What follows belongs to an exercise in optimizing a design on an open flow for small area and a short achievable clock period; a production flow would make more cautious choices.
At most, simulation tests tie the RTL to the original design; equivalence was not proved.
Some runs may be left out. An edit can pass the tests and still lose a function that they never use.
The RTL of runs 2 and 9 was laid out without a check of its function.

==> design.v <==
module mul16_top(
    input clk,
    input [15:0] a,
    input [15:0] b,
    output reg [31:0] res
);
    reg [15:0] a_r, b_r;
    wire [31:0] p;
    multiplier u_mul(.a(a_r), .b(b_r), .res(p));
    always @(posedge clk) begin
        a_r <= a;
        b_r <= b;
        res <= p;
    end
endmodule

module multiplier(
    input [15:0] a,
    input [15:0] b,
    output [31:0] res
);
    reg [31:0] tmp;
    reg [31:0] multiplicand;
    integer i;
    always @(*) begin
        tmp = 0;
        multiplicand = {16'b0, a}; 
        for (i = 0; i < 16; i = i + 1) begin
            if (b[i] == 1) begin
                tmp = tmp + multiplicand;
            end
            multiplicand = multiplicand << 1;
        end
    end
    assign res = tmp;
endmodule
==> run.sh <==
#!/bin/bash
# synth_recipe.tcl (not shown) runs the flow's synth.tcl, then flattens the netlist and writes it again
# the make line also repeats each setting of config.mk as NAME=value (left out here)
make -C /OpenROAD-flow-scripts/flow DESIGN_CONFIG=/design/flow/config.mk WORK_HOME=/design/flow/orfs CLKGATE_MAP_FILE= SYNTH_SCRIPT=/design/flow/synth_recipe.tcl finish
==> config.mk <==
export PLATFORM = sky130hd
export DESIGN_NAME = mul16_top
export DESIGN_NICKNAME = mul16_top
export VERILOG_FILES = /design/flow/design.v
export SDC_FILE = /design/flow/constraint.sdc
export NUM_CORES = 4
export LEC_CHECK = 0
export CAP_MARGIN = 20
export CORE_MARGIN = 2
export CORE_UTILIZATION = 40
export SLEW_MARGIN = 20
==> constraint.sdc <==
create_clock -name core_clock -period 22.0 [get_ports {clk}]
set_input_delay 4.4000 -clock core_clock [delete_from_list [all_inputs] [get_ports {clk}]]
set_output_delay 4.4000 -clock core_clock [all_outputs]
set_load 0.01 [all_outputs]
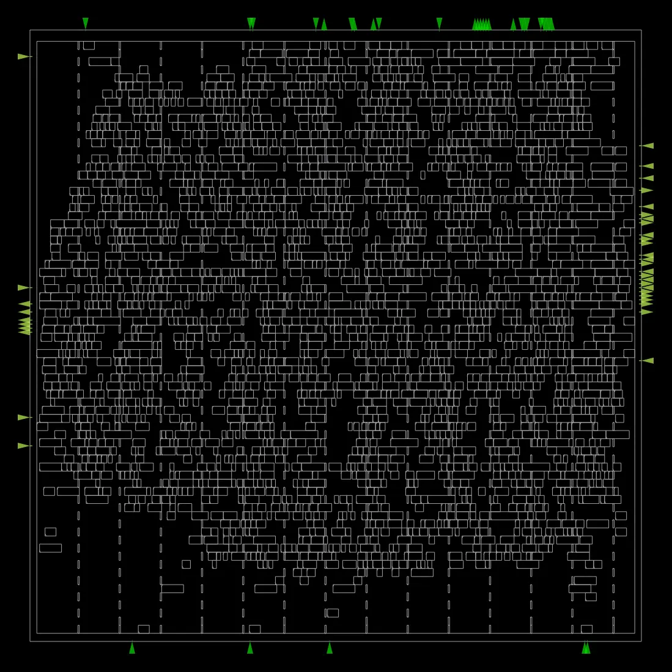
run_1/placement.png
tap cells: 525
count of non-filler cells in the finished layout: 2898
Core Region: 39800 sq um
placement row count: 73

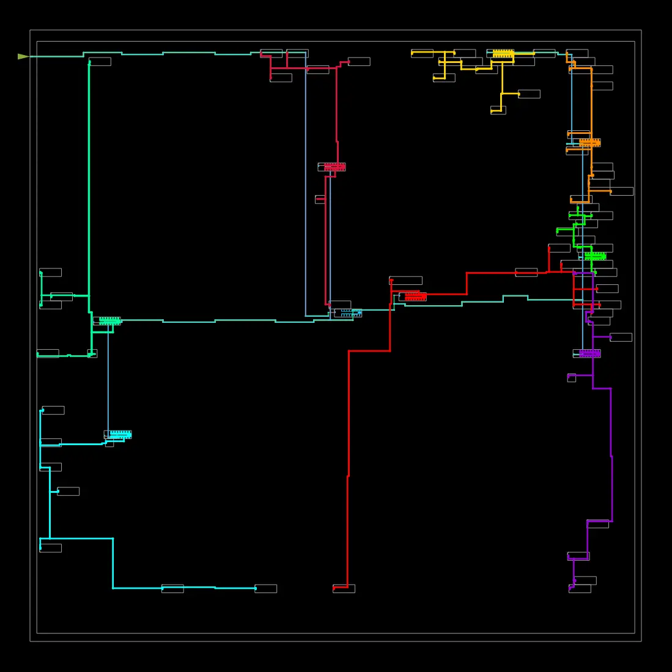
run_1/clock_tree.png
count of H-tree levels built during CTS: 3
number of buffers created by CTS: 9
number of sinks driven by the clock tree: 64
Clock Root Buffer: sky130_fd_sc_hd__clkbuf_16
number of sequential cells: 64

==> results_dict.tcl, run 1 <==
set metrics [dict create \
    run_status "complete, no violations" \
    drtPass1Iterations 5 \
    routabilityCongestion 0.961 \
    final_period_util_pct 95.5 \
    timing.fmax_mhz 47.6 \
    area_growth_pct 18.0 \
    post-synth-top-count-cell "sky130_fd_sc_hd__ha_1" \
    worst_skew_pair_later_pin_latency_ps 390 \
    drt.antenna.violating_nets 0 \
    fillers 4045 \
    synthDominantCellAreaShare_pct 21.1 \
    skew_ps 23.1 \
    fin_hold_ws_ps 583 \
    synthDominantAreaCellType "sky130_fd_sc_hd__ha_1" \
    report.final.slew_viol_count 0 \
    max_cap_violations 0 \
    worstHoldPathType "register to register" \
    crit_path_max_fanout 14 \
    route.final.wire_length_microns 57100 \
    worst_path_largest_cell_delay_ps 520 \
    reg2reg_to "res[30]$_DFF_P_" \
    design.die.area_sq_um 42100 \
    vias_per_cell 5.97 \
    whs_endpoint "res[0]$_SDFF_PN0_" \
    synth-edff-count 0 \
    remaining_drc_errors 0 \
    drive_above_1_share_pct 14.4 \
    synth.yosys.seq_area_share_pct 7.92 \
    ys_async_sr_fraction_pct 0 \
    yosys_most_used_dff "sky130_fd_sc_hd__dfxtp_1" \
    grt_pass1_vias 16241 \
    io_pins 65 \
    slowest_stage "sky130_fd_sc_hd__or4_1" \
    tightestPinTransition_ps 885 \
    post_synth_cell_types 87 \
    fp.dieW_microns 205 \
    syn-cell-area_sq_um 16200 \
    wire_length_per_cell_microns 19.7 \
    syn-mean-instance-area_sq_um 7.25 \
    syn_inst 2231 \
    antenna-diode-count 0 \
    drt-initial-drc-count 1396 \
    synthesis.yosys.warnings 2 \
    crit_path_frequent_cell "sky130_fd_sc_hd__ha_1" \
    timing.final.setup_violations 0 \
    synth_nets 2552 \
    hold_depth 1 \
]
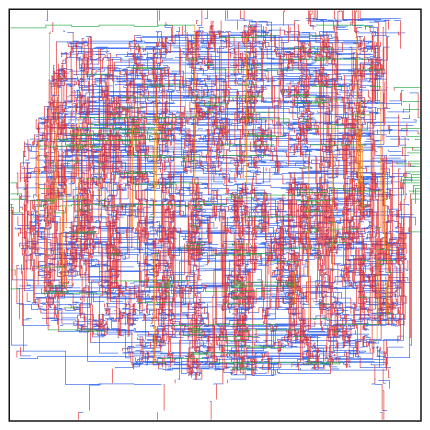
run_1/wires.png
(2 px per micron)
| color | layer | wire length |
|---|---|---|
| red | metal 2 | 25.7 mm |
| green | metal 3 | 2930 microns |
| blue | metal 1 | 26.7 mm |
| orange | metal 4 | 1790 microns |

run 1: state kept, by name (all words and copies together), names as in the netlist:
signal,cells
b_r,16
res,32
a_r,16
run 1: timing repair:
action / 4_1_cts / 5_1_grt
buffers inserted: 1 / 34
cloned: 0 / 0
setup endpoints to repair: 6 / 11
resized for setup: 8 / 128
pin swaps: 1 / 29
run 1: cells in the final DEF (no fill, tap or decap), drive strengths merged, types with 32 or more instances in the layout:
master,instances
a21oi,200
nor3,38
nand2b,37
o211ai,35
nand2,265
o21a,57
clkdlybuf4s50,64
nor2,166
inv,114
ha,273
a21o,60
nand3,44
xor2,58
xnor2,108
dfxtp,64
mux2,50
a211oi,34
buf,131
o21ai,172
a31oi,32
run 1: layout make-up:
cell class | count | area [sq um] | share of cell area, %
multi-input cells | 1983 | 14800 | 77.4
repair buffers | 195 | 1630 | 8.55
flip-flops and latches | 64 | 1290 | 6.74
well taps | 525 | 657 | 3.44
inverters | 115 | 432 | 2.26
clock buffers | 10 | 239 | 1.25
clock inverters | 6 | 67.6 | 0.354
run 1: critical path: cells and delay by family (launching register included):
kind / cells / cell delay (ps)
flip-flops: 1 / 400
adder cells (fa/ha/maj): 16 / 5080
buffers and inverters: 8 / 690
AND/OR/NAND/NOR: 16 / 3050
multiplexers: 6 / 1540
AO/OA/AOI/OAI: 43 / 8360
XOR/XNOR: 12 / 1710
run 1: cells by family after synthesis:
kind of cell             synth area share (%)
AO/OA/AOI/OAI                            31.7
AND/OR/NAND/NOR                          19.5
adder cells (fa/ha/maj)                  23.0
buffers and inverters                    4.35
XOR/XNOR                                 8.99
multiplexers                             4.59
flip-flops                               7.92
run 1: stage by stage:
step	instance area (sq um)	setup slack, ps	TNS [ps]
2_1_floorplan	16200	2450	0
3_3_place_gp	17900	-164	-471
3_5_place_dp	17900	-367	-1120
4_1_cts	18300	0.473	0
5_1_grt	19100	-193	-575
6_report	19100	999	0
run 1: per-layer routing:
layer	global-route usage (%)	share of wire, %
met1	36.7	47
met5	0	0
met3	2.59	5.1
met2	43.5	45
met4	9.10	3.1
--- run 2 (changed files replaced; the others as in run 1) ---
==> design.v <==
module mul16_top(
    input clk,
    input [15:0] a,
    input [15:0] b,
    output reg [31:0] res
);
    reg [15:0] a_r, b_r;
    wire [31:0] p;
    multiplier u_mul(.a(a_r), .b(b_r), .res(p));
    always @(posedge clk) begin
        a_r <= a;
        b_r <= b;
        res <= p;
    end
endmodule

module multiplier(
    input [15:0] a,
    input [15:0] b,
    output [31:0] res
);
  wire pp1;
  wire pp2;
  wire pp3;
  wire pp4;
  wire pp5;
  wire pp6;
  wire pp7;
  wire pp8;
  wire pp9;
  wire pp10;
  wire pp11;
  wire pp12;
  wire pp13;
  wire pp14;
  wire pp15;
  wire pp16;
  wire pp17;
  wire pp18;
  wire pp19;
  wire pp20;
  wire pp21;
  wire pp22;
  wire pp23;
  wire pp24;
  wire pp25;
  wire pp26;
  wire pp27;
  wire pp28;
  wire pp29;
  wire pp30;
  wire pp31;
  wire pp32;
  wire pp33;
  wire pp34;
  wire pp35;
  wire pp36;
  wire pp37;
  wire pp38;
  wire pp39;
  wire pp40;
  wire pp41;
  wire pp42;
  wire pp43;
  wire pp44;
  wire pp45;
  wire pp46;
  wire pp47;
  wire pp48;
  wire pp49;
  wire pp50;
  wire pp51;
  wire pp52;
  wire pp53;
  wire pp54;
  wire pp55;
  wire pp56;
  wire pp57;
  wire pp58;
  wire pp59;
  wire pp60;
  wire pp61;
  wire pp62;
  wire pp63;
  wire pp64;
  wire pp65;
  wire pp66;
  wire pp67;
  wire pp68;
  wire pp69;
  wire pp70;
  wire pp71;
  wire pp72;
  wire pp73;
  wire pp74;
  wire pp75;
  wire pp76;
  wire pp77;
  wire pp78;
  wire pp79;
  wire pp80;
  wire pp81;
  wire pp82;
  wire pp83;
  wire pp84;
  wire pp85;
  wire pp86;
  wire pp87;
  wire pp88;
  wire pp89;
  wire pp90;
  wire pp91;
  wire pp92;
  wire pp93;
  wire pp94;
  wire pp95;
  wire pp96;
  wire pp97;
  wire pp98;
  wire pp99;
  wire pp100;
  wire pp101;
  wire pp102;
  wire pp103;
  wire pp104;
  wire pp105;
  wire pp106;
  wire pp107;
  wire pp108;
  wire pp109;
  wire pp110;
  wire pp111;
  wire pp112;
  wire pp113;
  wire pp114;
  wire pp115;
  wire pp116;
  wire pp117;
  wire pp118;
  wire pp119;
  wire pp120;
  wire pp121;
  wire pp122;
  wire pp123;
  wire pp124;
  wire pp125;
  wire pp126;
  wire pp127;
  wire pp128;
  wire pp129;
  wire pp130;
  wire pp131;
  wire pp132;
  wire pp133;
  wire pp134;
  wire pp135;
  wire pp136;
  wire pp137;
  wire pp138;
  wire pp139;
  wire pp140;
  wire pp141;
  wire pp142;
  wire pp143;
  wire pp144;
  wire pp145;
  wire pp146;
  wire pp147;
  wire pp148;
  wire pp149;
  wire pp150;
  wire pp151;
  wire pp152;
  wire pp153;
  wire pp154;
  wire pp155;
  wire pp156;
  wire pp157;
  wire pp158;
  wire pp159;
  wire pp160;
  wire pp161;
  wire pp162;
  wire pp163;
  wire pp164;
  wire pp165;
  wire pp166;
  wire pp167;
  wire pp168;
  wire pp169;
  wire pp170;
  wire pp171;
  wire pp172;
  wire pp173;
  wire pp174;
  wire pp175;
  wire pp176;
  wire pp177;
  wire pp178;
  wire pp179;
  wire pp180;
  wire pp181;
  wire pp182;
  wire pp183;
  wire pp184;
  wire pp185;
  wire pp186;
  wire pp187;
  wire pp188;
  wire pp189;
  wire pp190;
  wire pp191;
  wire pp192;
  wire pp193;
  wire pp194;
  wire pp195;
  wire pp196;
  wire pp197;
  wire pp198;
  wire pp199;
  wire pp200;
  wire pp201;
  wire pp202;
  wire pp203;
  wire pp204;
  wire pp205;
  wire pp206;
  wire pp207;
  wire pp208;
  wire pp209;
  wire pp210;
  wire pp211;
  wire pp212;
  wire pp213;
  wire pp214;
  wire pp215;
  wire pp216;
  wire pp217;
  wire pp218;
  wire pp219;
  wire pp220;
  wire pp221;
  wire pp222;
  wire pp223;
  wire pp224;
  wire pp225;
  wire pp226;
  wire pp227;
  wire pp228;
  wire pp229;
  wire pp230;
  wire pp231;
  wire pp232;
  wire pp233;
  wire pp234;
  wire pp235;
  wire pp236;
  wire pp237;
  wire pp238;
  wire pp239;
  wire pp240;
  wire pp241;
  wire pp242;
  wire pp243;
  wire pp244;
  wire pp245;
  wire pp246;
  wire pp247;
  wire pp248;
  wire pp249;
  wire pp250;
  wire pp251;
  wire pp252;
  wire pp253;
  wire pp254;
  wire pp255;
  wire pp256;
  wire s257;
  wire c258;
  wire s259;
  wire c260;
  wire s261;
  wire c262;
  wire s263;
  wire c264;
  wire s265;
  wire c266;
  wire s267;
  wire c268;
  wire s269;
  wire c270;
  wire s271;
  wire c272;
  wire s273;
  wire c274;
  wire s275;
  wire c276;
  wire s277;
  wire c278;
  wire s279;
  wire c280;
  wire s281;
  wire c282;
  wire s283;
  wire c284;
  wire s285;
  wire c286;
  wire s287;
  wire c288;
  wire s289;
  wire c290;
  wire s291;
  wire c292;
  wire s293;
  wire c294;
  wire s295;
  wire c296;
  wire s297;
  wire c298;
  wire s299;
  wire c300;
  wire s301;
  wire c302;
  wire s303;
  wire c304;
  wire s305;
  wire c306;
  wire s307;
  wire c308;
  wire s309;
  wire c310;
  wire s311;
  wire c312;
  wire s313;
  wire c314;
  wire s315;
  wire c316;
  wire s317;
  wire c318;
  wire s319;
  wire c320;
  wire s321;
  wire c322;
  wire s323;
  wire c324;
  wire s325;
  wire c326;
  wire s327;
  wire c328;
  wire s329;
  wire c330;
  wire s331;
  wire c332;
  wire s333;
  wire c334;
  wire s335;
  wire c336;
  wire s337;
  wire c338;
  wire s339;
  wire c340;
  wire s341;
  wire c342;
  wire s343;
  wire c344;
  wire s345;
  wire c346;
  wire s347;
  wire c348;
  wire s349;
  wire c350;
  wire s351;
  wire c352;
  wire s353;
  wire c354;
  wire s355;
  wire c356;
  wire s357;
  wire c358;
  wire s359;
  wire c360;
  wire s361;
  wire c362;
  wire s363;
  wire c364;
  wire s365;
  wire c366;
  wire s367;
  wire c368;
  wire s369;
  wire c370;
  wire s371;
  wire c372;
  wire s373;
  wire c374;
  wire s375;
  wire c376;
  wire s377;
  wire c378;
  wire s379;
  wire c380;
  wire s381;
  wire c382;
  wire s383;
  wire c384;
  wire s385;
  wire c386;
  wire s387;
  wire c388;
  wire s389;
  wire c390;
  wire s391;
  wire c392;
  wire s393;
  wire c394;
  wire s395;
  wire c396;
  wire s397;
  wire c398;
  wire s399;
  wire c400;
  wire s401;
  wire c402;
  wire s403;
  wire c404;
  wire s405;
  wire c406;
  wire s407;
  wire c408;
  wire s409;
  wire c410;
  wire s411;
  wire c412;
  wire s413;
  wire c414;
  wire s415;
  wire c416;
  wire s417;
  wire c418;
  wire s419;
  wire c420;
  wire s421;
  wire c422;
  wire s423;
  wire c424;
  wire s425;
  wire c426;
  wire s427;
  wire c428;
  wire s429;
  wire c430;
  wire s431;
  wire c432;
  wire s433;
  wire c434;
  wire s435;
  wire c436;
  wire s437;
  wire c438;
  wire s439;
  wire c440;
  wire s441;
  wire c442;
  wire s443;
  wire c444;
  wire s445;
  wire c446;
  wire s447;
  wire c448;
  wire s449;
  wire c450;
  wire s451;
  wire c452;
  wire s453;
  wire c454;
  wire s455;
  wire c456;
  wire s457;
  wire c458;
  wire s459;
  wire c460;
  wire s461;
  wire c462;
  wire s463;
  wire c464;
  wire s465;
  wire c466;
  wire s467;
  wire c468;
  wire s469;
  wire c470;
  wire s471;
  wire c472;
  wire s473;
  wire c474;
  wire s475;
  wire c476;
  wire s477;
  wire c478;
  wire s479;
  wire c480;
  wire s481;
  wire c482;
  wire s483;
  wire c484;
  wire s485;
  wire c486;
  wire s487;
  wire c488;
  wire s489;
  wire c490;
  wire s491;
  wire c492;
  wire s493;
  wire c494;
  wire s495;
  wire c496;
  wire s497;
  wire c498;
  wire s499;
  wire c500;
  wire s501;
  wire c502;
  wire s503;
  wire c504;
  wire s505;
  wire c506;
  wire s507;
  wire c508;
  wire s509;
  wire c510;
  wire s511;
  wire c512;
  wire s513;
  wire c514;
  wire s515;
  wire c516;
  wire s517;
  wire c518;
  wire s519;
  wire c520;
  wire s521;
  wire c522;
  wire s523;
  wire c524;
  wire s525;
  wire c526;
  wire s527;
  wire c528;
  wire s529;
  wire c530;
  wire s531;
  wire c532;
  wire s533;
  wire c534;
  wire s535;
  wire c536;
  wire s537;
  wire c538;
  wire s539;
  wire c540;
  wire s541;
  wire c542;
  wire s543;
  wire c544;
  wire s545;
  wire c546;
  wire s547;
  wire c548;
  wire s549;
  wire c550;
  wire s551;
  wire c552;
  wire s553;
  wire c554;
  wire s555;
  wire c556;
  wire s557;
  wire c558;
  wire s559;
  wire c560;
  wire s561;
  wire c562;
  wire s563;
  wire c564;
  wire s565;
  wire c566;
  wire s567;
  wire c568;
  wire s569;
  wire c570;
  wire s571;
  wire c572;
  wire s573;
  wire c574;
  wire s575;
  wire c576;
  wire s577;
  wire c578;
  wire s579;
  wire c580;
  wire s581;
  wire c582;
  wire s583;
  wire c584;
  wire s585;
  wire c586;
  wire s587;
  wire c588;
  wire s589;
  wire c590;
  wire s591;
  wire c592;
  wire s593;
  wire c594;
  wire s595;
  wire c596;
  wire s597;
  wire c598;
  wire s599;
  wire c600;
  wire s601;
  wire c602;
  wire s603;
  wire c604;
  wire s605;
  wire c606;
  wire s607;
  wire c608;
  wire s609;
  wire c610;
  wire s611;
  wire c612;
  wire s613;
  wire c614;
  wire s615;
  wire c616;
  wire s617;
  wire c618;
  wire s619;
  wire c620;
  wire s621;
  wire c622;
  wire s623;
  wire c624;
  wire s625;
  wire c626;
  wire s627;
  wire c628;
  wire s629;
  wire c630;
  wire s631;
  wire c632;
  wire s633;
  wire c634;
  wire s635;
  wire c636;
  wire s637;
  wire c638;
  wire s639;
  wire c640;
  wire s641;
  wire c642;
  wire s643;
  wire c644;
  wire s645;
  wire c646;
  wire s647;
  wire c648;
  wire s649;
  wire c650;
  wire s651;
  wire c652;
  wire s653;
  wire c654;
  wire s655;
  wire c656;
  wire s657;
  wire c658;
  wire s659;
  wire c660;
  wire s661;
  wire c662;
  wire s663;
  wire c664;
  wire s665;
  wire c666;
  wire s667;
  wire c668;
  wire s669;
  wire c670;
  wire s671;
  wire c672;
  wire s673;
  wire c674;
  wire s675;
  wire c676;
  assign pp1 = a[0] & b[0];
  assign pp2 = a[1] & b[0];
  assign pp3 = a[2] & b[0];
  assign pp4 = a[3] & b[0];
  assign pp5 = a[4] & b[0];
  assign pp6 = a[5] & b[0];
  assign pp7 = a[6] & b[0];
  assign pp8 = a[7] & b[0];
  assign pp9 = a[8] & b[0];
  assign pp10 = a[9] & b[0];
  assign pp11 = a[10] & b[0];
  assign pp12 = a[11] & b[0];
  assign pp13 = a[12] & b[0];
  assign pp14 = a[13] & b[0];
  assign pp15 = a[14] & b[0];
  assign pp16 = a[15] & b[0];
  assign pp17 = a[0] & b[1];
  assign pp18 = a[1] & b[1];
  assign pp19 = a[2] & b[1];
  assign pp20 = a[3] & b[1];
  assign pp21 = a[4] & b[1];
  assign pp22 = a[5] & b[1];
  assign pp23 = a[6] & b[1];
  assign pp24 = a[7] & b[1];
  assign pp25 = a[8] & b[1];
  assign pp26 = a[9] & b[1];
  assign pp27 = a[10] & b[1];
  assign pp28 = a[11] & b[1];
  assign pp29 = a[12] & b[1];
  assign pp30 = a[13] & b[1];
  assign pp31 = a[14] & b[1];
  assign pp32 = a[15] & b[1];
  assign pp33 = a[0] & b[2];
  assign pp34 = a[1] & b[2];
  assign pp35 = a[2] & b[2];
  assign pp36 = a[3] & b[2];
  assign pp37 = a[4] & b[2];
  assign pp38 = a[5] & b[2];
  assign pp39 = a[6] & b[2];
  assign pp40 = a[7] & b[2];
  assign pp41 = a[8] & b[2];
  assign pp42 = a[9] & b[2];
  assign pp43 = a[10] & b[2];
  assign pp44 = a[11] & b[2];
  assign pp45 = a[12] & b[2];
  assign pp46 = a[13] & b[2];
  assign pp47 = a[14] & b[2];
  assign pp48 = a[15] & b[2];
  assign pp49 = a[0] & b[3];
  assign pp50 = a[1] & b[3];
  assign pp51 = a[2] & b[3];
  assign pp52 = a[3] & b[3];
  assign pp53 = a[4] & b[3];
  assign pp54 = a[5] & b[3];
  assign pp55 = a[6] & b[3];
  assign pp56 = a[7] & b[3];
  assign pp57 = a[8] & b[3];
  assign pp58 = a[9] & b[3];
  assign pp59 = a[10] & b[3];
  assign pp60 = a[11] & b[3];
  assign pp61 = a[12] & b[3];
  assign pp62 = a[13] & b[3];
  assign pp63 = a[14] & b[3];
  assign pp64 = a[15] & b[3];
  assign pp65 = a[0] & b[4];
  assign pp66 = a[1] & b[4];
  assign pp67 = a[2] & b[4];
  assign pp68 = a[3] & b[4];
  assign pp69 = a[4] & b[4];
  assign pp70 = a[5] & b[4];
  assign pp71 = a[6] & b[4];
  assign pp72 = a[7] & b[4];
  assign pp73 = a[8] & b[4];
  assign pp74 = a[9] & b[4];
  assign pp75 = a[10] & b[4];
  assign pp76 = a[11] & b[4];
  assign pp77 = a[12] & b[4];
  assign pp78 = a[13] & b[4];
  assign pp79 = a[14] & b[4];
  assign pp80 = a[15] & b[4];
  assign pp81 = a[0] & b[5];
  assign pp82 = a[1] & b[5];
  assign pp83 = a[2] & b[5];
  assign pp84 = a[3] & b[5];
  assign pp85 = a[4] & b[5];
  assign pp86 = a[5] & b[5];
  assign pp87 = a[6] & b[5];
  assign pp88 = a[7] & b[5];
  assign pp89 = a[8] & b[5];
  assign pp90 = a[9] & b[5];
  assign pp91 = a[10] & b[5];
  assign pp92 = a[11] & b[5];
  assign pp93 = a[12] & b[5];
  assign pp94 = a[13] & b[5];
  assign pp95 = a[14] & b[5];
  assign pp96 = a[15] & b[5];
  assign pp97 = a[0] & b[6];
  assign pp98 = a[1] & b[6];
  assign pp99 = a[2] & b[6];
  assign pp100 = a[3] & b[6];
  assign pp101 = a[4] & b[6];
  assign pp102 = a[5] & b[6];
  assign pp103 = a[6] & b[6];
  assign pp104 = a[7] & b[6];
  assign pp105 = a[8] & b[6];
  assign pp106 = a[9] & b[6];
  assign pp107 = a[10] & b[6];
  assign pp108 = a[11] & b[6];
  assign pp109 = a[12] & b[6];
  assign pp110 = a[13] & b[6];
  assign pp111 = a[14] & b[6];
  assign pp112 = a[15] & b[6];
  assign pp113 = a[0] & b[7];
  assign pp114 = a[1] & b[7];
  assign pp115 = a[2] & b[7];
  assign pp116 = a[3] & b[7];
  assign pp117 = a[4] & b[7];
  assign pp118 = a[5] & b[7];
  assign pp119 = a[6] & b[7];
  assign pp120 = a[7] & b[7];
  assign pp121 = a[8] & b[7];
  assign pp122 = a[9] & b[7];
  assign pp123 = a[10] & b[7];
  assign pp124 = a[11] & b[7];
  assign pp125 = a[12] & b[7];
  assign pp126 = a[13] & b[7];
  assign pp127 = a[14] & b[7];
  assign pp128 = a[15] & b[7];
  assign pp129 = a[0] & b[8];
  assign pp130 = a[1] & b[8];
  assign pp131 = a[2] & b[8];
  assign pp132 = a[3] & b[8];
  assign pp133 = a[4] & b[8];
  assign pp134 = a[5] & b[8];
  assign pp135 = a[6] & b[8];
  assign pp136 = a[7] & b[8];
  assign pp137 = a[8] & b[8];
  assign pp138 = a[9] & b[8];
  assign pp139 = a[10] & b[8];
  assign pp140 = a[11] & b[8];
  assign pp141 = a[12] & b[8];
  assign pp142 = a[13] & b[8];
  assign pp143 = a[14] & b[8];
  assign pp144 = a[15] & b[8];
  assign pp145 = a[0] & b[9];
  assign pp146 = a[1] & b[9];
  assign pp147 = a[2] & b[9];
  assign pp148 = a[3] & b[9];
  assign pp149 = a[4] & b[9];
  assign pp150 = a[5] & b[9];
  assign pp151 = a[6] & b[9];
  assign pp152 = a[7] & b[9];
  assign pp153 = a[8] & b[9];
  assign pp154 = a[9] & b[9];
  assign pp155 = a[10] & b[9];
  assign pp156 = a[11] & b[9];
  assign pp157 = a[12] & b[9];
  assign pp158 = a[13] & b[9];
  assign pp159 = a[14] & b[9];
  assign pp160 = a[15] & b[9];
  assign pp161 = a[0] & b[10];
  assign pp162 = a[1] & b[10];
  assign pp163 = a[2] & b[10];
  assign pp164 = a[3] & b[10];
  assign pp165 = a[4] & b[10];
  assign pp166 = a[5] & b[10];
  assign pp167 = a[6] & b[10];
  assign pp168 = a[7] & b[10];
  assign pp169 = a[8] & b[10];
  assign pp170 = a[9] & b[10];
  assign pp171 = a[10] & b[10];
  assign pp172 = a[11] & b[10];
  assign pp173 = a[12] & b[10];
  assign pp174 = a[13] & b[10];
  assign pp175 = a[14] & b[10];
  assign pp176 = a[15] & b[10];
  assign pp177 = a[0] & b[11];
  assign pp178 = a[1] & b[11];
  assign pp179 = a[2] & b[11];
  assign pp180 = a[3] & b[11];
  assign pp181 = a[4] & b[11];
  assign pp182 = a[5] & b[11];
  assign pp183 = a[6] & b[11];
  assign pp184 = a[7] & b[11];
  assign pp185 = a[8] & b[11];
  assign pp186 = a[9] & b[11];
  assign pp187 = a[10] & b[11];
  assign pp188 = a[11] & b[11];
  assign pp189 = a[12] & b[11];
  assign pp190 = a[13] & b[11];
  assign pp191 = a[14] & b[11];
  assign pp192 = a[15] & b[11];
  assign pp193 = a[0] & b[12];
  assign pp194 = a[1] & b[12];
  assign pp195 = a[2] & b[12];
  assign pp196 = a[3] & b[12];
  assign pp197 = a[4] & b[12];
  assign pp198 = a[5] & b[12];
  assign pp199 = a[6] & b[12];
  assign pp200 = a[7] & b[12];
  assign pp201 = a[8] & b[12];
  assign pp202 = a[9] & b[12];
  assign pp203 = a[10] & b[12];
  assign pp204 = a[11] & b[12];
  assign pp205 = a[12] & b[12];
  assign pp206 = a[13] & b[12];
  assign pp207 = a[14] & b[12];
  assign pp208 = a[15] & b[12];
  assign pp209 = a[0] & b[13];
  assign pp210 = a[1] & b[13];
  assign pp211 = a[2] & b[13];
  assign pp212 = a[3] & b[13];
  assign pp213 = a[4] & b[13];
  assign pp214 = a[5] & b[13];
  assign pp215 = a[6] & b[13];
  assign pp216 = a[7] & b[13];
  assign pp217 = a[8] & b[13];
  assign pp218 = a[9] & b[13];
  assign pp219 = a[10] & b[13];
  assign pp220 = a[11] & b[13];
  assign pp221 = a[12] & b[13];
  assign pp222 = a[13] & b[13];
  assign pp223 = a[14] & b[13];
  assign pp224 = a[15] & b[13];
  assign pp225 = a[0] & b[14];
  assign pp226 = a[1] & b[14];
  assign pp227 = a[2] & b[14];
  assign pp228 = a[3] & b[14];
  assign pp229 = a[4] & b[14];
  assign pp230 = a[5] & b[14];
  assign pp231 = a[6] & b[14];
  assign pp232 = a[7] & b[14];
  assign pp233 = a[8] & b[14];
  assign pp234 = a[9] & b[14];
  assign pp235 = a[10] & b[14];
  assign pp236 = a[11] & b[14];
  assign pp237 = a[12] & b[14];
  assign pp238 = a[13] & b[14];
  assign pp239 = a[14] & b[14];
  assign pp240 = a[15] & b[14];
  assign pp241 = a[0] & b[15];
  assign pp242 = a[1] & b[15];
  assign pp243 = a[2] & b[15];
  assign pp244 = a[3] & b[15];
  assign pp245 = a[4] & b[15];
  assign pp246 = a[5] & b[15];
  assign pp247 = a[6] & b[15];
  assign pp248 = a[7] & b[15];
  assign pp249 = a[8] & b[15];
  assign pp250 = a[9] & b[15];
  assign pp251 = a[10] & b[15];
  assign pp252 = a[11] & b[15];
  assign pp253 = a[12] & b[15];
  assign pp254 = a[13] & b[15];
  assign pp255 = a[14] & b[15];
  assign pp256 = a[15] & b[15];
  mul_ha us257 (.a(pp18), .b(pp3), .s(s257), .c(c258));
  mul_fa us259 (.a(pp19), .b(pp34), .ci(pp4), .s(s259), .co(c260));
  mul_ha us261 (.a(pp49), .b(c258), .s(s261), .c(c262));
  mul_fa us263 (.a(pp20), .b(pp35), .ci(pp5), .s(s263), .co(c264));
  mul_fa us265 (.a(pp50), .b(pp65), .ci(c260), .s(s265), .co(c266));
  mul_ha us267 (.a(c262), .b(s263), .s(s267), .c(c268));
  mul_fa us269 (.a(pp21), .b(pp36), .ci(pp51), .s(s269), .co(c270));
  mul_fa us271 (.a(pp6), .b(pp66), .ci(pp81), .s(s271), .co(c272));
  mul_fa us273 (.a(c264), .b(s269), .ci(s271), .s(s273), .co(c274));
  mul_ha us275 (.a(c268), .b(c266), .s(s275), .c(c276));
  mul_fa us277 (.a(pp22), .b(pp37), .ci(pp52), .s(s277), .co(c278));
  mul_fa us279 (.a(pp67), .b(pp7), .ci(pp82), .s(s279), .co(c280));
  mul_fa us281 (.a(pp97), .b(c270), .ci(c272), .s(s281), .co(c282));
  mul_fa us283 (.a(s277), .b(s279), .ci(c274), .s(s283), .co(c284));
  mul_ha us285 (.a(s281), .b(c276), .s(s285), .c(c286));
  mul_fa us287 (.a(pp113), .b(pp23), .ci(pp38), .s(s287), .co(c288));
  mul_fa us289 (.a(pp53), .b(pp68), .ci(pp8), .s(s289), .co(c290));
  mul_fa us291 (.a(pp83), .b(pp98), .ci(c278), .s(s291), .co(c292));
  mul_fa us293 (.a(c280), .b(s287), .ci(s289), .s(s293), .co(c294));
  mul_fa us295 (.a(c282), .b(s291), .ci(s293), .s(s295), .co(c296));
  mul_ha us297 (.a(c286), .b(c284), .s(s297), .c(c298));
  mul_fa us299 (.a(pp114), .b(pp129), .ci(pp24), .s(s299), .co(c300));
  mul_fa us301 (.a(pp39), .b(pp54), .ci(pp69), .s(s301), .co(c302));
  mul_fa us303 (.a(pp84), .b(pp9), .ci(pp99), .s(s303), .co(c304));
  mul_fa us305 (.a(c288), .b(c290), .ci(s299), .s(s305), .co(c306));
  mul_fa us307 (.a(s301), .b(s303), .ci(c292), .s(s307), .co(c308));
  mul_fa us309 (.a(c294), .b(s305), .ci(s307), .s(s309), .co(c310));
  mul_ha us311 (.a(c296), .b(c298), .s(s311), .c(c312));
  mul_fa us313 (.a(pp10), .b(pp100), .ci(pp115), .s(s313), .co(c314));
  mul_fa us315 (.a(pp130), .b(pp145), .ci(pp25), .s(s315), .co(c316));
  mul_fa us317 (.a(pp40), .b(pp55), .ci(pp70), .s(s317), .co(c318));
  mul_fa us319 (.a(pp85), .b(c300), .ci(c302), .s(s319), .co(c320));
  mul_fa us321 (.a(c304), .b(s313), .ci(s315), .s(s321), .co(c322));
  mul_fa us323 (.a(s317), .b(c306), .ci(s319), .s(s323), .co(c324));
  mul_fa us325 (.a(s321), .b(c308), .ci(s323), .s(s325), .co(c326));
  mul_ha us327 (.a(c310), .b(c312), .s(s327), .c(c328));
  mul_fa us329 (.a(pp101), .b(pp11), .ci(pp116), .s(s329), .co(c330));
  mul_fa us331 (.a(pp131), .b(pp146), .ci(pp161), .s(s331), .co(c332));
  mul_fa us333 (.a(pp26), .b(pp41), .ci(pp56), .s(s333), .co(c334));
  mul_fa us335 (.a(pp71), .b(pp86), .ci(c314), .s(s335), .co(c336));
  mul_fa us337 (.a(c316), .b(c318), .ci(s329), .s(s337), .co(c338));
  mul_fa us339 (.a(s331), .b(s333), .ci(c320), .s(s339), .co(c340));
  mul_fa us341 (.a(c322), .b(s335), .ci(s337), .s(s341), .co(c342));
  mul_fa us343 (.a(c324), .b(s339), .ci(s341), .s(s343), .co(c344));
  mul_ha us345 (.a(c326), .b(s343), .s(s345), .c(c346));
  mul_fa us347 (.a(pp102), .b(pp117), .ci(pp12), .s(s347), .co(c348));
  mul_fa us349 (.a(pp132), .b(pp147), .ci(pp162), .s(s349), .co(c350));
  mul_fa us351 (.a(pp177), .b(pp27), .ci(pp42), .s(s351), .co(c352));
  mul_fa us353 (.a(pp57), .b(pp72), .ci(pp87), .s(s353), .co(c354));
  mul_fa us355 (.a(c330), .b(c332), .ci(c334), .s(s355), .co(c356));
  mul_fa us357 (.a(s347), .b(s349), .ci(s351), .s(s357), .co(c358));
  mul_fa us359 (.a(s353), .b(c336), .ci(c338), .s(s359), .co(c360));
  mul_fa us361 (.a(s355), .b(s357), .ci(c340), .s(s361), .co(c362));
  mul_fa us363 (.a(s359), .b(c342), .ci(s361), .s(s363), .co(c364));
  mul_ha us365 (.a(c344), .b(c346), .s(s365), .c(c366));
  mul_fa us367 (.a(pp103), .b(pp118), .ci(pp13), .s(s367), .co(c368));
  mul_fa us369 (.a(pp133), .b(pp148), .ci(pp163), .s(s369), .co(c370));
  mul_fa us371 (.a(pp178), .b(pp193), .ci(pp28), .s(s371), .co(c372));
  mul_fa us373 (.a(pp43), .b(pp58), .ci(pp73), .s(s373), .co(c374));
  mul_fa us375 (.a(pp88), .b(c348), .ci(c350), .s(s375), .co(c376));
  mul_fa us377 (.a(c352), .b(c354), .ci(s367), .s(s377), .co(c378));
  mul_fa us379 (.a(s369), .b(s371), .ci(s373), .s(s379), .co(c380));
  mul_fa us381 (.a(c356), .b(c358), .ci(s375), .s(s381), .co(c382));
  mul_fa us383 (.a(s377), .b(s379), .ci(c360), .s(s383), .co(c384));
  mul_fa us385 (.a(s381), .b(c362), .ci(s383), .s(s385), .co(c386));
  mul_ha us387 (.a(c364), .b(s385), .s(s387), .c(c388));
  mul_fa us389 (.a(pp104), .b(pp119), .ci(pp134), .s(s389), .co(c390));
  mul_fa us391 (.a(pp14), .b(pp149), .ci(pp164), .s(s391), .co(c392));
  mul_fa us393 (.a(pp179), .b(pp194), .ci(pp209), .s(s393), .co(c394));
  mul_fa us395 (.a(pp29), .b(pp44), .ci(pp59), .s(s395), .co(c396));
  mul_fa us397 (.a(pp74), .b(pp89), .ci(c368), .s(s397), .co(c398));
  mul_fa us399 (.a(c370), .b(c372), .ci(c374), .s(s399), .co(c400));
  mul_fa us401 (.a(s389), .b(s391), .ci(s393), .s(s401), .co(c402));
  mul_fa us403 (.a(s395), .b(c376), .ci(c378), .s(s403), .co(c404));
  mul_fa us405 (.a(c380), .b(s397), .ci(s399), .s(s405), .co(c406));
  mul_fa us407 (.a(s401), .b(c382), .ci(s403), .s(s407), .co(c408));
  mul_fa us409 (.a(s405), .b(c384), .ci(s407), .s(s409), .co(c410));
  mul_ha us411 (.a(c386), .b(s409), .s(s411), .c(c412));
  mul_fa us413 (.a(pp105), .b(pp120), .ci(pp135), .s(s413), .co(c414));
  mul_fa us415 (.a(pp15), .b(pp150), .ci(pp165), .s(s415), .co(c416));
  mul_fa us417 (.a(pp180), .b(pp195), .ci(pp210), .s(s417), .co(c418));
  mul_fa us419 (.a(pp225), .b(pp30), .ci(pp45), .s(s419), .co(c420));
  mul_fa us421 (.a(pp60), .b(pp75), .ci(pp90), .s(s421), .co(c422));
  mul_fa us423 (.a(c390), .b(c392), .ci(c394), .s(s423), .co(c424));
  mul_fa us425 (.a(c396), .b(s413), .ci(s415), .s(s425), .co(c426));
  mul_fa us427 (.a(s417), .b(s419), .ci(s421), .s(s427), .co(c428));
  mul_fa us429 (.a(c398), .b(c400), .ci(c402), .s(s429), .co(c430));
  mul_fa us431 (.a(s423), .b(s425), .ci(s427), .s(s431), .co(c432));
  mul_fa us433 (.a(c404), .b(c406), .ci(s429), .s(s433), .co(c434));
  mul_fa us435 (.a(s431), .b(c408), .ci(s433), .s(s435), .co(c436));
  mul_ha us437 (.a(c410), .b(s435), .s(s437), .c(c438));
  mul_fa us439 (.a(pp106), .b(pp121), .ci(pp136), .s(s439), .co(c440));
  mul_fa us441 (.a(pp151), .b(pp16), .ci(pp166), .s(s441), .co(c442));
  mul_fa us443 (.a(pp181), .b(pp196), .ci(pp211), .s(s443), .co(c444));
  mul_fa us445 (.a(pp226), .b(pp241), .ci(pp31), .s(s445), .co(c446));
  mul_fa us447 (.a(pp46), .b(pp61), .ci(pp76), .s(s447), .co(c448));
  mul_fa us449 (.a(pp91), .b(c414), .ci(c416), .s(s449), .co(c450));
  mul_fa us451 (.a(c418), .b(c420), .ci(c422), .s(s451), .co(c452));
  mul_fa us453 (.a(s439), .b(s441), .ci(s443), .s(s453), .co(c454));
  mul_fa us455 (.a(s445), .b(s447), .ci(c424), .s(s455), .co(c456));
  mul_fa us457 (.a(c426), .b(c428), .ci(s449), .s(s457), .co(c458));
  mul_fa us459 (.a(s451), .b(s453), .ci(c430), .s(s459), .co(c460));
  mul_fa us461 (.a(s455), .b(s457), .ci(c432), .s(s461), .co(c462));
  mul_fa us463 (.a(s459), .b(c434), .ci(s461), .s(s463), .co(c464));
  mul_ha us465 (.a(c436), .b(s463), .s(s465), .c(c466));
  mul_fa us467 (.a(pp107), .b(pp122), .ci(pp137), .s(s467), .co(c468));
  mul_fa us469 (.a(pp152), .b(pp167), .ci(pp182), .s(s469), .co(c470));
  mul_fa us471 (.a(pp197), .b(pp212), .ci(pp227), .s(s471), .co(c472));
  mul_fa us473 (.a(pp242), .b(pp32), .ci(pp47), .s(s473), .co(c474));
  mul_fa us475 (.a(pp62), .b(pp77), .ci(pp92), .s(s475), .co(c476));
  mul_fa us477 (.a(c440), .b(c442), .ci(c444), .s(s477), .co(c478));
  mul_fa us479 (.a(c446), .b(c448), .ci(s467), .s(s479), .co(c480));
  mul_fa us481 (.a(s469), .b(s471), .ci(s473), .s(s481), .co(c482));
  mul_fa us483 (.a(s475), .b(c450), .ci(c452), .s(s483), .co(c484));
  mul_fa us485 (.a(c454), .b(s477), .ci(s479), .s(s485), .co(c486));
  mul_fa us487 (.a(s481), .b(c456), .ci(c458), .s(s487), .co(c488));
  mul_fa us489 (.a(s483), .b(s485), .ci(c460), .s(s489), .co(c490));
  mul_fa us491 (.a(s487), .b(c462), .ci(s489), .s(s491), .co(c492));
  mul_ha us493 (.a(c464), .b(c466), .s(s493), .c(c494));
  mul_fa us495 (.a(pp108), .b(pp123), .ci(pp138), .s(s495), .co(c496));
  mul_fa us497 (.a(pp153), .b(pp168), .ci(pp183), .s(s497), .co(c498));
  mul_fa us499 (.a(pp198), .b(pp213), .ci(pp228), .s(s499), .co(c500));
  mul_fa us501 (.a(pp243), .b(pp48), .ci(pp63), .s(s501), .co(c502));
  mul_fa us503 (.a(pp78), .b(pp93), .ci(c468), .s(s503), .co(c504));
  mul_fa us505 (.a(c470), .b(c472), .ci(c474), .s(s505), .co(c506));
  mul_fa us507 (.a(c476), .b(s495), .ci(s497), .s(s507), .co(c508));
  mul_fa us509 (.a(s499), .b(s501), .ci(c478), .s(s509), .co(c510));
  mul_fa us511 (.a(c480), .b(c482), .ci(s503), .s(s511), .co(c512));
  mul_fa us513 (.a(s505), .b(s507), .ci(c484), .s(s513), .co(c514));
  mul_fa us515 (.a(s509), .b(s511), .ci(c486), .s(s515), .co(c516));
  mul_fa us517 (.a(c488), .b(s513), .ci(s515), .s(s517), .co(c518));
  mul_fa us519 (.a(c490), .b(s517), .ci(c492), .s(s519), .co(c520));
  mul_fa us521 (.a(pp109), .b(pp124), .ci(pp139), .s(s521), .co(c522));
  mul_fa us523 (.a(pp154), .b(pp169), .ci(pp184), .s(s523), .co(c524));
  mul_fa us525 (.a(pp199), .b(pp214), .ci(pp229), .s(s525), .co(c526));
  mul_fa us527 (.a(pp244), .b(pp64), .ci(pp79), .s(s527), .co(c528));
  mul_fa us529 (.a(pp94), .b(c496), .ci(c498), .s(s529), .co(c530));
  mul_fa us531 (.a(c500), .b(c502), .ci(s521), .s(s531), .co(c532));
  mul_fa us533 (.a(s523), .b(s525), .ci(s527), .s(s533), .co(c534));
  mul_fa us535 (.a(c504), .b(c506), .ci(c508), .s(s535), .co(c536));
  mul_fa us537 (.a(s529), .b(s531), .ci(s533), .s(s537), .co(c538));
  mul_fa us539 (.a(c510), .b(c512), .ci(s535), .s(s539), .co(c540));
  mul_fa us541 (.a(s537), .b(c514), .ci(c516), .s(s541), .co(c542));
  mul_fa us543 (.a(s539), .b(c518), .ci(s541), .s(s543), .co(c544));
  mul_fa us545 (.a(pp110), .b(pp125), .ci(pp140), .s(s545), .co(c546));
  mul_fa us547 (.a(pp155), .b(pp170), .ci(pp185), .s(s547), .co(c548));
  mul_fa us549 (.a(pp200), .b(pp215), .ci(pp230), .s(s549), .co(c550));
  mul_fa us551 (.a(pp245), .b(pp80), .ci(pp95), .s(s551), .co(c552));
  mul_fa us553 (.a(c522), .b(c524), .ci(c526), .s(s553), .co(c554));
  mul_fa us555 (.a(c528), .b(s545), .ci(s547), .s(s555), .co(c556));
  mul_fa us557 (.a(s549), .b(s551), .ci(c530), .s(s557), .co(c558));
  mul_fa us559 (.a(c532), .b(c534), .ci(s553), .s(s559), .co(c560));
  mul_fa us561 (.a(s555), .b(c536), .ci(s557), .s(s561), .co(c562));
  mul_fa us563 (.a(s559), .b(c538), .ci(c540), .s(s563), .co(c564));
  mul_fa us565 (.a(s561), .b(c542), .ci(s563), .s(s565), .co(c566));
  mul_fa us567 (.a(pp111), .b(pp126), .ci(pp141), .s(s567), .co(c568));
  mul_fa us569 (.a(pp156), .b(pp171), .ci(pp186), .s(s569), .co(c570));
  mul_fa us571 (.a(pp201), .b(pp216), .ci(pp231), .s(s571), .co(c572));
  mul_fa us573 (.a(pp246), .b(pp96), .ci(c546), .s(s573), .co(c574));
  mul_fa us575 (.a(c548), .b(c550), .ci(c552), .s(s575), .co(c576));
  mul_fa us577 (.a(s567), .b(s569), .ci(s571), .s(s577), .co(c578));
  mul_fa us579 (.a(c554), .b(c556), .ci(s573), .s(s579), .co(c580));
  mul_fa us581 (.a(s575), .b(s577), .ci(c558), .s(s581), .co(c582));
  mul_fa us583 (.a(c560), .b(s579), .ci(s581), .s(s583), .co(c584));
  mul_fa us585 (.a(c562), .b(c564), .ci(s583), .s(s585), .co(c586));
  mul_fa us587 (.a(pp112), .b(pp127), .ci(pp142), .s(s587), .co(c588));
  mul_fa us589 (.a(pp157), .b(pp172), .ci(pp187), .s(s589), .co(c590));
  mul_fa us591 (.a(pp202), .b(pp217), .ci(pp232), .s(s591), .co(c592));
  mul_fa us593 (.a(pp247), .b(c568), .ci(c570), .s(s593), .co(c594));
  mul_fa us595 (.a(c572), .b(s587), .ci(s589), .s(s595), .co(c596));
  mul_fa us597 (.a(s591), .b(c574), .ci(c576), .s(s597), .co(c598));
  mul_fa us599 (.a(c578), .b(s593), .ci(s595), .s(s599), .co(c600));
  mul_fa us601 (.a(c580), .b(s597), .ci(s599), .s(s601), .co(c602));
  mul_fa us603 (.a(c582), .b(s601), .ci(c584), .s(s603), .co(c604));
  mul_fa us605 (.a(pp128), .b(pp143), .ci(pp158), .s(s605), .co(c606));
  mul_fa us607 (.a(pp173), .b(pp188), .ci(pp203), .s(s607), .co(c608));
  mul_fa us609 (.a(pp218), .b(pp233), .ci(pp248), .s(s609), .co(c610));
  mul_fa us611 (.a(c588), .b(c590), .ci(c592), .s(s611), .co(c612));
  mul_fa us613 (.a(s605), .b(s607), .ci(s609), .s(s613), .co(c614));
  mul_fa us615 (.a(c594), .b(c596), .ci(s611), .s(s615), .co(c616));
  mul_fa us617 (.a(s613), .b(c598), .ci(s615), .s(s617), .co(c618));
  mul_fa us619 (.a(c600), .b(c602), .ci(s617), .s(s619), .co(c620));
  mul_fa us621 (.a(pp144), .b(pp159), .ci(pp174), .s(s621), .co(c622));
  mul_fa us623 (.a(pp189), .b(pp204), .ci(pp219), .s(s623), .co(c624));
  mul_fa us625 (.a(pp234), .b(pp249), .ci(c606), .s(s625), .co(c626));
  mul_fa us627 (.a(c608), .b(c610), .ci(s621), .s(s627), .co(c628));
  mul_fa us629 (.a(s623), .b(c612), .ci(c614), .s(s629), .co(c630));
  mul_fa us631 (.a(s625), .b(s627), .ci(c616), .s(s631), .co(c632));
  mul_fa us633 (.a(s629), .b(s631), .ci(c618), .s(s633), .co(c634));
  mul_fa us635 (.a(pp160), .b(pp175), .ci(pp190), .s(s635), .co(c636));
  mul_fa us637 (.a(pp205), .b(pp220), .ci(pp235), .s(s637), .co(c638));
  mul_fa us639 (.a(pp250), .b(c622), .ci(c624), .s(s639), .co(c640));
  mul_fa us641 (.a(s635), .b(s637), .ci(c626), .s(s641), .co(c642));
  mul_fa us643 (.a(c628), .b(s639), .ci(c630), .s(s643), .co(c644));
  mul_fa us645 (.a(s641), .b(c632), .ci(s643), .s(s645), .co(c646));
  mul_fa us647 (.a(pp176), .b(pp191), .ci(pp206), .s(s647), .co(c648));
  mul_fa us649 (.a(pp221), .b(pp236), .ci(pp251), .s(s649), .co(c650));
  mul_fa us651 (.a(c636), .b(c638), .ci(s647), .s(s651), .co(c652));
  mul_fa us653 (.a(s649), .b(c640), .ci(s651), .s(s653), .co(c654));
  mul_fa us655 (.a(c642), .b(s653), .ci(c644), .s(s655), .co(c656));
  mul_fa us657 (.a(pp192), .b(pp207), .ci(pp222), .s(s657), .co(c658));
  mul_fa us659 (.a(pp237), .b(pp252), .ci(c648), .s(s659), .co(c660));
  mul_fa us661 (.a(c650), .b(s657), .ci(c652), .s(s661), .co(c662));
  mul_fa us663 (.a(s659), .b(s661), .ci(c654), .s(s663), .co(c664));
  mul_fa us665 (.a(pp208), .b(pp223), .ci(pp238), .s(s665), .co(c666));
  mul_fa us667 (.a(pp253), .b(c658), .ci(s665), .s(s667), .co(c668));
  mul_fa us669 (.a(c660), .b(s667), .ci(c662), .s(s669), .co(c670));
  mul_fa us671 (.a(pp224), .b(pp239), .ci(pp254), .s(s671), .co(c672));
  mul_fa us673 (.a(c666), .b(s671), .ci(c668), .s(s673), .co(c674));
  mul_fa us675 (.a(pp240), .b(pp255), .ci(c672), .s(s675), .co(c676));
  wire [31:0] fx = {1'b0, pp256, s675, s673, s669, s663, c646, c634, c620, s619, c586, c566, c544, s543, c494, s491, c438, c412, c388, c366, s363, c328, s325, s309, s295, s285, s273, s267, s259, pp33, pp17, pp1};
  wire [31:0] fy = {1'b0, c676, c674, c670, c664, c656, s655, s645, s633, c604, s603, s585, s565, c520, s519, s493, s465, s437, s411, s387, s365, s345, s327, s311, s297, s283, s275, s265, s261, s257, pp2, 1'b0};
  assign res = fx + fy;
endmodule
module mul_fa(input a, input b, input ci, output s, output co);
  assign s = a ^ b ^ ci;
  assign co = (a & b) | (a & ci) | (b & ci);
endmodule
module mul_ha(input a, input b, output s, output c);
  assign s = a ^ b;
  assign c = a & b;
endmodule
==> config.mk <==
export PLATFORM = sky130hd
export DESIGN_NAME = mul16_top
export DESIGN_NICKNAME = mul16_top
export VERILOG_FILES = /design/flow/design.v
export SDC_FILE = /design/flow/constraint.sdc
export NUM_CORES = 4
export LEC_CHECK = 0
export CAP_MARGIN = 20
export CORE_MARGIN = 2
export CORE_UTILIZATION = 40
export SLEW_MARGIN = 20
export SYNTH_HIERARCHICAL = 1
==> run 2 against run 1 <==
  * Worst setup slack better by 15000 ps
  * Critical path type unchanged
  * Critical endpoint unchanged
  * Die area down 45%
  * Global-route usage down 6.4 points
  * Routed wire length down 60%
  * Area after synthesis down 45%
  * Largest cell class unchanged
  * Flip-flop and latch count unchanged
  * Core utilization down 2.1 points
  * Register-to-register slack better by 15000 ps
==> results_dict.tcl, run 2 <==
set metrics [dict create \
    worst_path_largest_cell_delay_ps 780 \
    timing.final.setup_violations 0 \
    fillers 2054 \
    cts.htree.levels 3 \
    drt.antenna.violating_nets 0 \
    grt_pass1_vias 6509 \
    slowest_stage "sky130_fd_sc_hd__dfxtp_1" \
    placed_cell_area_sq_um 9650 \
    post_synth_most_frequent_cells "sky130_fd_sc_hd__and2_1 (256), sky130_fd_sc_hd__fa_1 (196), sky130_fd_sc_hd__dfxtp_1 (64)" \
    reg2reg_to "res[30]$_DFF_P_" \
    syn_inst 802 \
    io_buf_count 64 \
    finalInstanceArea_sq_um 9980 \
    synth-edff-count 0 \
    tightestPinTransition_ps 773 \
    registers.top_by_ff_count "res" \
    route.final.wire_length_microns 23000 \
    largest_reg_flops 32 \
    syn-mean-instance-area_sq_um 11.0 \
    skew_ps 7.70 \
    wire_length_per_cell_microns 20.5 \
    drt-initial-drc-count 368 \
    io_pins 65 \
    crit_path_frequent_cell "sky130_fd_sc_hd__fa_1" \
    routabilityCongestion 0.855 \
    fp.dieW_microns 153 \
    drive_above_1_share_pct 3.44 \
    grt_start_max_net_pins 17 \
    cts_buffers 9 \
    finalCriticalPeriod_ps 5850 \
    timing.fmax_mhz 171 \
    cts.repair_timing.setup_buffer_count 0 \
    report.final.slew_viol_count 0 \
    remaining_drc_errors 0 \
    area_growth_pct 12.9 \
    yosys_most_used_dff "sky130_fd_sc_hd__dfxtp_1" \
    crit_family "adder cells" \
    post_synth_cell_types 53 \
    hold_depth 1 \
    syn-cell-area_sq_um 8840 \
    synthesis.yosys.warnings 7 \
    vias_per_cell 5.34 \
    max_cap_violations 0 \
    synth_nets 1076 \
    crit_path_max_fanout 16 \
    synth.yosys.seq_area_share_pct 14.5 \
    fin_hold_ws_ps 751 \
    placement_row_count 54 \
    whs_endpoint "res[0]$_DFF_P_" \
    drtPass1Iterations 5 \
    critical_path.n_buffers_inverters 0 \
    mostFrequentLayoutCells "sky130_fd_sc_hd__and2_1 (256), sky130_fd_sc_hd__fa_1 (196), sky130_fd_sc_hd__dfxtp_1 (64), sky130_fd_sc_hd__clkdlybuf4s50_1 (64), sky130_fd_sc_hd__ha_1 (45)" \
    run_status "complete, no violations" \
    setup_total_negative_slack_ps 0 \
    antenna-diode-count 0 \
    design.die.area_sq_um 23300 \
    worstHoldPathType "register to register" \
    synthDominantCellAreaShare_pct 44.4 \
    critical_path_class "register to register" \
    number_of_nets_in_the_final_layout 1111 \
    worst_skew_pair_later_pin_latency_ps 350 \
    tritoncts_num_sinks 64 \
    postCtsHoldBufs 0 \
    post-synth-top-count-cell "sky130_fd_sc_hd__and2_1" \
    ys_async_sr_fraction_pct 0 \
    r2r_setup_slack_ps 16150 \
    vias 5992 \
    largest_registers "res (32), a_r (16), b_r (16)" \
    core_sq_um 21800 \
    cts-root-buf "sky130_fd_sc_hd__clkbuf_16" \
    final_period_util_pct 26.6 \
    layout_commonest_cell "sky130_fd_sc_hd__and2_1" \
    synthDominantAreaCellType "sky130_fd_sc_hd__fa_1" \
    cts_resized 0 \
]
run 2: changes by cell type after synthesis, sizes merged, moves of 38 or more:
cell / delta
nand2: -242
a21o: -50
and2: +232
xnor2: -87
a21oi: -163
ha: -228
nor2: -152
xor2: -54
inv: -111
o21a: -56
mux2: -50
fa: +181
nand3: -38
o21ai: -155
run 2: worst max-delay path by stage:
stage / startpoint / endpoint / slack (ps) / depth (start not counted)
after floorplan: b_r[7]$_DFF_P_ / res[29]$_DFF_P_ / 16740 / 16
after global placement: a_r[7]$_DFF_P_ / res[30]$_DFF_P_ / 16220 / 15
after detailed placement: b_r[8]$_DFF_P_ / res[30]$_DFF_P_ / 16160 / 15
after CTS: b_r[8]$_DFF_P_ / res[30]$_DFF_P_ / 16150 / 15
after global routing: b_r[8]$_DFF_P_ / res[30]$_DFF_P_ / 15860 / 15
final: b_r[9]$_DFF_P_ / res[30]$_DFF_P_ / 16150 / 15
run 2: through the flow:
step,worst slack (ps),instances
global placement,16220,1106
global route,15860,1122
floorplan,16740,802
finish,16150,1122
CTS,16150,1122
detailed placement,16160,1106
run 2: Yosys stat by module (local to each module, per instance):
module,cells,flops+latches,cell area [sq um],copies in the design
multiplier,528,0,3460,1
mul16_top,64,64,1280,1
mul_fa,1,0,20.0,195
mul_ha,1,0,12.5,15
run 2: cell type report:
type                            instances  area, sq um  share of cell area [%]
Tap cell                              280          350                    3.51
Multi-Input combinational cell        695         7370                    73.8
Clock buffer                            9          225                    2.26
Sequential cell                        64         1280                    12.8
Clock inverter                          7         96.3                   0.966
Inverter                                2         7.51                  0.0753
Timing Repair Buffer                   65          648                    6.50
run 2: kinds of logic after synthesis:
kind of cell	count (synthesis)	synth area share (%)
XOR/XNOR	25	2.48
AO/OA/AOI/OAI	98	7.70
adder cells (fa/ha/maj)	241	50.8
AND/OR/NAND/NOR	331	22.4
flip-flops	64	14.5
buffers and inverters	43	2.14
run 2: routing by layer:
metal,GRT usage (%),part of all wire [%]
met5,0,0
met4,5.64,1.5
met3,3.70,5.1
met2,33.3,47
met1,27.9,46
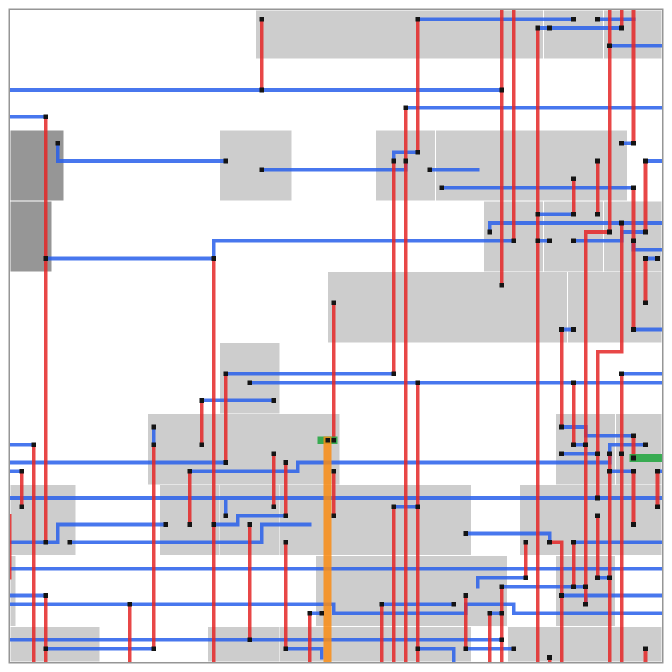
run_2/detail.png
Window x 26 to 51, y 102 to 127 microns. Cells in gray, sequential cells in the stronger gray; small squares are vias.
| color | layer |
|---|---|
| green | metal 3 |
| red | metal 2 |
| orange | metal 4 |
| blue | metal 1 |
most frequent: and2_1 (11), fa_1 (7)
cells with their middle in the window: 22
sequential cells in the window: 0

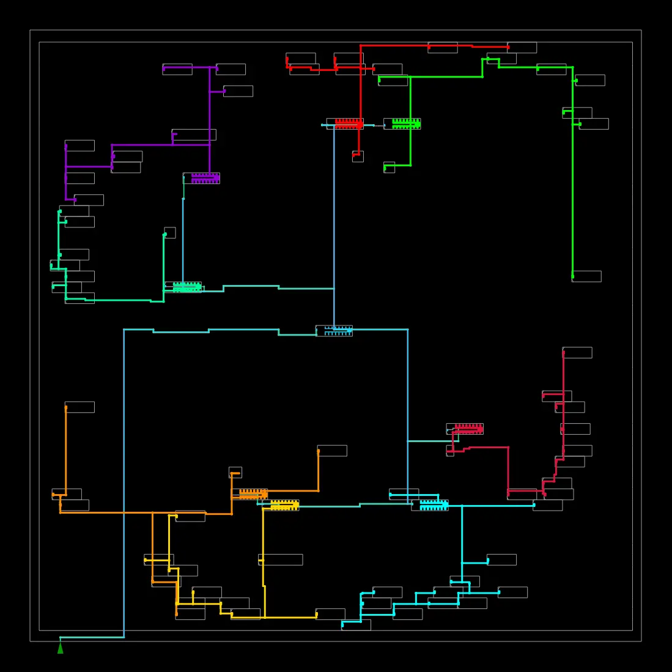
run_2/clock_tree.png

--- run 3: outline of the changes from run 2 ---
design.v: 1175 -> 1654 lines; modules unchanged: 3
  multiplier: edited, 1151 -> 1630 lines
==> run 3 against run 2 <==
  * Highest routed layer unchanged
  * Worst setup slack better by 230 ps
  * Critical path type unchanged
  * Die area decreased by 4.5%
  * Flip-flop and latch count unchanged
  * Largest cell class unchanged
==> results_dict.tcl, run 3 <==
set metrics [dict create \
    post_synth_cell_types 40 \
    post_synth_most_frequent_cells "sky130_fd_sc_hd__and2_1 (257), sky130_fd_sc_hd__fa_1 (199), sky130_fd_sc_hd__dfxtp_1 (64)" \
    drt.antenna.violating_nets 0 \
    worst_path_largest_cell_delay_ps 770 \
    whs_endpoint "res[0]$_DFF_P_" \
    cts-root-buf "sky130_fd_sc_hd__clkbuf_16" \
    design.die.area_sq_um 22200 \
    synth_nets 1012 \
    r2r_setup_slack_ps 16380 \
    post_synth_xor_area_fraction_pct 1.97 \
    timing.max_slew.rel_slack_pct 51.6 \
    crit_chain "and2_1, fa_1, fa_1, fa_1, fa_1, fa_1, fa_1, ha_1, a21o_1, a31oi_1, nor2_1, o21ai_0, and2_4, o21ai_1, a21o_1" \
    registers.top_by_ff_count "res" \
    congestion_overflow_gr 0 \
    yosys_most_used_dff "sky130_fd_sc_hd__dfxtp_1" \
    drtPass1Iterations 5 \
    layout_commonest_cell "sky130_fd_sc_hd__and2_1" \
    vias_per_cell 5.22 \
    final-instance-count-excl-fill 1055 \
    io_buf_count 64 \
    largest_reg_flops 32 \
    placement_row_count 53 \
    synth-edff-count 0 \
    skew_ps 9.71 \
    area_growth_pct 13.8 \
    finalInstanceArea_sq_um 9590 \
    global_route.usage.total_pct 20.0 \
    tightestPinTransition_ps 724 \
    mostFrequentLayoutCells "sky130_fd_sc_hd__and2_1 (257), sky130_fd_sc_hd__fa_1 (199), sky130_fd_sc_hd__dfxtp_1 (64), sky130_fd_sc_hd__clkdlybuf4s50_1 (64), sky130_fd_sc_hd__ha_1 (45)" \
    synth-seq-cells 64 \
    synth_fa_ha_area_share_pct 54.0 \
    synth_compound_gate_area_share_pct 4.32 \
    syn-mean-instance-area_sq_um 11.5 \
    cts_tree "done" \
    wire_length_per_cell_microns 19.9 \
    final_period_util_pct 25.5 \
    timing.fmax_mhz 178 \
    route.final.wire_length_microns 21000 \
    core_sq_um 20800 \
    slowest_stage "sky130_fd_sc_hd__dfxtp_1" \
    drt-initial-drc-count 270 \
    final.setup.worst_slack_ps 16380 \
    cts.htree.levels 3 \
    grt_pass1_vias 6244 \
    setup_total_negative_slack_ps 0 \
    crit_path_max_fanout 16 \
    largest_cells_by_area_after_synthesis "sky130_fd_sc_hd__fa_1 (47%), sky130_fd_sc_hd__and2_1 (19%), sky130_fd_sc_hd__dfxtp_1 (15%), sky130_fd_sc_hd__ha_1 (6.7%), sky130_fd_sc_hd__clkbuf_1 (1.4%)" \
    placedCellCount 1039 \
    synth_top_family_by_area "adder cells" \
    synth_simple_gate_area_share_pct 22.2 \
    syn-cell-area_sq_um 8430 \
    timing.final.setup_violations 0 \
    post_synth_mux_area_share_pct 0 \
    worst-endpoint-arrival_ps 5860 \
    worstHoldPathType "register to register" \
    largest_registers "res (32), a_r (16), b_r (16)" \
    pre_cts_setup_slack_ps 16410 \
    synth.yosys.seq_area_share_pct 15.2 \
    crit_path_frequent_cell "sky130_fd_sc_hd__fa_1" \
    drive_above_1_share_pct 3.46 \
    grt_start_max_net_pins 17 \
    placed_cell_area_sq_um 9270 \
    fp.dieW_microns 149 \
    synthesis.yosys.warnings 7 \
    critical_path_class "register to register" \
    grt_setup_unrepaired "false" \
    cts_buffers 9 \
    routabilityCongestion 0.872 \
    vias 5512 \
    ys_async_sr_fraction_pct 0 \
    number_of_nets_in_the_final_layout 1052 \
    reg2reg_to "res[31]$_DFF_P_" \
    critical_path.n_buffers_inverters 0 \
    finalCriticalPeriod_ps 5620 \
    antenna-diode-count 0 \
    finalHoldViolCount 0 \
    synthDominantAreaCellType "sky130_fd_sc_hd__fa_1" \
    run_status "complete, no violations" \
    cts_resized 0 \
    postCtsHoldBufs 0 \
    remaining_drc_errors 0 \
    max_cap_violations 0 \
    hold_depth 1 \
    cts.repair_timing.setup_buffer_count 0 \
    worst_setup_path_start_kind "register" \
    crit_family "adder cells" \
    io_pins 65 \
    tritoncts_num_sinks 64 \
    worst_skew_pair_later_pin_latency_ps 350 \
    syn_inst 735 \
    synthDominantCellAreaShare_pct 47.3 \
    worst_r2r_startpoint "a_r[8]$_DFF_P_" \
    report.final.slew_viol_count 0 \
    post-synth-top-count-cell "sky130_fd_sc_hd__and2_1" \
]
==> run 3: cell count changes after synthesis, sizes merged, moves of 3 or more <==
| cell | previous run | this run |
|---|---|---|
| a21oi | 37 | 18 |
| inv | 2 | 14 |
| nand2 | 23 | 12 |
| xnor2 | 21 | 10 |
| o211ai | 8 | 0 |
| o21ai | 17 | 10 |
| xor2 | 4 | 9 |
| clkbuf | 36 | 32 |
| nor4 | 4 | 0 |
| a211oi | 4 | 1 |
| fa | 196 | 199 |
| nor2 | 14 | 11 |
| o21bai | 6 | 3 |
==> run 3: how the worst max path moves through the flow <==
stage / from / to / slack, ps / cells past startpoint
2_1_floorplan: b_r[7]$_DFF_P_ / res[31]$_DFF_P_ / 16940 / 17
3_3_place_gp: a_r[9]$_DFF_P_ / res[31]$_DFF_P_ / 16460 / 15
3_5_place_dp: a_r[10]$_DFF_P_ / res[31]$_DFF_P_ / 16410 / 15
4_1_cts: res[31]$_DFF_P_ / res[31] / 16360 / 1
5_1_grt: a_r[8]$_DFF_P_ / res[29]$_DFF_P_ / 16060 / 15
6_report: a_r[8]$_DFF_P_ / res[31]$_DFF_P_ / 16380 / 15
==> run 3: per-stage QoR <==
stage	util [%]	hold WS (ps)
2_1_floorplan	-	592
3_3_place_gp	44.5	717
3_5_place_dp	44.5	745
4_1_cts	46.1	745
5_1_grt	46.1	789
6_report	46.1	744
==> run 3: cells by family after synthesis <==
family,count (synthesis)
AO/OA/AOI/OAI,51
XOR/XNOR,19
adder cells (fa/ha/maj),244
buffers and inverters,49
flip-flops,64
AND/OR/NAND/NOR,308
==> run 3: layout make-up <==
cell class | instances | area [sq um]
Clock buffer | 9 | 225
Clock inverter | 7 | 96.3
Fill cell | 1936 | 11200
Inverter | 14 | 52.6
Multi-Input combinational cell | 622 | 6950
Sequential cell | 64 | 1280
Tap cell | 275 | 344
Timing Repair Buffer | 64 | 641
==> run 3: metal layers <==
layer  vias to the layer above  track usage, %  share of wire [%]  wire length (microns)
met3                        42            3.39                4.3                    905
met1                      2915            24.5                 40                   8340
li1                       2393               -                  -                      -
met5                         -               0                  0                      0
met4                         0            9.90                4.7                    982
met2                       162            34.3                 51                  10700
==> run 3: Yosys stat by module, one instance, submodules excluded <==
module	cells inside	area [sq um]	copies in the design	flops+latches
mul_ha	1	12.5	15	0
mul16_top	64	1280	1	64
multiplier	461	3050	1	0
mul_fa	1	20.0	195	0
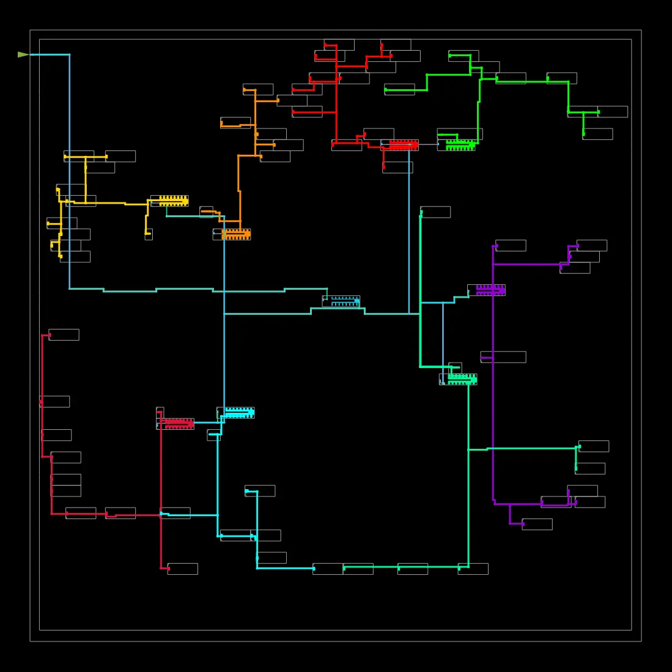
run_3/clock_tree.png

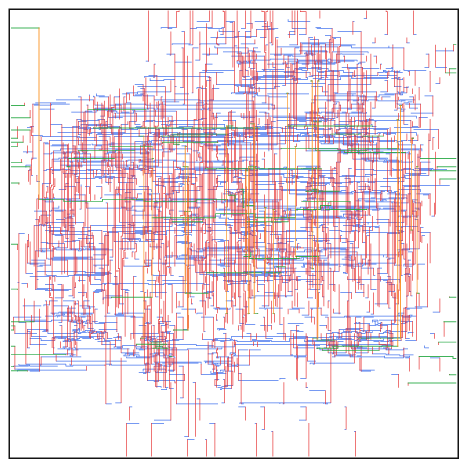
run_3/wires.png
(3 px per micron)
| color | layer | wire length |
|---|---|---|
| orange | metal 4 | 983 microns |
| blue | metal 1 | 8340 microns |
| green | metal 3 | 906 microns |
| red | metal 2 | 10700 microns |

==> run 4: changes to the inputs <==
--- a/config.mk
+++ b/config.mk
@@ -5,6 +5,7 @@
 export SDC_FILE = /design/flow/constraint.sdc
 export NUM_CORES = 4
 export LEC_CHECK = 0
+export ABC_CLOCK_PERIOD_IN_PS = 2000
 export CAP_MARGIN = 20
 export CORE_MARGIN = 2
 export CORE_UTILIZATION = 40
==> run 4 against run 3 <==
  * Via count did not move
  * Critical endpoint unchanged
  * Register-to-register slack barely moved
  * Clock-buffer cell count did not move
  * Non-clock buffer count did not move
  * Highest routed layer unchanged
  * Critical path depth did not move
==> results_dict.tcl, run 4 <==
set metrics [dict create \
    run_status "complete, no violations" \
    slowest_stage "sky130_fd_sc_hd__dfxtp_1" \
    setup_total_negative_slack_ps 0 \
    timing.fmax_mhz 178 \
    synth.yosys.seq_area_share_pct 15.2 \
    synth_nets 1012 \
    syn-cell-area_sq_um 8430 \
    worstHoldPathType "register to register" \
    fp.dieW_microns 149 \
    number_of_nets_in_the_final_layout 1052 \
    post-synth-top-count-cell "sky130_fd_sc_hd__and2_1" \
    drt.antenna.violating_nets 0 \
    max_cap_violations 0 \
    cts-root-buf "sky130_fd_sc_hd__clkbuf_16" \
    final_period_util_pct 25.5 \
    core_sq_um 20800 \
    grt_start_max_net_pins 17 \
    cts_buffers 9 \
    drive_above_1_share_pct 3.46 \
    congestion_overflow_gr 0 \
    vias_per_cell 5.22 \
    drtPass1Iterations 5 \
    vias 5512 \
    yosys_most_used_dff "sky130_fd_sc_hd__dfxtp_1" \
    grt_pass1_wl_microns 33400 \
    mostFrequentLayoutCells "sky130_fd_sc_hd__and2_1 (257), sky130_fd_sc_hd__fa_1 (199), sky130_fd_sc_hd__dfxtp_1 (64), sky130_fd_sc_hd__clkdlybuf4s50_1 (64), sky130_fd_sc_hd__ha_1 (45)" \
    syn_inst 735 \
    grt_pass1_vias 6244 \
    critical_path.n_buffers_inverters 0 \
    worst_setup_path_start_kind "register" \
    worst-endpoint-arrival_ps 5860 \
    multi_input_comb_area_sq_um 6950 \
    timing.final.setup_violations 0 \
    tritoncts_num_sinks 64 \
    tightestPinTransition_ps 724 \
    crit_path_max_fanout 16 \
    cts.htree.levels 3 \
    cts_tree "done" \
    pre_cts_setup_slack_ps 16410 \
    cts.repair_timing.setup_buffer_count 0 \
    design.die.area_sq_um 22200 \
    post_synth_most_frequent_cells "sky130_fd_sc_hd__and2_1 (257), sky130_fd_sc_hd__fa_1 (199), sky130_fd_sc_hd__dfxtp_1 (64)" \
    crit_path_frequent_cell "sky130_fd_sc_hd__fa_1" \
    global_route.usage.total_pct 20.0 \
    critical_path_class "register to register" \
    skew_ps 9.71 \
    remaining_drc_errors 0 \
    post_synth_cell_types 40 \
    io_buf_count 64 \
    synth-seq-cells 64 \
    synthDominantCellAreaShare_pct 47.3 \
    area_growth_pct 13.8 \
    syn-mean-instance-area_sq_um 11.5 \
    largest_cells_by_area_after_synthesis "sky130_fd_sc_hd__fa_1 (47%), sky130_fd_sc_hd__and2_1 (19%), sky130_fd_sc_hd__dfxtp_1 (15%), sky130_fd_sc_hd__ha_1 (6.7%), sky130_fd_sc_hd__clkbuf_1 (1.4%)" \
    timing.max_slew.rel_slack_pct 51.6 \
    largest_registers "res (32), a_r (16), b_r (16)" \
    worst_skew_pair_later_pin_latency_ps 350 \
    synth-edff-count 0 \
    finalCriticalPeriod_ps 5620 \
    crit_family "adder cells" \
    grt_setup_unrepaired "false" \
    wire_length_per_cell_microns 19.9 \
    layout_commonest_cell "sky130_fd_sc_hd__and2_1" \
    drt-initial-drc-count 270 \
    postCtsHoldBufs 0 \
    synthDominantAreaCellType "sky130_fd_sc_hd__fa_1" \
    final.setup.worst_slack_ps 16380 \
    ys_async_sr_fraction_pct 0 \
    worst_path_largest_cell_delay_ps 770 \
    route.final.wire_length_microns 21000 \
    antenna-diode-count 0 \
    placement_row_count 53 \
    cts_resized 0 \
    finalHoldViolCount 0 \
    report.final.slew_viol_count 0 \
    registers.top_by_ff_count "res" \
    seq_area_sq_um 1280 \
    crit_chain "and2_1, fa_1, fa_1, fa_1, fa_1, fa_1, fa_1, ha_1, a21o_1, a31oi_1, nor2_1, o21ai_0, and2_4, o21ai_1, a21o_1" \
]
==> run 4: layout make-up <==
cell class / instances / share of cell area [%]
sequential: 64 / 13.4
tap: 275 / 3.59
clock buffer: 9 / 2.35
timing repair buffer: 64 / 6.68
clock inverter: 7 / 1.00
inverter: 14 / 0.548
multi-input combinational: 622 / 72.5
==> run 4: logic make-up after synthesis <==
kind of cell	share of synthesized area, %
simple gates	22.2
fa+ha+maj	54.0
flops	15.2
buf+inv	2.32
xor+xnor	1.97
compound gates	4.32
==> run 4: through the flow <==
step / hold WS [ps] / std cells / util (%) / instance area, sq um
2_1_floorplan: 592 / 735 / - / 8430
3_3_place_gp: 717 / 1039 / 44.5 / 9270
3_5_place_dp: 745 / 1039 / 44.5 / 9270
4_1_cts: 745 / 1055 / 46.1 / 9590
5_1_grt: 789 / 1055 / 46.1 / 9590
6_report: 744 / 1055 / 46.1 / 9590
==> run 4: worst paths after layout <==
kind / start / end / slack [ps] / cells past startpoint
worst max register to register: a_r[8]$_DFF_P_ / res[31]$_DFF_P_ / 16380 / 15
worst max-delay path: a_r[8]$_DFF_P_ / res[31]$_DFF_P_ / 16380 / 15
worst min register to register: b_r[0]$_DFF_P_ / res[0]$_DFF_P_ / 740 / 1
worst min-delay path: b_r[0]$_DFF_P_ / res[0]$_DFF_P_ / 740 / 1
==> run 4: per-module statistics from Yosys (local to each module, per instance) <==
module / copies in the design / cells
mul16_top: 1 / 64
mul_fa: 195 / 1
multiplier: 1 / 461
mul_ha: 15 / 1
==> run 4: routing by layer <==
layer	wire (microns)	share of wire [%]	up-vias	track usage, %
met3	905	4.3	42	3.39
li1	-	-	2393	-
met1	8340	40	2915	24.5
met5	0	0	-	0
met4	982	4.7	0	9.90
met2	10700	51	162	34.3
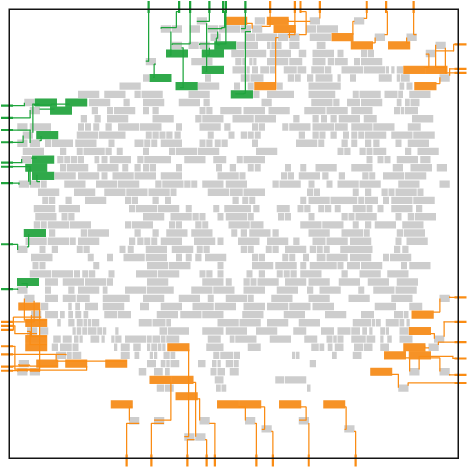
run_4/io_fan.png
(3 px per micron)
| color | port | bits | direction | end cells | wire |
|---|---|---|---|---|---|
| orange | res | 32 | output | 32 | 654 microns |
| green | b | 16 | input | 16 | 277 microns |

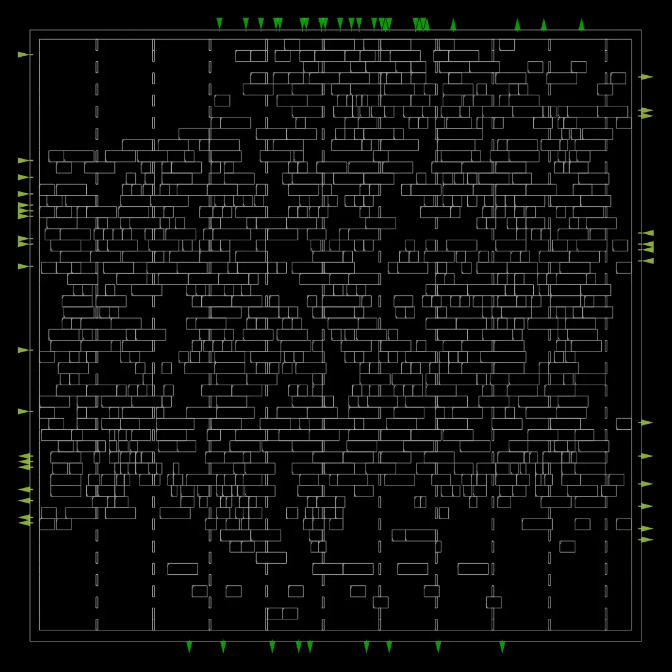
run_4/placement.png
fillers: 1936
post-route core utilization: 46.1%

==> run 5: changes to the inputs <==
--- a/config.mk
+++ b/config.mk
@@ -5,9 +5,8 @@
 export SDC_FILE = /design/flow/constraint.sdc
 export NUM_CORES = 4
 export LEC_CHECK = 0
-export ABC_CLOCK_PERIOD_IN_PS = 2000
 export CAP_MARGIN = 20
 export CORE_MARGIN = 2
-export CORE_UTILIZATION = 40
+export CORE_UTILIZATION = 70
 export SLEW_MARGIN = 20
 export SYNTH_HIERARCHICAL = 1
==> run 5 against run 4 <==
  * Critical endpoint is now res[29]$_DFF_P_
  * Largest cell class unchanged
  * Routed wire length fell by 4.6%
  * Cell count fell by 12%
  * Synthesized cell count is the same
  * Clock-buffer cell count up 2
  * Non-clock buffer count did not move
  * Sequential share of layout area is 0.27 points higher
==> results_dict.tcl, run 5 <==
set metrics [dict create \
    cts-root-buf "sky130_fd_sc_hd__clkbuf_16" \
    drt.antenna.violating_nets 0 \
    seq_area_sq_um 1280 \
    start_util_pct 71.0 \
    placed_cell_area_sq_um 9110 \
    ys_async_sr_fraction_pct 0 \
    cts_tree "done" \
    cp.required_ps 22230 \
    crit_chain "and2_1, fa_1, fa_1, fa_1, fa_1, fa_1, fa_1, ha_1, a21o_1, a31oi_1, nor2_1, o21ai_0, nand2_1, a311oi_1, nor3_1" \
    vias_per_cell 6.09 \
    route.final.wire_length_microns 20000 \
    crit_path_max_fanout 16 \
    endpoint_kind "register" \
    placement_row_count 40 \
    cts.reportedPaths.clkPinSlew_ps 60 \
    core_sq_um 11900 \
    drtPass1Iterations 7 \
    drt-initial-drc-count 442 \
    post-synth-top-count-cell "sky130_fd_sc_hd__and2_1" \
    timing.max_slew.rel_slack_pct 53.0 \
    synth_nets 1012 \
    finalCriticalPeriod_ps 5730 \
    hold_depth 1 \
    synth-edff-count 0 \
    finalHoldViolCount 0 \
    max_cap_violations 0 \
    area_growth_pct 11.5 \
    number_of_nets_in_the_final_layout 1052 \
    crit_path_frequent_cell "sky130_fd_sc_hd__fa_1" \
    grt_setup_unrepaired "false" \
    worst_setup_path_start_kind "register" \
    timing.fmax_mhz 175 \
    antenna-diode-count 0 \
    largest_registers "res (32), a_r (16), b_r (16)" \
    drive_above_1_share_pct 3.46 \
    fp.dieH_microns 114 \
    synthDominantAreaCellType "sky130_fd_sc_hd__fa_1" \
    highest-signal-layer "met4" \
    syn-cell-area_sq_um 8430 \
    initial_antenna_violation_count 0 \
    grt_start_max_net_pins 17 \
    fp.dieW_microns 114 \
    run_status "complete, no violations" \
    vias 5643 \
    setup_total_negative_slack_ps 0 \
    worst_path_largest_cell_delay_ps 760 \
    route.layer.met1.wl_microns 7800 \
    final_period_util_pct 26.0 \
    grt_pass1_wl_microns 33300 \
    timing.critical_path.depth 15 \
    worst_skew_pair_later_pin_latency_ps 350 \
    worst-endpoint-arrival_ps 5960 \
    report.final.slew_viol_count 0 \
    synthDominantCellAreaShare_pct 47.3 \
    post_synth_cell_types 40 \
    cts.htree.levels 3 \
    design.die.area_sq_um 12900 \
    routabilityCongestion 0.913 \
    post_synth_most_frequent_cells "sky130_fd_sc_hd__and2_1 (257), sky130_fd_sc_hd__fa_1 (199), sky130_fd_sc_hd__dfxtp_1 (64)" \
    critical_path.n_buffers_inverters 0 \
    tightestPinTransition_ps 704 \
    largest_reg_flops 32 \
    syn_inst 735 \
    io_pins 65 \
    finalInstanceArea_sq_um 9400 \
    yosys_most_used_dff "sky130_fd_sc_hd__dfxtp_1" \
    postCtsHoldBufs 0 \
    registers.top_by_ff_count "res" \
    worstHoldPathType "register to register" \
    dr_wl_met2_microns 9970 \
    congestion_overflow_gr 0 \
    global_route.usage.total_pct 34.3 \
    synth-seq-cells 64 \
    placed_wire_length_estimate_microns 15200 \
    critical_path_class "register to register" \
    slowest_stage "sky130_fd_sc_hd__dfxtp_1" \
    synth.yosys.seq_area_share_pct 15.2 \
    crit_family "adder cells" \
    clk_path_buf_depth 2 \
    skew_ps 10.3 \
    route.met3.wl_microns 1390 \
    fin_hold_ws_ps 747 \
    syn-mean-instance-area_sq_um 11.5 \
    io_buf_count 64 \
    wire_length_per_cell_microns 21.6 \
    timing.final.setup_violations 0 \
    fillers 786 \
    cts.repair_timing.setup_buffer_count 0 \
    layout_commonest_cell "sky130_fd_sc_hd__and2_1" \
    cts_resized 0 \
    remaining_drc_errors 0 \
    multi_input_comb_area_sq_um 6950 \
    synthesis.yosys.warnings 7 \
    mostFrequentLayoutCells "sky130_fd_sc_hd__and2_1 (257), sky130_fd_sc_hd__fa_1 (199), sky130_fd_sc_hd__dfxtp_1 (64), sky130_fd_sc_hd__clkdlybuf4s50_1 (64), sky130_fd_sc_hd__ha_1 (45)" \
    worst_r2r_path_depth 15 \
    largest_cells_by_area_after_synthesis "sky130_fd_sc_hd__fa_1 (47%), sky130_fd_sc_hd__and2_1 (19%), sky130_fd_sc_hd__dfxtp_1 (15%), sky130_fd_sc_hd__ha_1 (6.7%), sky130_fd_sc_hd__clkbuf_1 (1.4%)" \
    tritoncts_num_sinks 64 \
    grt_pass1_vias 6420 \
    cts_buffers 9 \
]
==> run 5: cell counts after synthesis <==
Identical to the previous run, type by type.
==> run 5: worst paths after layout <==
| check | start | to | slack [ps] |
|---|---|---|---|
| max | a_r[10]$_DFF_P_ | res[29]$_DFF_P_ | 16270 |
| min | b_r[0]$_DFF_P_ | res[0]$_DFF_P_ | 750 |
| max reg2reg | a_r[10]$_DFF_P_ | res[29]$_DFF_P_ | 16270 |
| min reg2reg | b_r[0]$_DFF_P_ | res[0]$_DFF_P_ | 750 |
==> run 5: through the flow <==
step / setup WS (ps) / cells / util (%)
5_1_grt: 15980 / 927 / 79.2
3_5_place_dp: 16340 / 911 / 76.8
6_report: 16270 / 927 / 79.2
3_3_place_gp: 16530 / 911 / 76.8
2_1_floorplan: 16940 / 735 / -
4_1_cts: 16300 / 927 / 79.2
==> run 5: layout make-up <==
class / count / share of cell area [%]
flip-flops and latches: 64 / 13.6
repair buffers: 64 / 6.82
multi-input cells: 622 / 73.9
well taps: 147 / 1.96
clock inverters: 5 / 0.399
inverters: 14 / 0.559
clock buffers: 11 / 2.69
==> run 5: modules after synthesis (local to each module, per instance) <==
module | flops+latches | cells | cell area [sq um] | times used
multiplier | 0 | 461 | 3050 | 1
mul16_top | 64 | 64 | 1280 | 1
mul_fa | 0 | 1 | 20.0 | 195
mul_ha | 0 | 1 | 12.5 | 15
==> run 5: cells by family (layout without fill, tap and decap cells) <==
group	Yosys count	after routing	share of synthesized area, %
adder cells (fa/ha/maj)	244	244	54.0
AO/OA/AOI/OAI	51	51	4.32
AND/OR/NAND/NOR	308	308	22.2
flip-flops	64	64	15.2
buffers and inverters	49	94	2.32
XOR/XNOR	19	19	1.97
==> run 5: metal layers <==
metal	vias up	GRT usage (%)
met2	280	56.0
met4	0	16.3
met3	57	7.28
met5	-	0
met1	2910	44.5
li1	2396	-
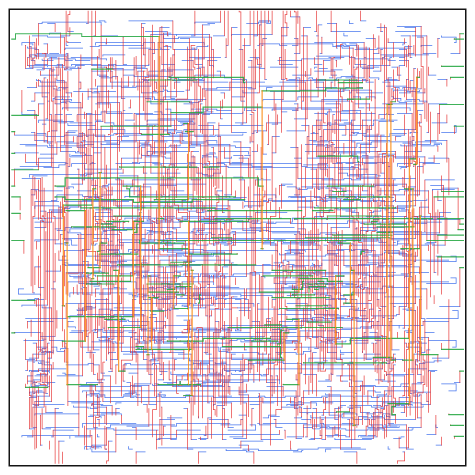
run_5/wires.png
(4 px per micron)
| color | layer | wire length |
|---|---|---|
| green | metal 3 | 1390 microns |
| orange | metal 4 | 834 microns |
| blue | metal 1 | 7800 microns |
| red | metal 2 | 9970 microns |

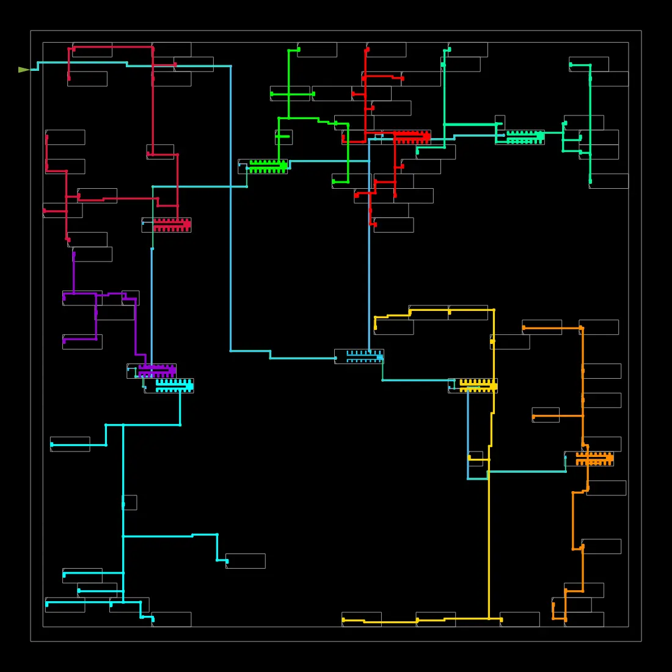
run_5/clock_tree.png

==> run 6: changes to the inputs <==
--- a/config.mk
+++ b/config.mk
@@ -7,6 +7,6 @@
 export LEC_CHECK = 0
 export CAP_MARGIN = 20
 export CORE_MARGIN = 2
-export CORE_UTILIZATION = 70
+export CORE_UTILIZATION = 55
 export SLEW_MARGIN = 20
 export SYNTH_HIERARCHICAL = 1
==> run 6 against run 5 <==
  * Global-route usage shrank 6.8 points
  * Design area grew 1.2%
  * Die area grew 26%
  * Cell count grew 4.4%
  * Routed wire length grew 1.9%
  * Register-to-register slack gained 130 ps
  * Maximum frequency grew 2.1%
  * Non-clock buffer count is the same
  * Highest routed layer unchanged
==> results_dict.tcl, run 6 <==
set metrics [dict create \
    run_status "complete, no violations" \
    fp.dieW_microns 128 \
    grt_setup_unrepaired "false" \
    placedCellCount 952 \
    drive_above_1_share_pct 3.46 \
    grt_pass1_vias 6166 \
    finalHoldViolCount 0 \
    timing.max_slew.rel_slack_pct 53.7 \
    final-instance-count-excl-fill 968 \
    crit_family "buffers and inverters" \
    cts_buffers 9 \
    synth-seq-cells 64 \
    finalCriticalPeriod_ps 5610 \
    cts-root-buf "sky130_fd_sc_hd__clkbuf_16" \
    fp.dieH_microns 128 \
    skew_ps 8.52 \
    vias 5361 \
    worstHoldPathType "register to register" \
    cts_resized 0 \
    timing.fmax_mhz 178 \
    synth_nets 1012 \
    placement_row_count 45 \
    synth_compound_gate_area_share_pct 4.32 \
    largest_reg_flops 32 \
    vias_per_cell 5.54 \
    cp.required_ps 17600 \
    grt_pass1_wl_microns 33600 \
    area_growth_pct 12.9 \
    syn_inst 735 \
    clk_path_buf_depth 2 \
    post_synth_most_frequent_cells "sky130_fd_sc_hd__and2_1 (257), sky130_fd_sc_hd__fa_1 (199), sky130_fd_sc_hd__dfxtp_1 (64)" \
    post_synth_cell_types 40 \
    max_cap_violations 0 \
    synth.yosys.seq_area_share_pct 15.2 \
    core_sq_um 15100 \
    worst_setup_path_start_kind "register" \
    post_synth_mux_area_share_pct 0 \
    registers.top_by_ff_count "res" \
    multi_input_comb_area_sq_um 6950 \
    synth_top_family_by_area "adder cells" \
    synth-edff-count 0 \
    seq_area_sq_um 1280 \
    pre_cts_setup_slack_ps 16380 \
    route.final.wire_length_microns 20400 \
    syn-mean-instance-area_sq_um 11.5 \
    remaining_drc_errors 0 \
    timing.final.setup_violations 0 \
    endpoint_kind "output port" \
    start_util_pct 55.8 \
    cts.repair_timing.setup_buffer_count 0 \
    worst_skew_pair_later_pin_latency_ps 350 \
    final_period_util_pct 25.5 \
    crit_chain "clkdlybuf4s50_1" \
    post-synth-top-count-cell "sky130_fd_sc_hd__and2_1" \
    routabilityCongestion 0.846 \
    setup_total_negative_slack_ps 0 \
    synthesis.yosys.warnings 7 \
    congestion_overflow_gr 0 \
    antenna-diode-count 0 \
    number_of_nets_in_the_final_layout 1052 \
    report.final.slew_viol_count 0 \
    mostFrequentLayoutCells "sky130_fd_sc_hd__and2_1 (257), sky130_fd_sc_hd__fa_1 (199), sky130_fd_sc_hd__dfxtp_1 (64), sky130_fd_sc_hd__clkdlybuf4s50_1 (64), sky130_fd_sc_hd__ha_1 (45)" \
    layout_commonest_cell "sky130_fd_sc_hd__and2_1" \
    postCtsHoldBufs 0 \
    grt_start_max_net_pins 17 \
    critical_path_class "register to output port" \
    cts.htree.levels 3 \
    io_buf_count 64 \
    final.setup.worst_slack_ps 16390 \
    post_synth_xor_area_fraction_pct 1.97 \
    design.die.area_sq_um 16300 \
    slowest_stage "sky130_fd_sc_hd__clkdlybuf4s50_1" \
    ys_async_sr_fraction_pct 0 \
    cts.reportedPaths.clkPinSlew_ps 60 \
    synthDominantAreaCellType "sky130_fd_sc_hd__fa_1" \
    worst-endpoint-arrival_ps 1210 \
    tightestPinTransition_ps 694 \
    yosys_most_used_dff "sky130_fd_sc_hd__dfxtp_1" \
    drt-initial-drc-count 315 \
    largest_cells_by_area_after_synthesis "sky130_fd_sc_hd__fa_1 (47%), sky130_fd_sc_hd__and2_1 (19%), sky130_fd_sc_hd__dfxtp_1 (15%), sky130_fd_sc_hd__ha_1 (6.7%), sky130_fd_sc_hd__clkbuf_1 (1.4%)" \
    io_pins 65 \
    drtPass1Iterations 4 \
]
[run 6: final cells by class]
class                           count  share of cell area (%)
Timing Repair Buffer               64                    6.74
Clock buffer                        9                    2.37
Clock inverter                      7                    1.32
Inverter                           14                   0.553
Sequential cell                    64                    13.5
Multi-Input combinational cell    622                    73.1
Tap cell                          188                    2.47
[run 6: worst paths after layout]
check / startpoint / to / slack, ps / cells past startpoint
max: res[22]$_DFF_P_ / res[22] / 16390 / 1
max reg2reg: a_r[10]$_DFF_P_ / res[31]$_DFF_P_ / 16400 / 15
min: b_r[0]$_DFF_P_ / res[0]$_DFF_P_ / 760 / 1
min reg2reg: b_r[0]$_DFF_P_ / res[0]$_DFF_P_ / 760 / 1
[run 6: metal layers]
layer | wire (microns) | up-vias | track usage [%]
met4 | 448 | 0 | 7.95
met5 | 0 | - | 0
met3 | 1130 | 25 | 6.18
li1 | - | 2394 | -
met1 | 8280 | 2792 | 35.0
met2 | 10500 | 150 | 47.5
[run 6: modules after synthesis (local to each module, per instance)]
module      copies in the design  area (sq um)  flops+latches  cells
multiplier                     1          3050              0    461
mul16_top                      1          1280             64     64
mul_fa                       195          20.0              0      1
mul_ha                        15          12.5              0      1
[run 6: logic make-up after synthesis]
logic type	Yosys count
compound gates	51
xor+xnor	19
fa+ha+maj	244
buf+inv	49
flops	64
simple gates	308
[run 6: per-stage QoR]
stage               util, %  instance area, sq um  hold WS, ps
finish                 63.0                  9510          758
global route           63.0                  9510          777
floorplan                 -                  8430          592
CTS                    63.0                  9510          747
detailed placement     60.7                  9160          739
global placement       60.7                  9160          747
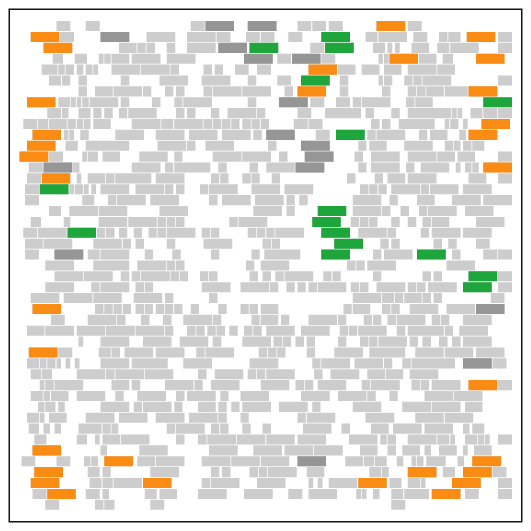
run_6/flops_by_reg.png
(4 px per micron)
| color | netlist name | sequential cells |
|---|---|---|
| green | a_r | 16 |
| orange | res | 32 |

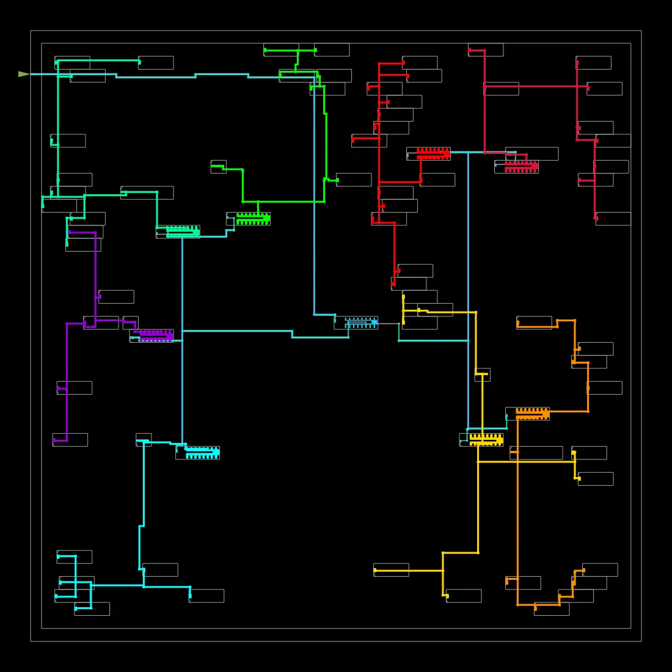
run_6/clock_tree.png

==> run 7: changes to the inputs <==
--- a/config.mk
+++ b/config.mk
@@ -7,6 +7,7 @@
 export LEC_CHECK = 0
 export CAP_MARGIN = 20
 export CORE_MARGIN = 2
-export CORE_UTILIZATION = 55
+export CORE_UTILIZATION = 40
+export CTS_BUF_LIST = sky130_fd_sc_hd__clkbuf_8
 export SLEW_MARGIN = 20
 export SYNTH_HIERARCHICAL = 1
==> run 7 against run 6 <==
  * Largest cell class unchanged
  * Core utilization shrank 17 points
  * Sequential share of layout area is essentially flat
  * Still clean
  * Flip-flop and latch count is the same
  * Clock-buffer cell count is the same
  * Via count grew 1.8%
  * First-iteration DRC count shrank 18%
  * Die area grew 36%
==> results_dict.tcl, run 7 <==
set metrics [dict create \
    number_of_nets_in_the_final_layout 1052 \
    timing.fmax_mhz 177 \
    mostFrequentLayoutCells "sky130_fd_sc_hd__and2_1 (257), sky130_fd_sc_hd__fa_1 (199), sky130_fd_sc_hd__dfxtp_1 (64), sky130_fd_sc_hd__clkdlybuf4s50_1 (64), sky130_fd_sc_hd__ha_1 (45)" \
    start_util_pct 40.5 \
    worstHoldPathType "register to register" \
    design.die.area_sq_um 22200 \
    congestion_overflow_gr 0 \
    critical_path_class "register to register" \
    largest_cells_by_area_after_synthesis "sky130_fd_sc_hd__fa_1 (47%), sky130_fd_sc_hd__and2_1 (19%), sky130_fd_sc_hd__dfxtp_1 (15%), sky130_fd_sc_hd__ha_1 (6.7%), sky130_fd_sc_hd__clkbuf_1 (1.4%)" \
    route.final.wire_length_microns 20900 \
    syn-mean-instance-area_sq_um 11.5 \
    antenna-diode-count 0 \
    crit_path_max_fanout 16 \
    tritoncts_num_sinks 64 \
    cts_buffers 9 \
    timing.max_slew.rel_slack_pct 49.4 \
    cts-root-buf "sky130_fd_sc_hd__clkbuf_8" \
    finalCriticalPeriod_ps 5650 \
    grt_setup_unrepaired "false" \
    crit_path_frequent_cell "sky130_fd_sc_hd__fa_1" \
    placed_wire_length_estimate_microns 15400 \
    endpoint_kind "register" \
    post_synth_cell_types 40 \
    setup.worst_path.start "a_r[10]$_DFF_P_" \
    run_status "complete, no violations" \
    area_growth_pct 12.6 \
    pre_cts_setup_slack_ps 16410 \
    cp.required_ps 22280 \
    largest_reg_flops 32 \
    slowest_stage "sky130_fd_sc_hd__dfxtp_1" \
    synthDominantAreaCellType "sky130_fd_sc_hd__fa_1" \
    max_cap_violations 0 \
    largest_registers "res (32), a_r (16), b_r (16)" \
    r2r_setup_slack_ps 16350 \
    fillers 1945 \
    drtPass1Iterations 4 \
    grt_busiest_layer "met2" \
    layout_commonest_cell "sky130_fd_sc_hd__and2_1" \
    crit_family "adder cells" \
    yosys_most_used_dff "sky130_fd_sc_hd__dfxtp_1" \
    use_met3_pct 3.76 \
    drive_above_1_share_pct 3.46 \
    global_route.usage.total_pct 20.0 \
    wire_length_per_cell_microns 19.8 \
    worst_r2r_startpoint "a_r[10]$_DFF_P_" \
    global_route.usage.met2_pct 34.1 \
    synthesis.yosys.warnings 7 \
    report.final.slew_viol_count 0 \
    fp.dieW_microns 149 \
    synth-edff-count 0 \
    post_synth_most_frequent_cells "sky130_fd_sc_hd__and2_1 (257), sky130_fd_sc_hd__fa_1 (199), sky130_fd_sc_hd__dfxtp_1 (64)" \
    cts.htree.levels 3 \
    fp.dieH_microns 149 \
    drt.antenna.violating_nets 0 \
    io_buf_count 64 \
    crit_chain "and2_1, fa_1, fa_1, fa_1, fa_1, fa_1, fa_1, ha_1, a21o_1, a31oi_1, nor2_1, o21ai_0, and2_4, o21ai_1, a21o_1" \
    post-synth-top-count-cell "sky130_fd_sc_hd__and2_1" \
    routabilityCongestion 0.872 \
    initial_antenna_violation_count 1 \
    io_pins 65 \
    cts_resized 0 \
    timing.final.setup_violations 0 \
    grt_start_max_net_pins 17 \
    tightestPinTransition_ps 758 \
    vias_per_cell 5.17 \
    setup_total_negative_slack_ps 0 \
    cts.reportedPaths.clkPinSlew_ps 80 \
    worst-endpoint-arrival_ps 5940 \
    cts.repair_timing.setup_buffer_count 0 \
    worst_setup_path_start_kind "register" \
    final_period_util_pct 25.7 \
    clk_path_buf_depth 2 \
    remaining_drc_errors 0 \
    globalRouteMet1Util_pct 24.4 \
    placement_row_count 53 \
    syn_inst 735 \
    synthDominantCellAreaShare_pct 47.3 \
    core_sq_um 20800 \
    fin_hold_ws_ps 755 \
    synth-seq-cells 64 \
    registers.top_by_ff_count "res" \
    drt-initial-drc-count 257 \
    worst_skew_pair_later_pin_latency_ps 390 \
    syn-cell-area_sq_um 8430 \
    final.setup.worst_slack_ps 16350 \
    vias 5458 \
    critical_path.n_buffers_inverters 0 \
    hp-start "b_r[0]$_DFF_P_" \
    grt_pass1_wl_microns 33300 \
    worst_path_largest_cell_delay_ps 810 \
    cts_tree "done" \
    synth_nets 1012 \
    finalHoldViolCount 0 \
    skew_ps 16.7 \
    synth.yosys.seq_area_share_pct 15.2 \
    grt_pass1_vias 6274 \
]
==> run 7: cell types whose count changed in the layout (fill, tap and decap cells not counted) <==
cell                        change
sky130_fd_sc_hd__clkbuf_16      -9
sky130_fd_sc_hd__clkbuf_8       +9
sky130_fd_sc_hd__inv_6          -3
sky130_fd_sc_hd__clkinv_2       +2
sky130_fd_sc_hd__clkinv_4       +2
sky130_fd_sc_hd__bufinv_16      -1
==> run 7: layout make-up <==
type                            instances  area [sq um]  share of cell area (%)
Clock inverter                          7          96.3                    1.02
Timing Repair Buffer                   64           641                    6.75
Multi-Input combinational cell        622          6950                    73.2
Inverter                               14          52.6                   0.554
Clock buffer                            9           124                    1.31
Sequential cell                        64          1280                    13.5
Tap cell                              275           344                    3.63
==> run 7: stage by stage <==
| step | instances | cell area (sq um) | utilization (%) |
|---|---|---|---|
| after CTS | 1055 | 9490 | 45.6 |
| after floorplan | 735 | 8430 | - |
| after detailed placement | 1039 | 9270 | 44.5 |
| after global placement | 1039 | 9270 | 44.5 |
| final | 1055 | 9490 | 45.6 |
| after global routing | 1055 | 9490 | 45.6 |
==> run 7: cells by family (layout without fill, tap and decap cells) <==
family	after synthesis	in the layout	share of synthesized area (%)
xor+xnor	19	19	1.97
buf+inv	49	94	2.32
flops	64	64	15.2
simple gates	308	308	22.2
compound gates	51	51	4.32
fa+ha+maj	244	244	54.0
==> run 7: path summary, 6_finish.rpt <==
kind                                   endpoint  cells after the start
worst max register to register  res[31]$_DFF_P_                     15
worst max-delay path            res[31]$_DFF_P_                     15
worst min register to register   res[0]$_DFF_P_                      1
worst min-delay path             res[0]$_DFF_P_                      1
==> run 7: layer usage <==
layer,up-vias,part of all wire [%],wire length (microns)
li1,2393,-,-
met1,2862,39,8220
met2,166,51,10700
met3,37,5.2,1080
met4,0,4.4,928
met5,-,0,0
==> run 7: per-module statistics from Yosys (local to each module, per instance) <==
module,cells inside,cell area (sq um)
mul_ha,1,12.5
mul16_top,64,1280
multiplier,461,3050
mul_fa,1,20.0
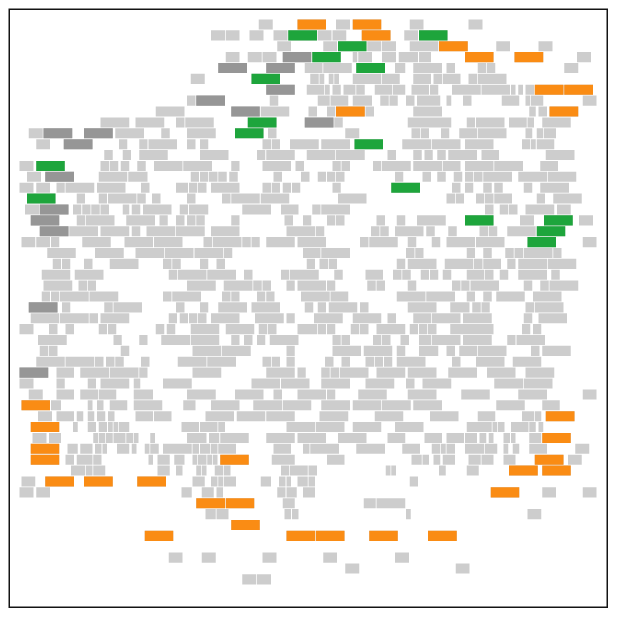
run_7/flops_by_reg.png
(4 px per micron)
| color | netlist name | sequential cells |
|---|---|---|
| green | a_r | 16 |
| orange | res | 32 |

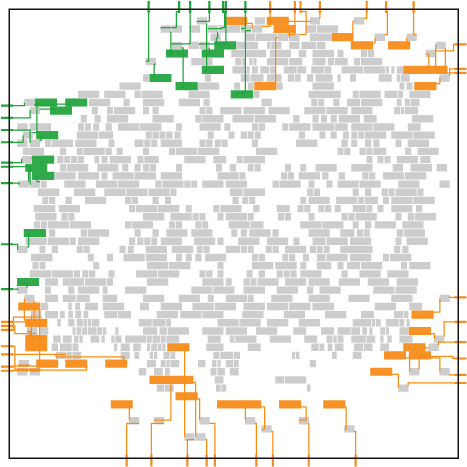
run_7/io_fan.png
(3 px per micron)
| color | port | bits | direction | end cells | wire |
|---|---|---|---|---|---|
| orange | res | 32 | output | 32 | 655 microns |
| green | b | 16 | input | 16 | 277 microns |

==> run 8: changes to the inputs <==
--- a/config.mk
+++ b/config.mk
@@ -5,9 +5,9 @@
 export SDC_FILE = /design/flow/constraint.sdc
 export NUM_CORES = 4
 export LEC_CHECK = 0
+export ABC_CLOCK_PERIOD_IN_PS = 1000
 export CAP_MARGIN = 20
 export CORE_MARGIN = 2
 export CORE_UTILIZATION = 40
-export CTS_BUF_LIST = sky130_fd_sc_hd__clkbuf_8
 export SLEW_MARGIN = 20
 export SYNTH_HIERARCHICAL = 1
==> run 8 against run 7 <==
  * Hold slack got worse by 11 ps
  * Clock skew decreased by 6.9 ps
  * Global-route usage hardly changed
  * Still clean on timing, DRC and antenna
  * Critical path type unchanged
  * Core utilization grew 0.49 points
  * Clock-buffer cell count unchanged
  * Critical path depth is the same
  * First-iteration DRC count up 5.1%
  * Non-clock buffer count stayed put
  * Via count up 0.99%
  * Design area grew 1.1%
  * Synthesized cell count is the same
==> results_dict.tcl, run 8 <==
set metrics [dict create \
    cts_buffers 9 \
    route.final.wire_length_microns 21000 \
    placedCellCount 1039 \
    largest_registers "res (32), a_r (16), b_r (16)" \
    synth_nets 1012 \
    critical_path.n_buffers_inverters 0 \
    worst_path_largest_cell_delay_ps 770 \
    yosys_most_used_dff "sky130_fd_sc_hd__dfxtp_1" \
    largest_cells_by_area_after_synthesis "sky130_fd_sc_hd__fa_1 (47%), sky130_fd_sc_hd__and2_1 (19%), sky130_fd_sc_hd__dfxtp_1 (15%), sky130_fd_sc_hd__ha_1 (6.7%), sky130_fd_sc_hd__clkbuf_1 (1.4%)" \
    crit_path_end "res[31]$_DFF_P_" \
    post_synth_cell_types 40 \
    cts_resized 0 \
    congestion_overflow_gr 0 \
    tritoncts_num_sinks 64 \
    io_pins 65 \
    fp.dieW_microns 149 \
    registers.top_by_ff_count "res" \
    worst_r2r_path_depth 15 \
    largest_reg_flops 32 \
    area_growth_pct 13.8 \
    worst_setup_path_start_kind "register" \
    vias 5512 \
    finalHoldViolCount 0 \
    cts-root-buf "sky130_fd_sc_hd__clkbuf_16" \
    number_of_nets_in_the_final_layout 1052 \
    drive_above_1_share_pct 3.46 \
    syn-mean-instance-area_sq_um 11.5 \
    start_util_pct 40.5 \
    grt_pass1_wl_microns 33400 \
    synth_top_family_by_area "adder cells" \
    slowest_stage "sky130_fd_sc_hd__dfxtp_1" \
    drtPass1Iterations 5 \
    setup.worst_path.start "a_r[8]$_DFF_P_" \
    routabilityCongestion 0.872 \
    worst_skew_pair_later_pin_latency_ps 350 \
    grt_setup_unrepaired "false" \
    crit_path_max_fanout 16 \
    core_sq_um 20800 \
    clk_path_buf_depth 2 \
    run_status "complete, no violations" \
    setup_total_negative_slack_ps 0 \
]
==> run 8: metrics by stage <==
step | area (sq um) | hold slack, ps | worst slack [ps] | utilization (%)
detailed placement | 9270 | 745 | 16410 | 44.5
finish | 9590 | 744 | 16380 | 46.1
global placement | 9270 | 717 | 16460 | 44.5
global route | 9590 | 789 | 16060 | 46.1
CTS | 9590 | 745 | 16360 | 46.1
floorplan | 8430 | 592 | 16940 | -
==> run 8: area by class of cell <==
cell class	instances	area (sq um)
multi-input combinational	622	6950
clock buffer	9	225
fill	1936	11200
sequential	64	1280
inverter	14	52.6
timing repair buffer	64	641
clock inverter	7	96.3
tap	275	344
==> run 8: per-module statistics from Yosys, one instance, submodules excluded <==
module,area (sq um),flip-flops and latches
mul16_top,1280,64
mul_fa,20.0,0
mul_ha,12.5,0
multiplier,3050,0
==> run 8: cell families after synthesis <==
kind of cell | after synthesis
buf+inv | 49
xor+xnor | 19
fa+ha+maj | 244
flops | 64
compound gates | 51
simple gates | 308
==> run 8: worst min path at each step <==
stage / end / slack, ps / depth (start not counted)
detailed placement: res[0]$_DFF_P_ / 750 / 1
global placement: res[0]$_DFF_P_ / 720 / 1
finish: res[0]$_DFF_P_ / 740 / 1
global route: res[0]$_DFF_P_ / 790 / 1
CTS: res[0]$_DFF_P_ / 750 / 1
floorplan: res[0]$_DFF_P_ / 590 / 2
==> run 8: routing by layer <==
| metal | global-route usage (%) | share of wire [%] | wire length, microns | vias to the layer above |
|---|---|---|---|---|
| met5 | 0 | 0 | 0 | - |
| met3 | 3.39 | 4.3 | 905 | 42 |
| li1 | - | - | - | 2393 |
| met4 | 9.90 | 4.7 | 982 | 0 |
| met2 | 34.3 | 51 | 10700 | 162 |
| met1 | 24.5 | 40 | 8340 | 2915 |
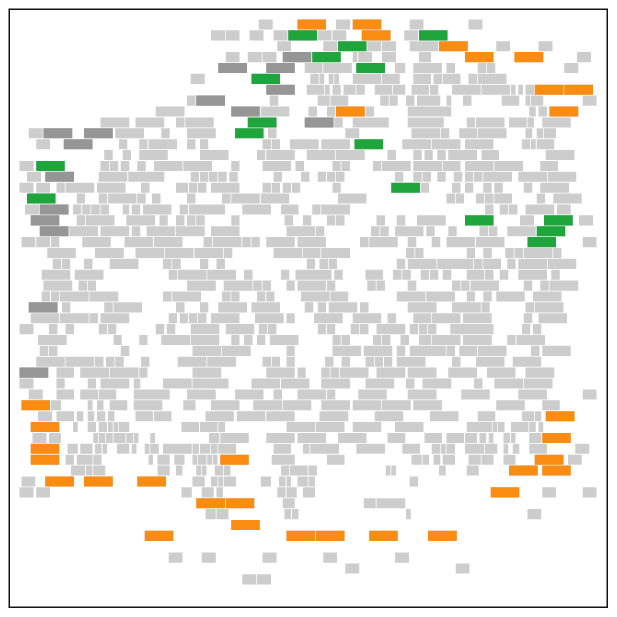
run_8/flops_by_reg.png
(4 px per micron)
| color | netlist name | sequential cells |
|---|---|---|
| orange | res | 32 |
| green | a_r | 16 |
not colored: 16

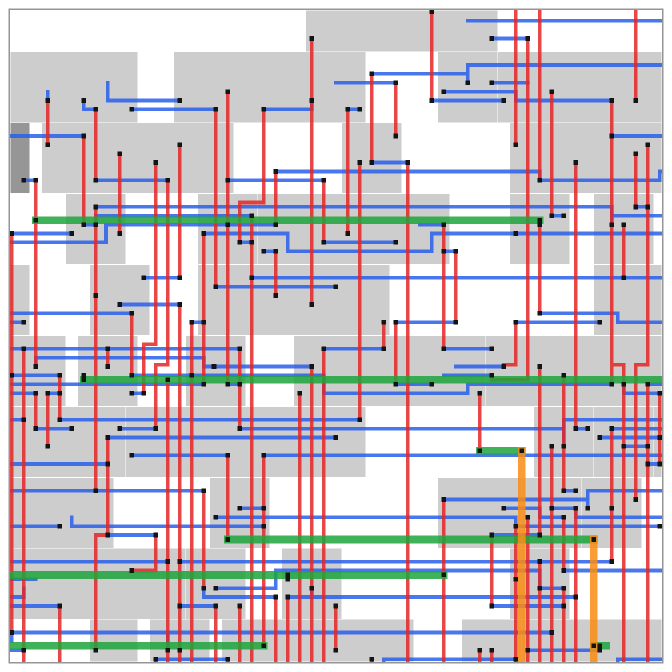
run_8/detail.png
Window x 25 to 50, y 99 to 124 microns. Cells in gray, sequential cells in the stronger gray; small squares are vias.
| color | layer |
|---|---|
| orange | metal 4 |
| red | metal 2 |
| green | metal 3 |
| blue | metal 1 |
cells with their middle in the window: 38
sequential cells in the window: 0
most frequent: and2_1 (20), fa_1 (14), clkbuf_16 (2)

==> run 9: too many edits to list; what changed since run 8 <==
design.v: 1654 -> 1562 lines; modules unchanged: 3
  multiplier: edited, 1630 -> 1538 lines
--- a/config.mk
+++ b/config.mk
@@ -6,5 +6,5 @@
 export NUM_CORES = 4
 export LEC_CHECK = 0
-export ABC_CLOCK_PERIOD_IN_PS = 1000
+export ABC_CLOCK_PERIOD_IN_PS = 2000
 export CAP_MARGIN = 20
 export CORE_MARGIN = 2
==> run 9 against run 8 <==
  * First-iteration DRC count decreased by 21%
  * Highest routed layer unchanged
  * Routed wire length up 0.42%
  * Cell count decreased by 0.95%
  * Worst setup slack worse by 180 ps
  * Largest cell class unchanged
==> results_dict.tcl, run 9 <==
set metrics [dict create \
    multi_input_comb_area_sq_um 6900 \
    tightestPinTransition_ps 789 \
    synth.yosys.seq_area_share_pct 15.2 \
    core_sq_um 20900 \
    syn_inst 725 \
    skew_ps 14.4 \
    worst-endpoint-arrival_ps 6020 \
    fin_hold_ws_ps 797 \
    largest_cells_by_area_after_synthesis "sky130_fd_sc_hd__fa_1 (50%), sky130_fd_sc_hd__and2_1 (19%), sky130_fd_sc_hd__dfxtp_1 (15%), sky130_fd_sc_hd__ha_1 (6.5%), sky130_fd_sc_hd__inv_1 (1.6%)" \
    placedCellCount 1029 \
    synthDominantCellAreaShare_pct 49.7 \
    worst_setup_path_start_kind "register" \
    cts_buffers 9 \
    cts.repair_timing.setup_buffer_count 0 \
    seq_area_sq_um 1280 \
    io_buf_count 64 \
    route.final.wire_length_microns 21100 \
    timing.max_slew.rel_slack_pct 47.3 \
    r2r_setup_slack_ps 16200 \
    post_synth_cell_types 33 \
    fp.dieH_microns 149 \
    tritoncts_num_sinks 64 \
    placed_wire_length_estimate_microns 16100 \
    finalInstanceArea_sq_um 9570 \
    drtPass1Iterations 4 \
    grt_pass1_wl_microns 34200 \
    drt.antenna.violating_nets 0 \
    registers.top_by_ff_count "res" \
    run_status "complete, no violations" \
    finalHoldViolCount 0 \
    routabilityCongestion 0.861 \
    pre_cts_setup_slack_ps 16190 \
    largest_registers "res (32), a_r (16), b_r (16)" \
    critical_path_class "register to register" \
    worst_skew_pair_later_pin_latency_ps 350 \
    cts.htree.levels 3 \
    synth_nets 1012 \
    global_route.usage.total_pct 20.6 \
    post-synth-top-count-cell "sky130_fd_sc_hd__and2_1" \
    timing.fmax_mhz 172 \
    mostFrequentLayoutCells "sky130_fd_sc_hd__and2_1 (254), sky130_fd_sc_hd__fa_1 (210), sky130_fd_sc_hd__dfxtp_1 (64), sky130_fd_sc_hd__clkdlybuf4s50_1 (64), sky130_fd_sc_hd__ha_1 (44)" \
    remaining_drc_errors 0 \
    cts_tree "done" \
    grt_start_max_net_pins 17 \
    vias_per_cell 5.12 \
    drive_above_1_share_pct 3.38 \
    cts.reportedPaths.clkPinSlew_ps 60 \
    ys_async_sr_fraction_pct 0 \
    number_of_nets_in_the_final_layout 1052 \
    congestion_overflow_gr 0 \
    initial_antenna_violation_count 0 \
    fp.dieW_microns 149 \
    placed_cell_area_sq_um 9300 \
    post_synth_most_frequent_cells "sky130_fd_sc_hd__and2_1 (254), sky130_fd_sc_hd__fa_1 (210), sky130_fd_sc_hd__dfxtp_1 (64)" \
    io_pins 65 \
    clk_path_buf_depth 2 \
    design.die.area_sq_um 22300 \
    synth-seq-cells 64 \
    final-instance-count-excl-fill 1045 \
    finalCriticalPeriod_ps 5800 \
    synthDominantAreaCellType "sky130_fd_sc_hd__fa_1" \
    antenna-diode-count 0 \
    layout_commonest_cell "sky130_fd_sc_hd__and2_1" \
    final.setup.worst_slack_ps 16200 \
    grt_setup_unrepaired "false" \
    synth-edff-count 0 \
    cts-root-buf "sky130_fd_sc_hd__clkbuf_16" \
    fillers 1932 \
    start_util_pct 40.5 \
    drt-initial-drc-count 214 \
    area_growth_pct 13.2 \
    postCtsHoldBufs 0 \
    crit_path_max_fanout 16 \
    synthesis.yosys.warnings 7 \
    setup_total_negative_slack_ps 0 \
    worstHoldPathType "register to register" \
    syn-mean-instance-area_sq_um 11.7 \
    final_period_util_pct 26.4 \
    cts_resized 0 \
    cp.required_ps 22220 \
    yosys_most_used_dff "sky130_fd_sc_hd__dfxtp_1" \
    timing.final.setup_violations 0 \
    fin_util_pct 45.8 \
    grt_pass1_vias 6351 \
    syn-cell-area_sq_um 8460 \
]
-- run 9: final cells by class --
type,instances,share of cell area [%]
multi-input cells,591,72.1
well taps,275,3.60
flip-flops and latches,64,13.4
repair buffers,64,6.69
clock buffers,9,2.35
inverters,35,1.37
clock inverters,7,0.497
-- run 9: critical path: stages, from the launching register on --
cell	delay [ps]
sky130_fd_sc_hd__dfxtp_1	830
sky130_fd_sc_hd__and2_1	240
sky130_fd_sc_hd__fa_1	430
sky130_fd_sc_hd__fa_1	510
sky130_fd_sc_hd__fa_1	430
sky130_fd_sc_hd__fa_1	430
sky130_fd_sc_hd__fa_1	520
sky130_fd_sc_hd__fa_1	420
sky130_fd_sc_hd__ha_1	340
sky130_fd_sc_hd__a21oi_1	180
sky130_fd_sc_hd__o21ai_0	150
sky130_fd_sc_hd__a31o_2	250
sky130_fd_sc_hd__a41oi_2	280
sky130_fd_sc_hd__o21bai_1	120
sky130_fd_sc_hd__fa_1	380
sky130_fd_sc_hd__xor2_1	170
-- run 9: modules after synthesis, one instance, submodules excluded --
| module | flip-flops and latches | cell area [sq um] |
|---|---|---|
| mul16_top | 64 | 1280 |
| multiplier | 0 | 3080 |
| mul_ha | 0 | 12.5 |
| mul_fa | 0 | 20.0 |
-- run 9: kinds of logic after synthesis --
logic type	Yosys count	share of synthesized area, %
AOI/OAI and AO/OA	47	3.86
xor gates and xnor gates	14	1.45
DFF	64	15.2
and+or+nand+nor	276	20.1
buffers and inverters	70	3.24
adders and majority gates	254	56.2
-- run 9: path summary, 6_finish.rpt --
check	from	to	cells after the start
max reg2reg	a_r[8]$_DFF_P_	res[25]$_DFF_P_	15
max	a_r[8]$_DFF_P_	res[25]$_DFF_P_	15
min reg2reg	b_r[0]$_DFF_P_	res[0]$_DFF_P_	1
min	b_r[0]$_DFF_P_	res[0]$_DFF_P_	1
-- run 9: metal layers --
layer	track usage (%)	part of all wire [%]	up-vias
met1	26.0	41	2879
li1	-	-	2318
met5	0	0	-
met2	36.5	53	126
met4	6.52	2.3	0
met3	3.06	4.1	27
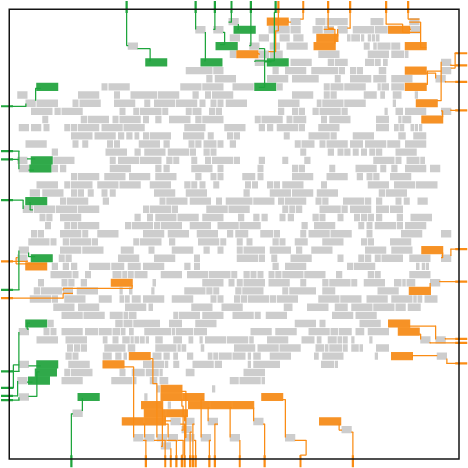
run_9/io_fan.png
(3 px per micron)
| color | port | bits | direction | end cells | wire |
|---|---|---|---|---|---|
| orange | res | 32 | output | 32 | 549 microns |
| green | b | 16 | input | 16 | 242 microns |

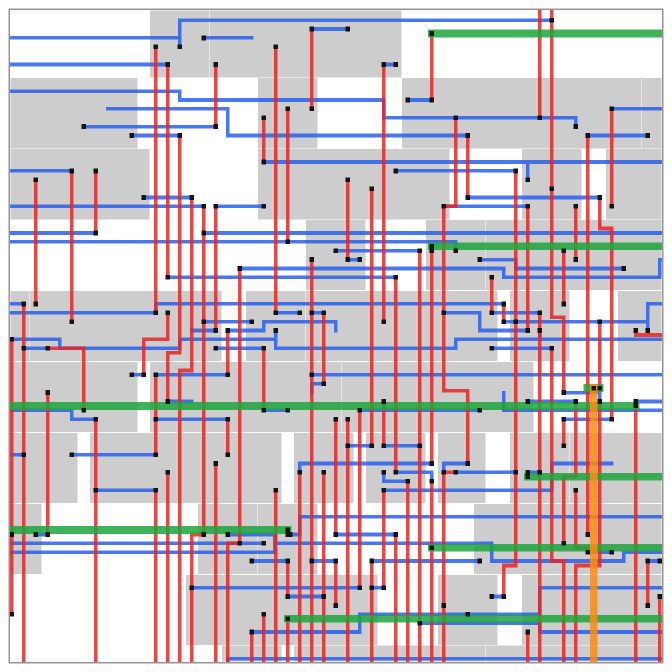
run_9/detail.png
Window x 25 to 50, y 100 to 125 microns. Cells in gray, sequential cells in the stronger gray; small squares are vias.
| color | layer |
|---|---|
| green | metal 3 |
| orange | metal 4 |
| blue | metal 1 |
| red | metal 2 |
cells with their middle in the window: 31
sequential cells in the window: 0
most frequent: and2_1 (15), fa_1 (14)


==> screenshots <==
Placement view.
panel A
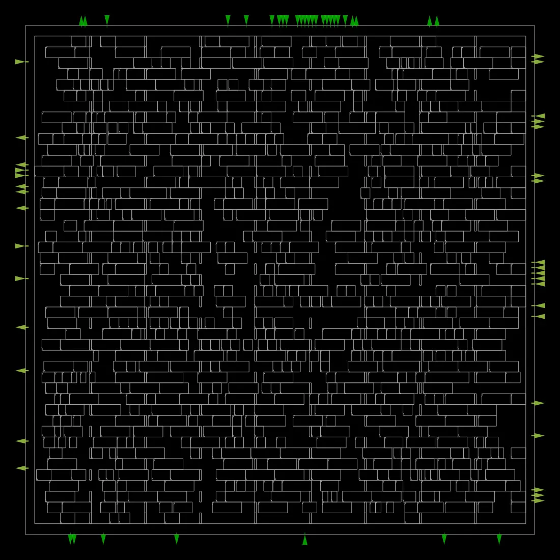
panel B
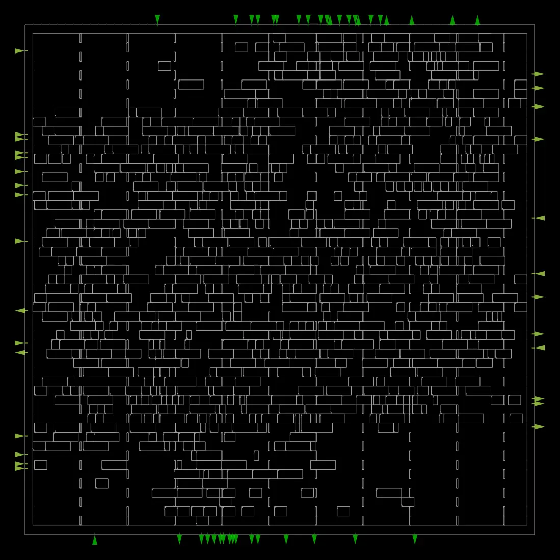
panel C
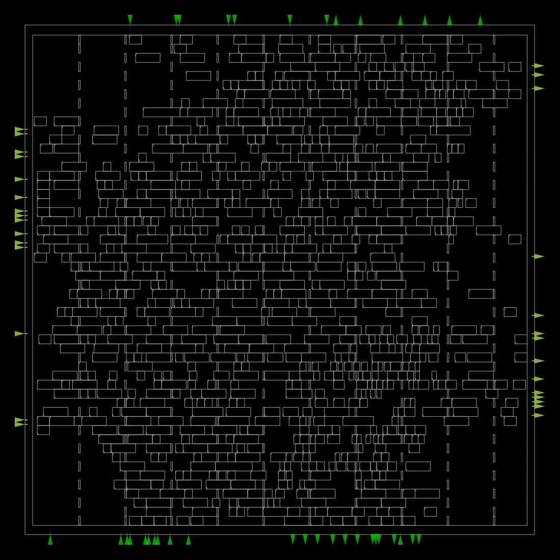
The one with the highest utilization is panel A.
| from | picture |
|---|---|
| run 9 | panel B |
| run 2 | panel C |
| run 6 | panel A |


## Gallery

Metal layers overlaid.
(a)
(3 px per micron)
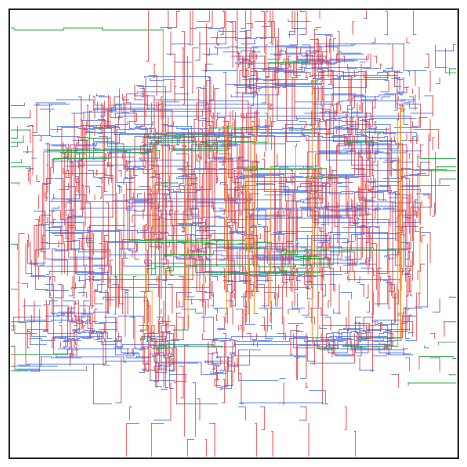
(b)
(3 px per micron)
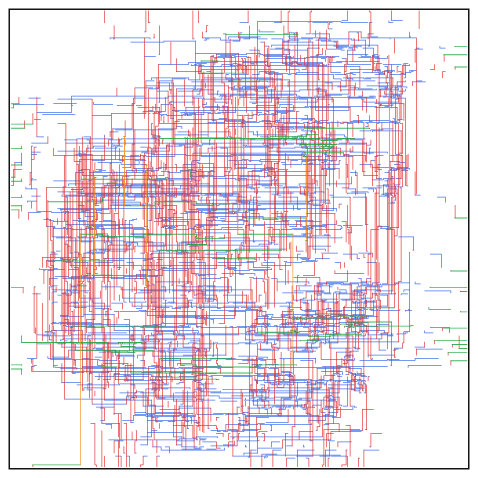
(c)
(4 px per micron)
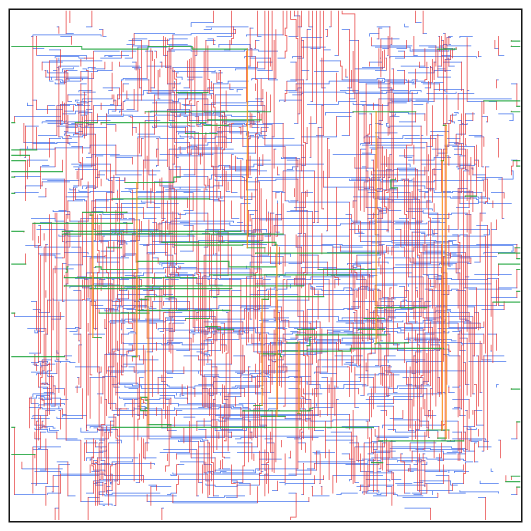
- run 2 = (b)
- run 7 = (a)
- run 6 = (c)
- smallest die: (c)

-- re-timing with driven ports --
Ports are ideal in the flow. The routed layouts listed here were re-timed in OpenROAD. Step 1 assumes that a clkbuf_16 drives the clock port and a buf_2 every other input. Step 2 moves the port delays by t, midway between the first and last clock arrival at a register: inputs arrive t later, outputs are due t later. That takes back most of the time a late clock gives input paths. Three values: ideal, step 1, step 2; two values: the first two.
run | t, ns | setup slack, ns | hold slack, ns | worst register clock-pin slew, ns
run 1 | 0.433 | 0.999 / 0.999 / 0.999 | 0.583 / 0.583 / 0.583 | 0.08 / 0.08
run 2 | 0.398 | 16.152 / 16.152 / 16.152 | 0.751 / 0.751 / 0.751 | 0.06 / 0.06
run 3 | 0.387 | 16.379 / 16.344 / 16.379 | 0.744 / 0.744 / 0.744 | 0.06 / 0.06
run 4 | 0.387 | 16.379 / 16.344 / 16.379 | 0.744 / 0.744 / 0.744 | 0.06 / 0.06
run 5 | 0.386 | 16.274 / 16.274 / 16.274 | 0.747 / 0.747 / 0.747 | 0.06 / 0.06
run 6 | 0.390 | 16.394 / 16.350 / 16.403 | 0.758 / 0.758 / 0.758 | 0.07 / 0.07
run 7 | 0.425 | 16.347 / 16.306 / 16.347 | 0.755 / 0.755 / 0.755 | 0.09 / 0.09
run 8 | 0.387 | 16.379 / 16.344 / 16.379 | 0.744 / 0.744 / 0.744 | 0.06 / 0.06
run 9 | 0.386 | 16.200 / 16.200 / 16.200 | 0.797 / 0.797 / 0.797 | 0.07 / 0.07
After both steps every run listed still meets setup and hold.
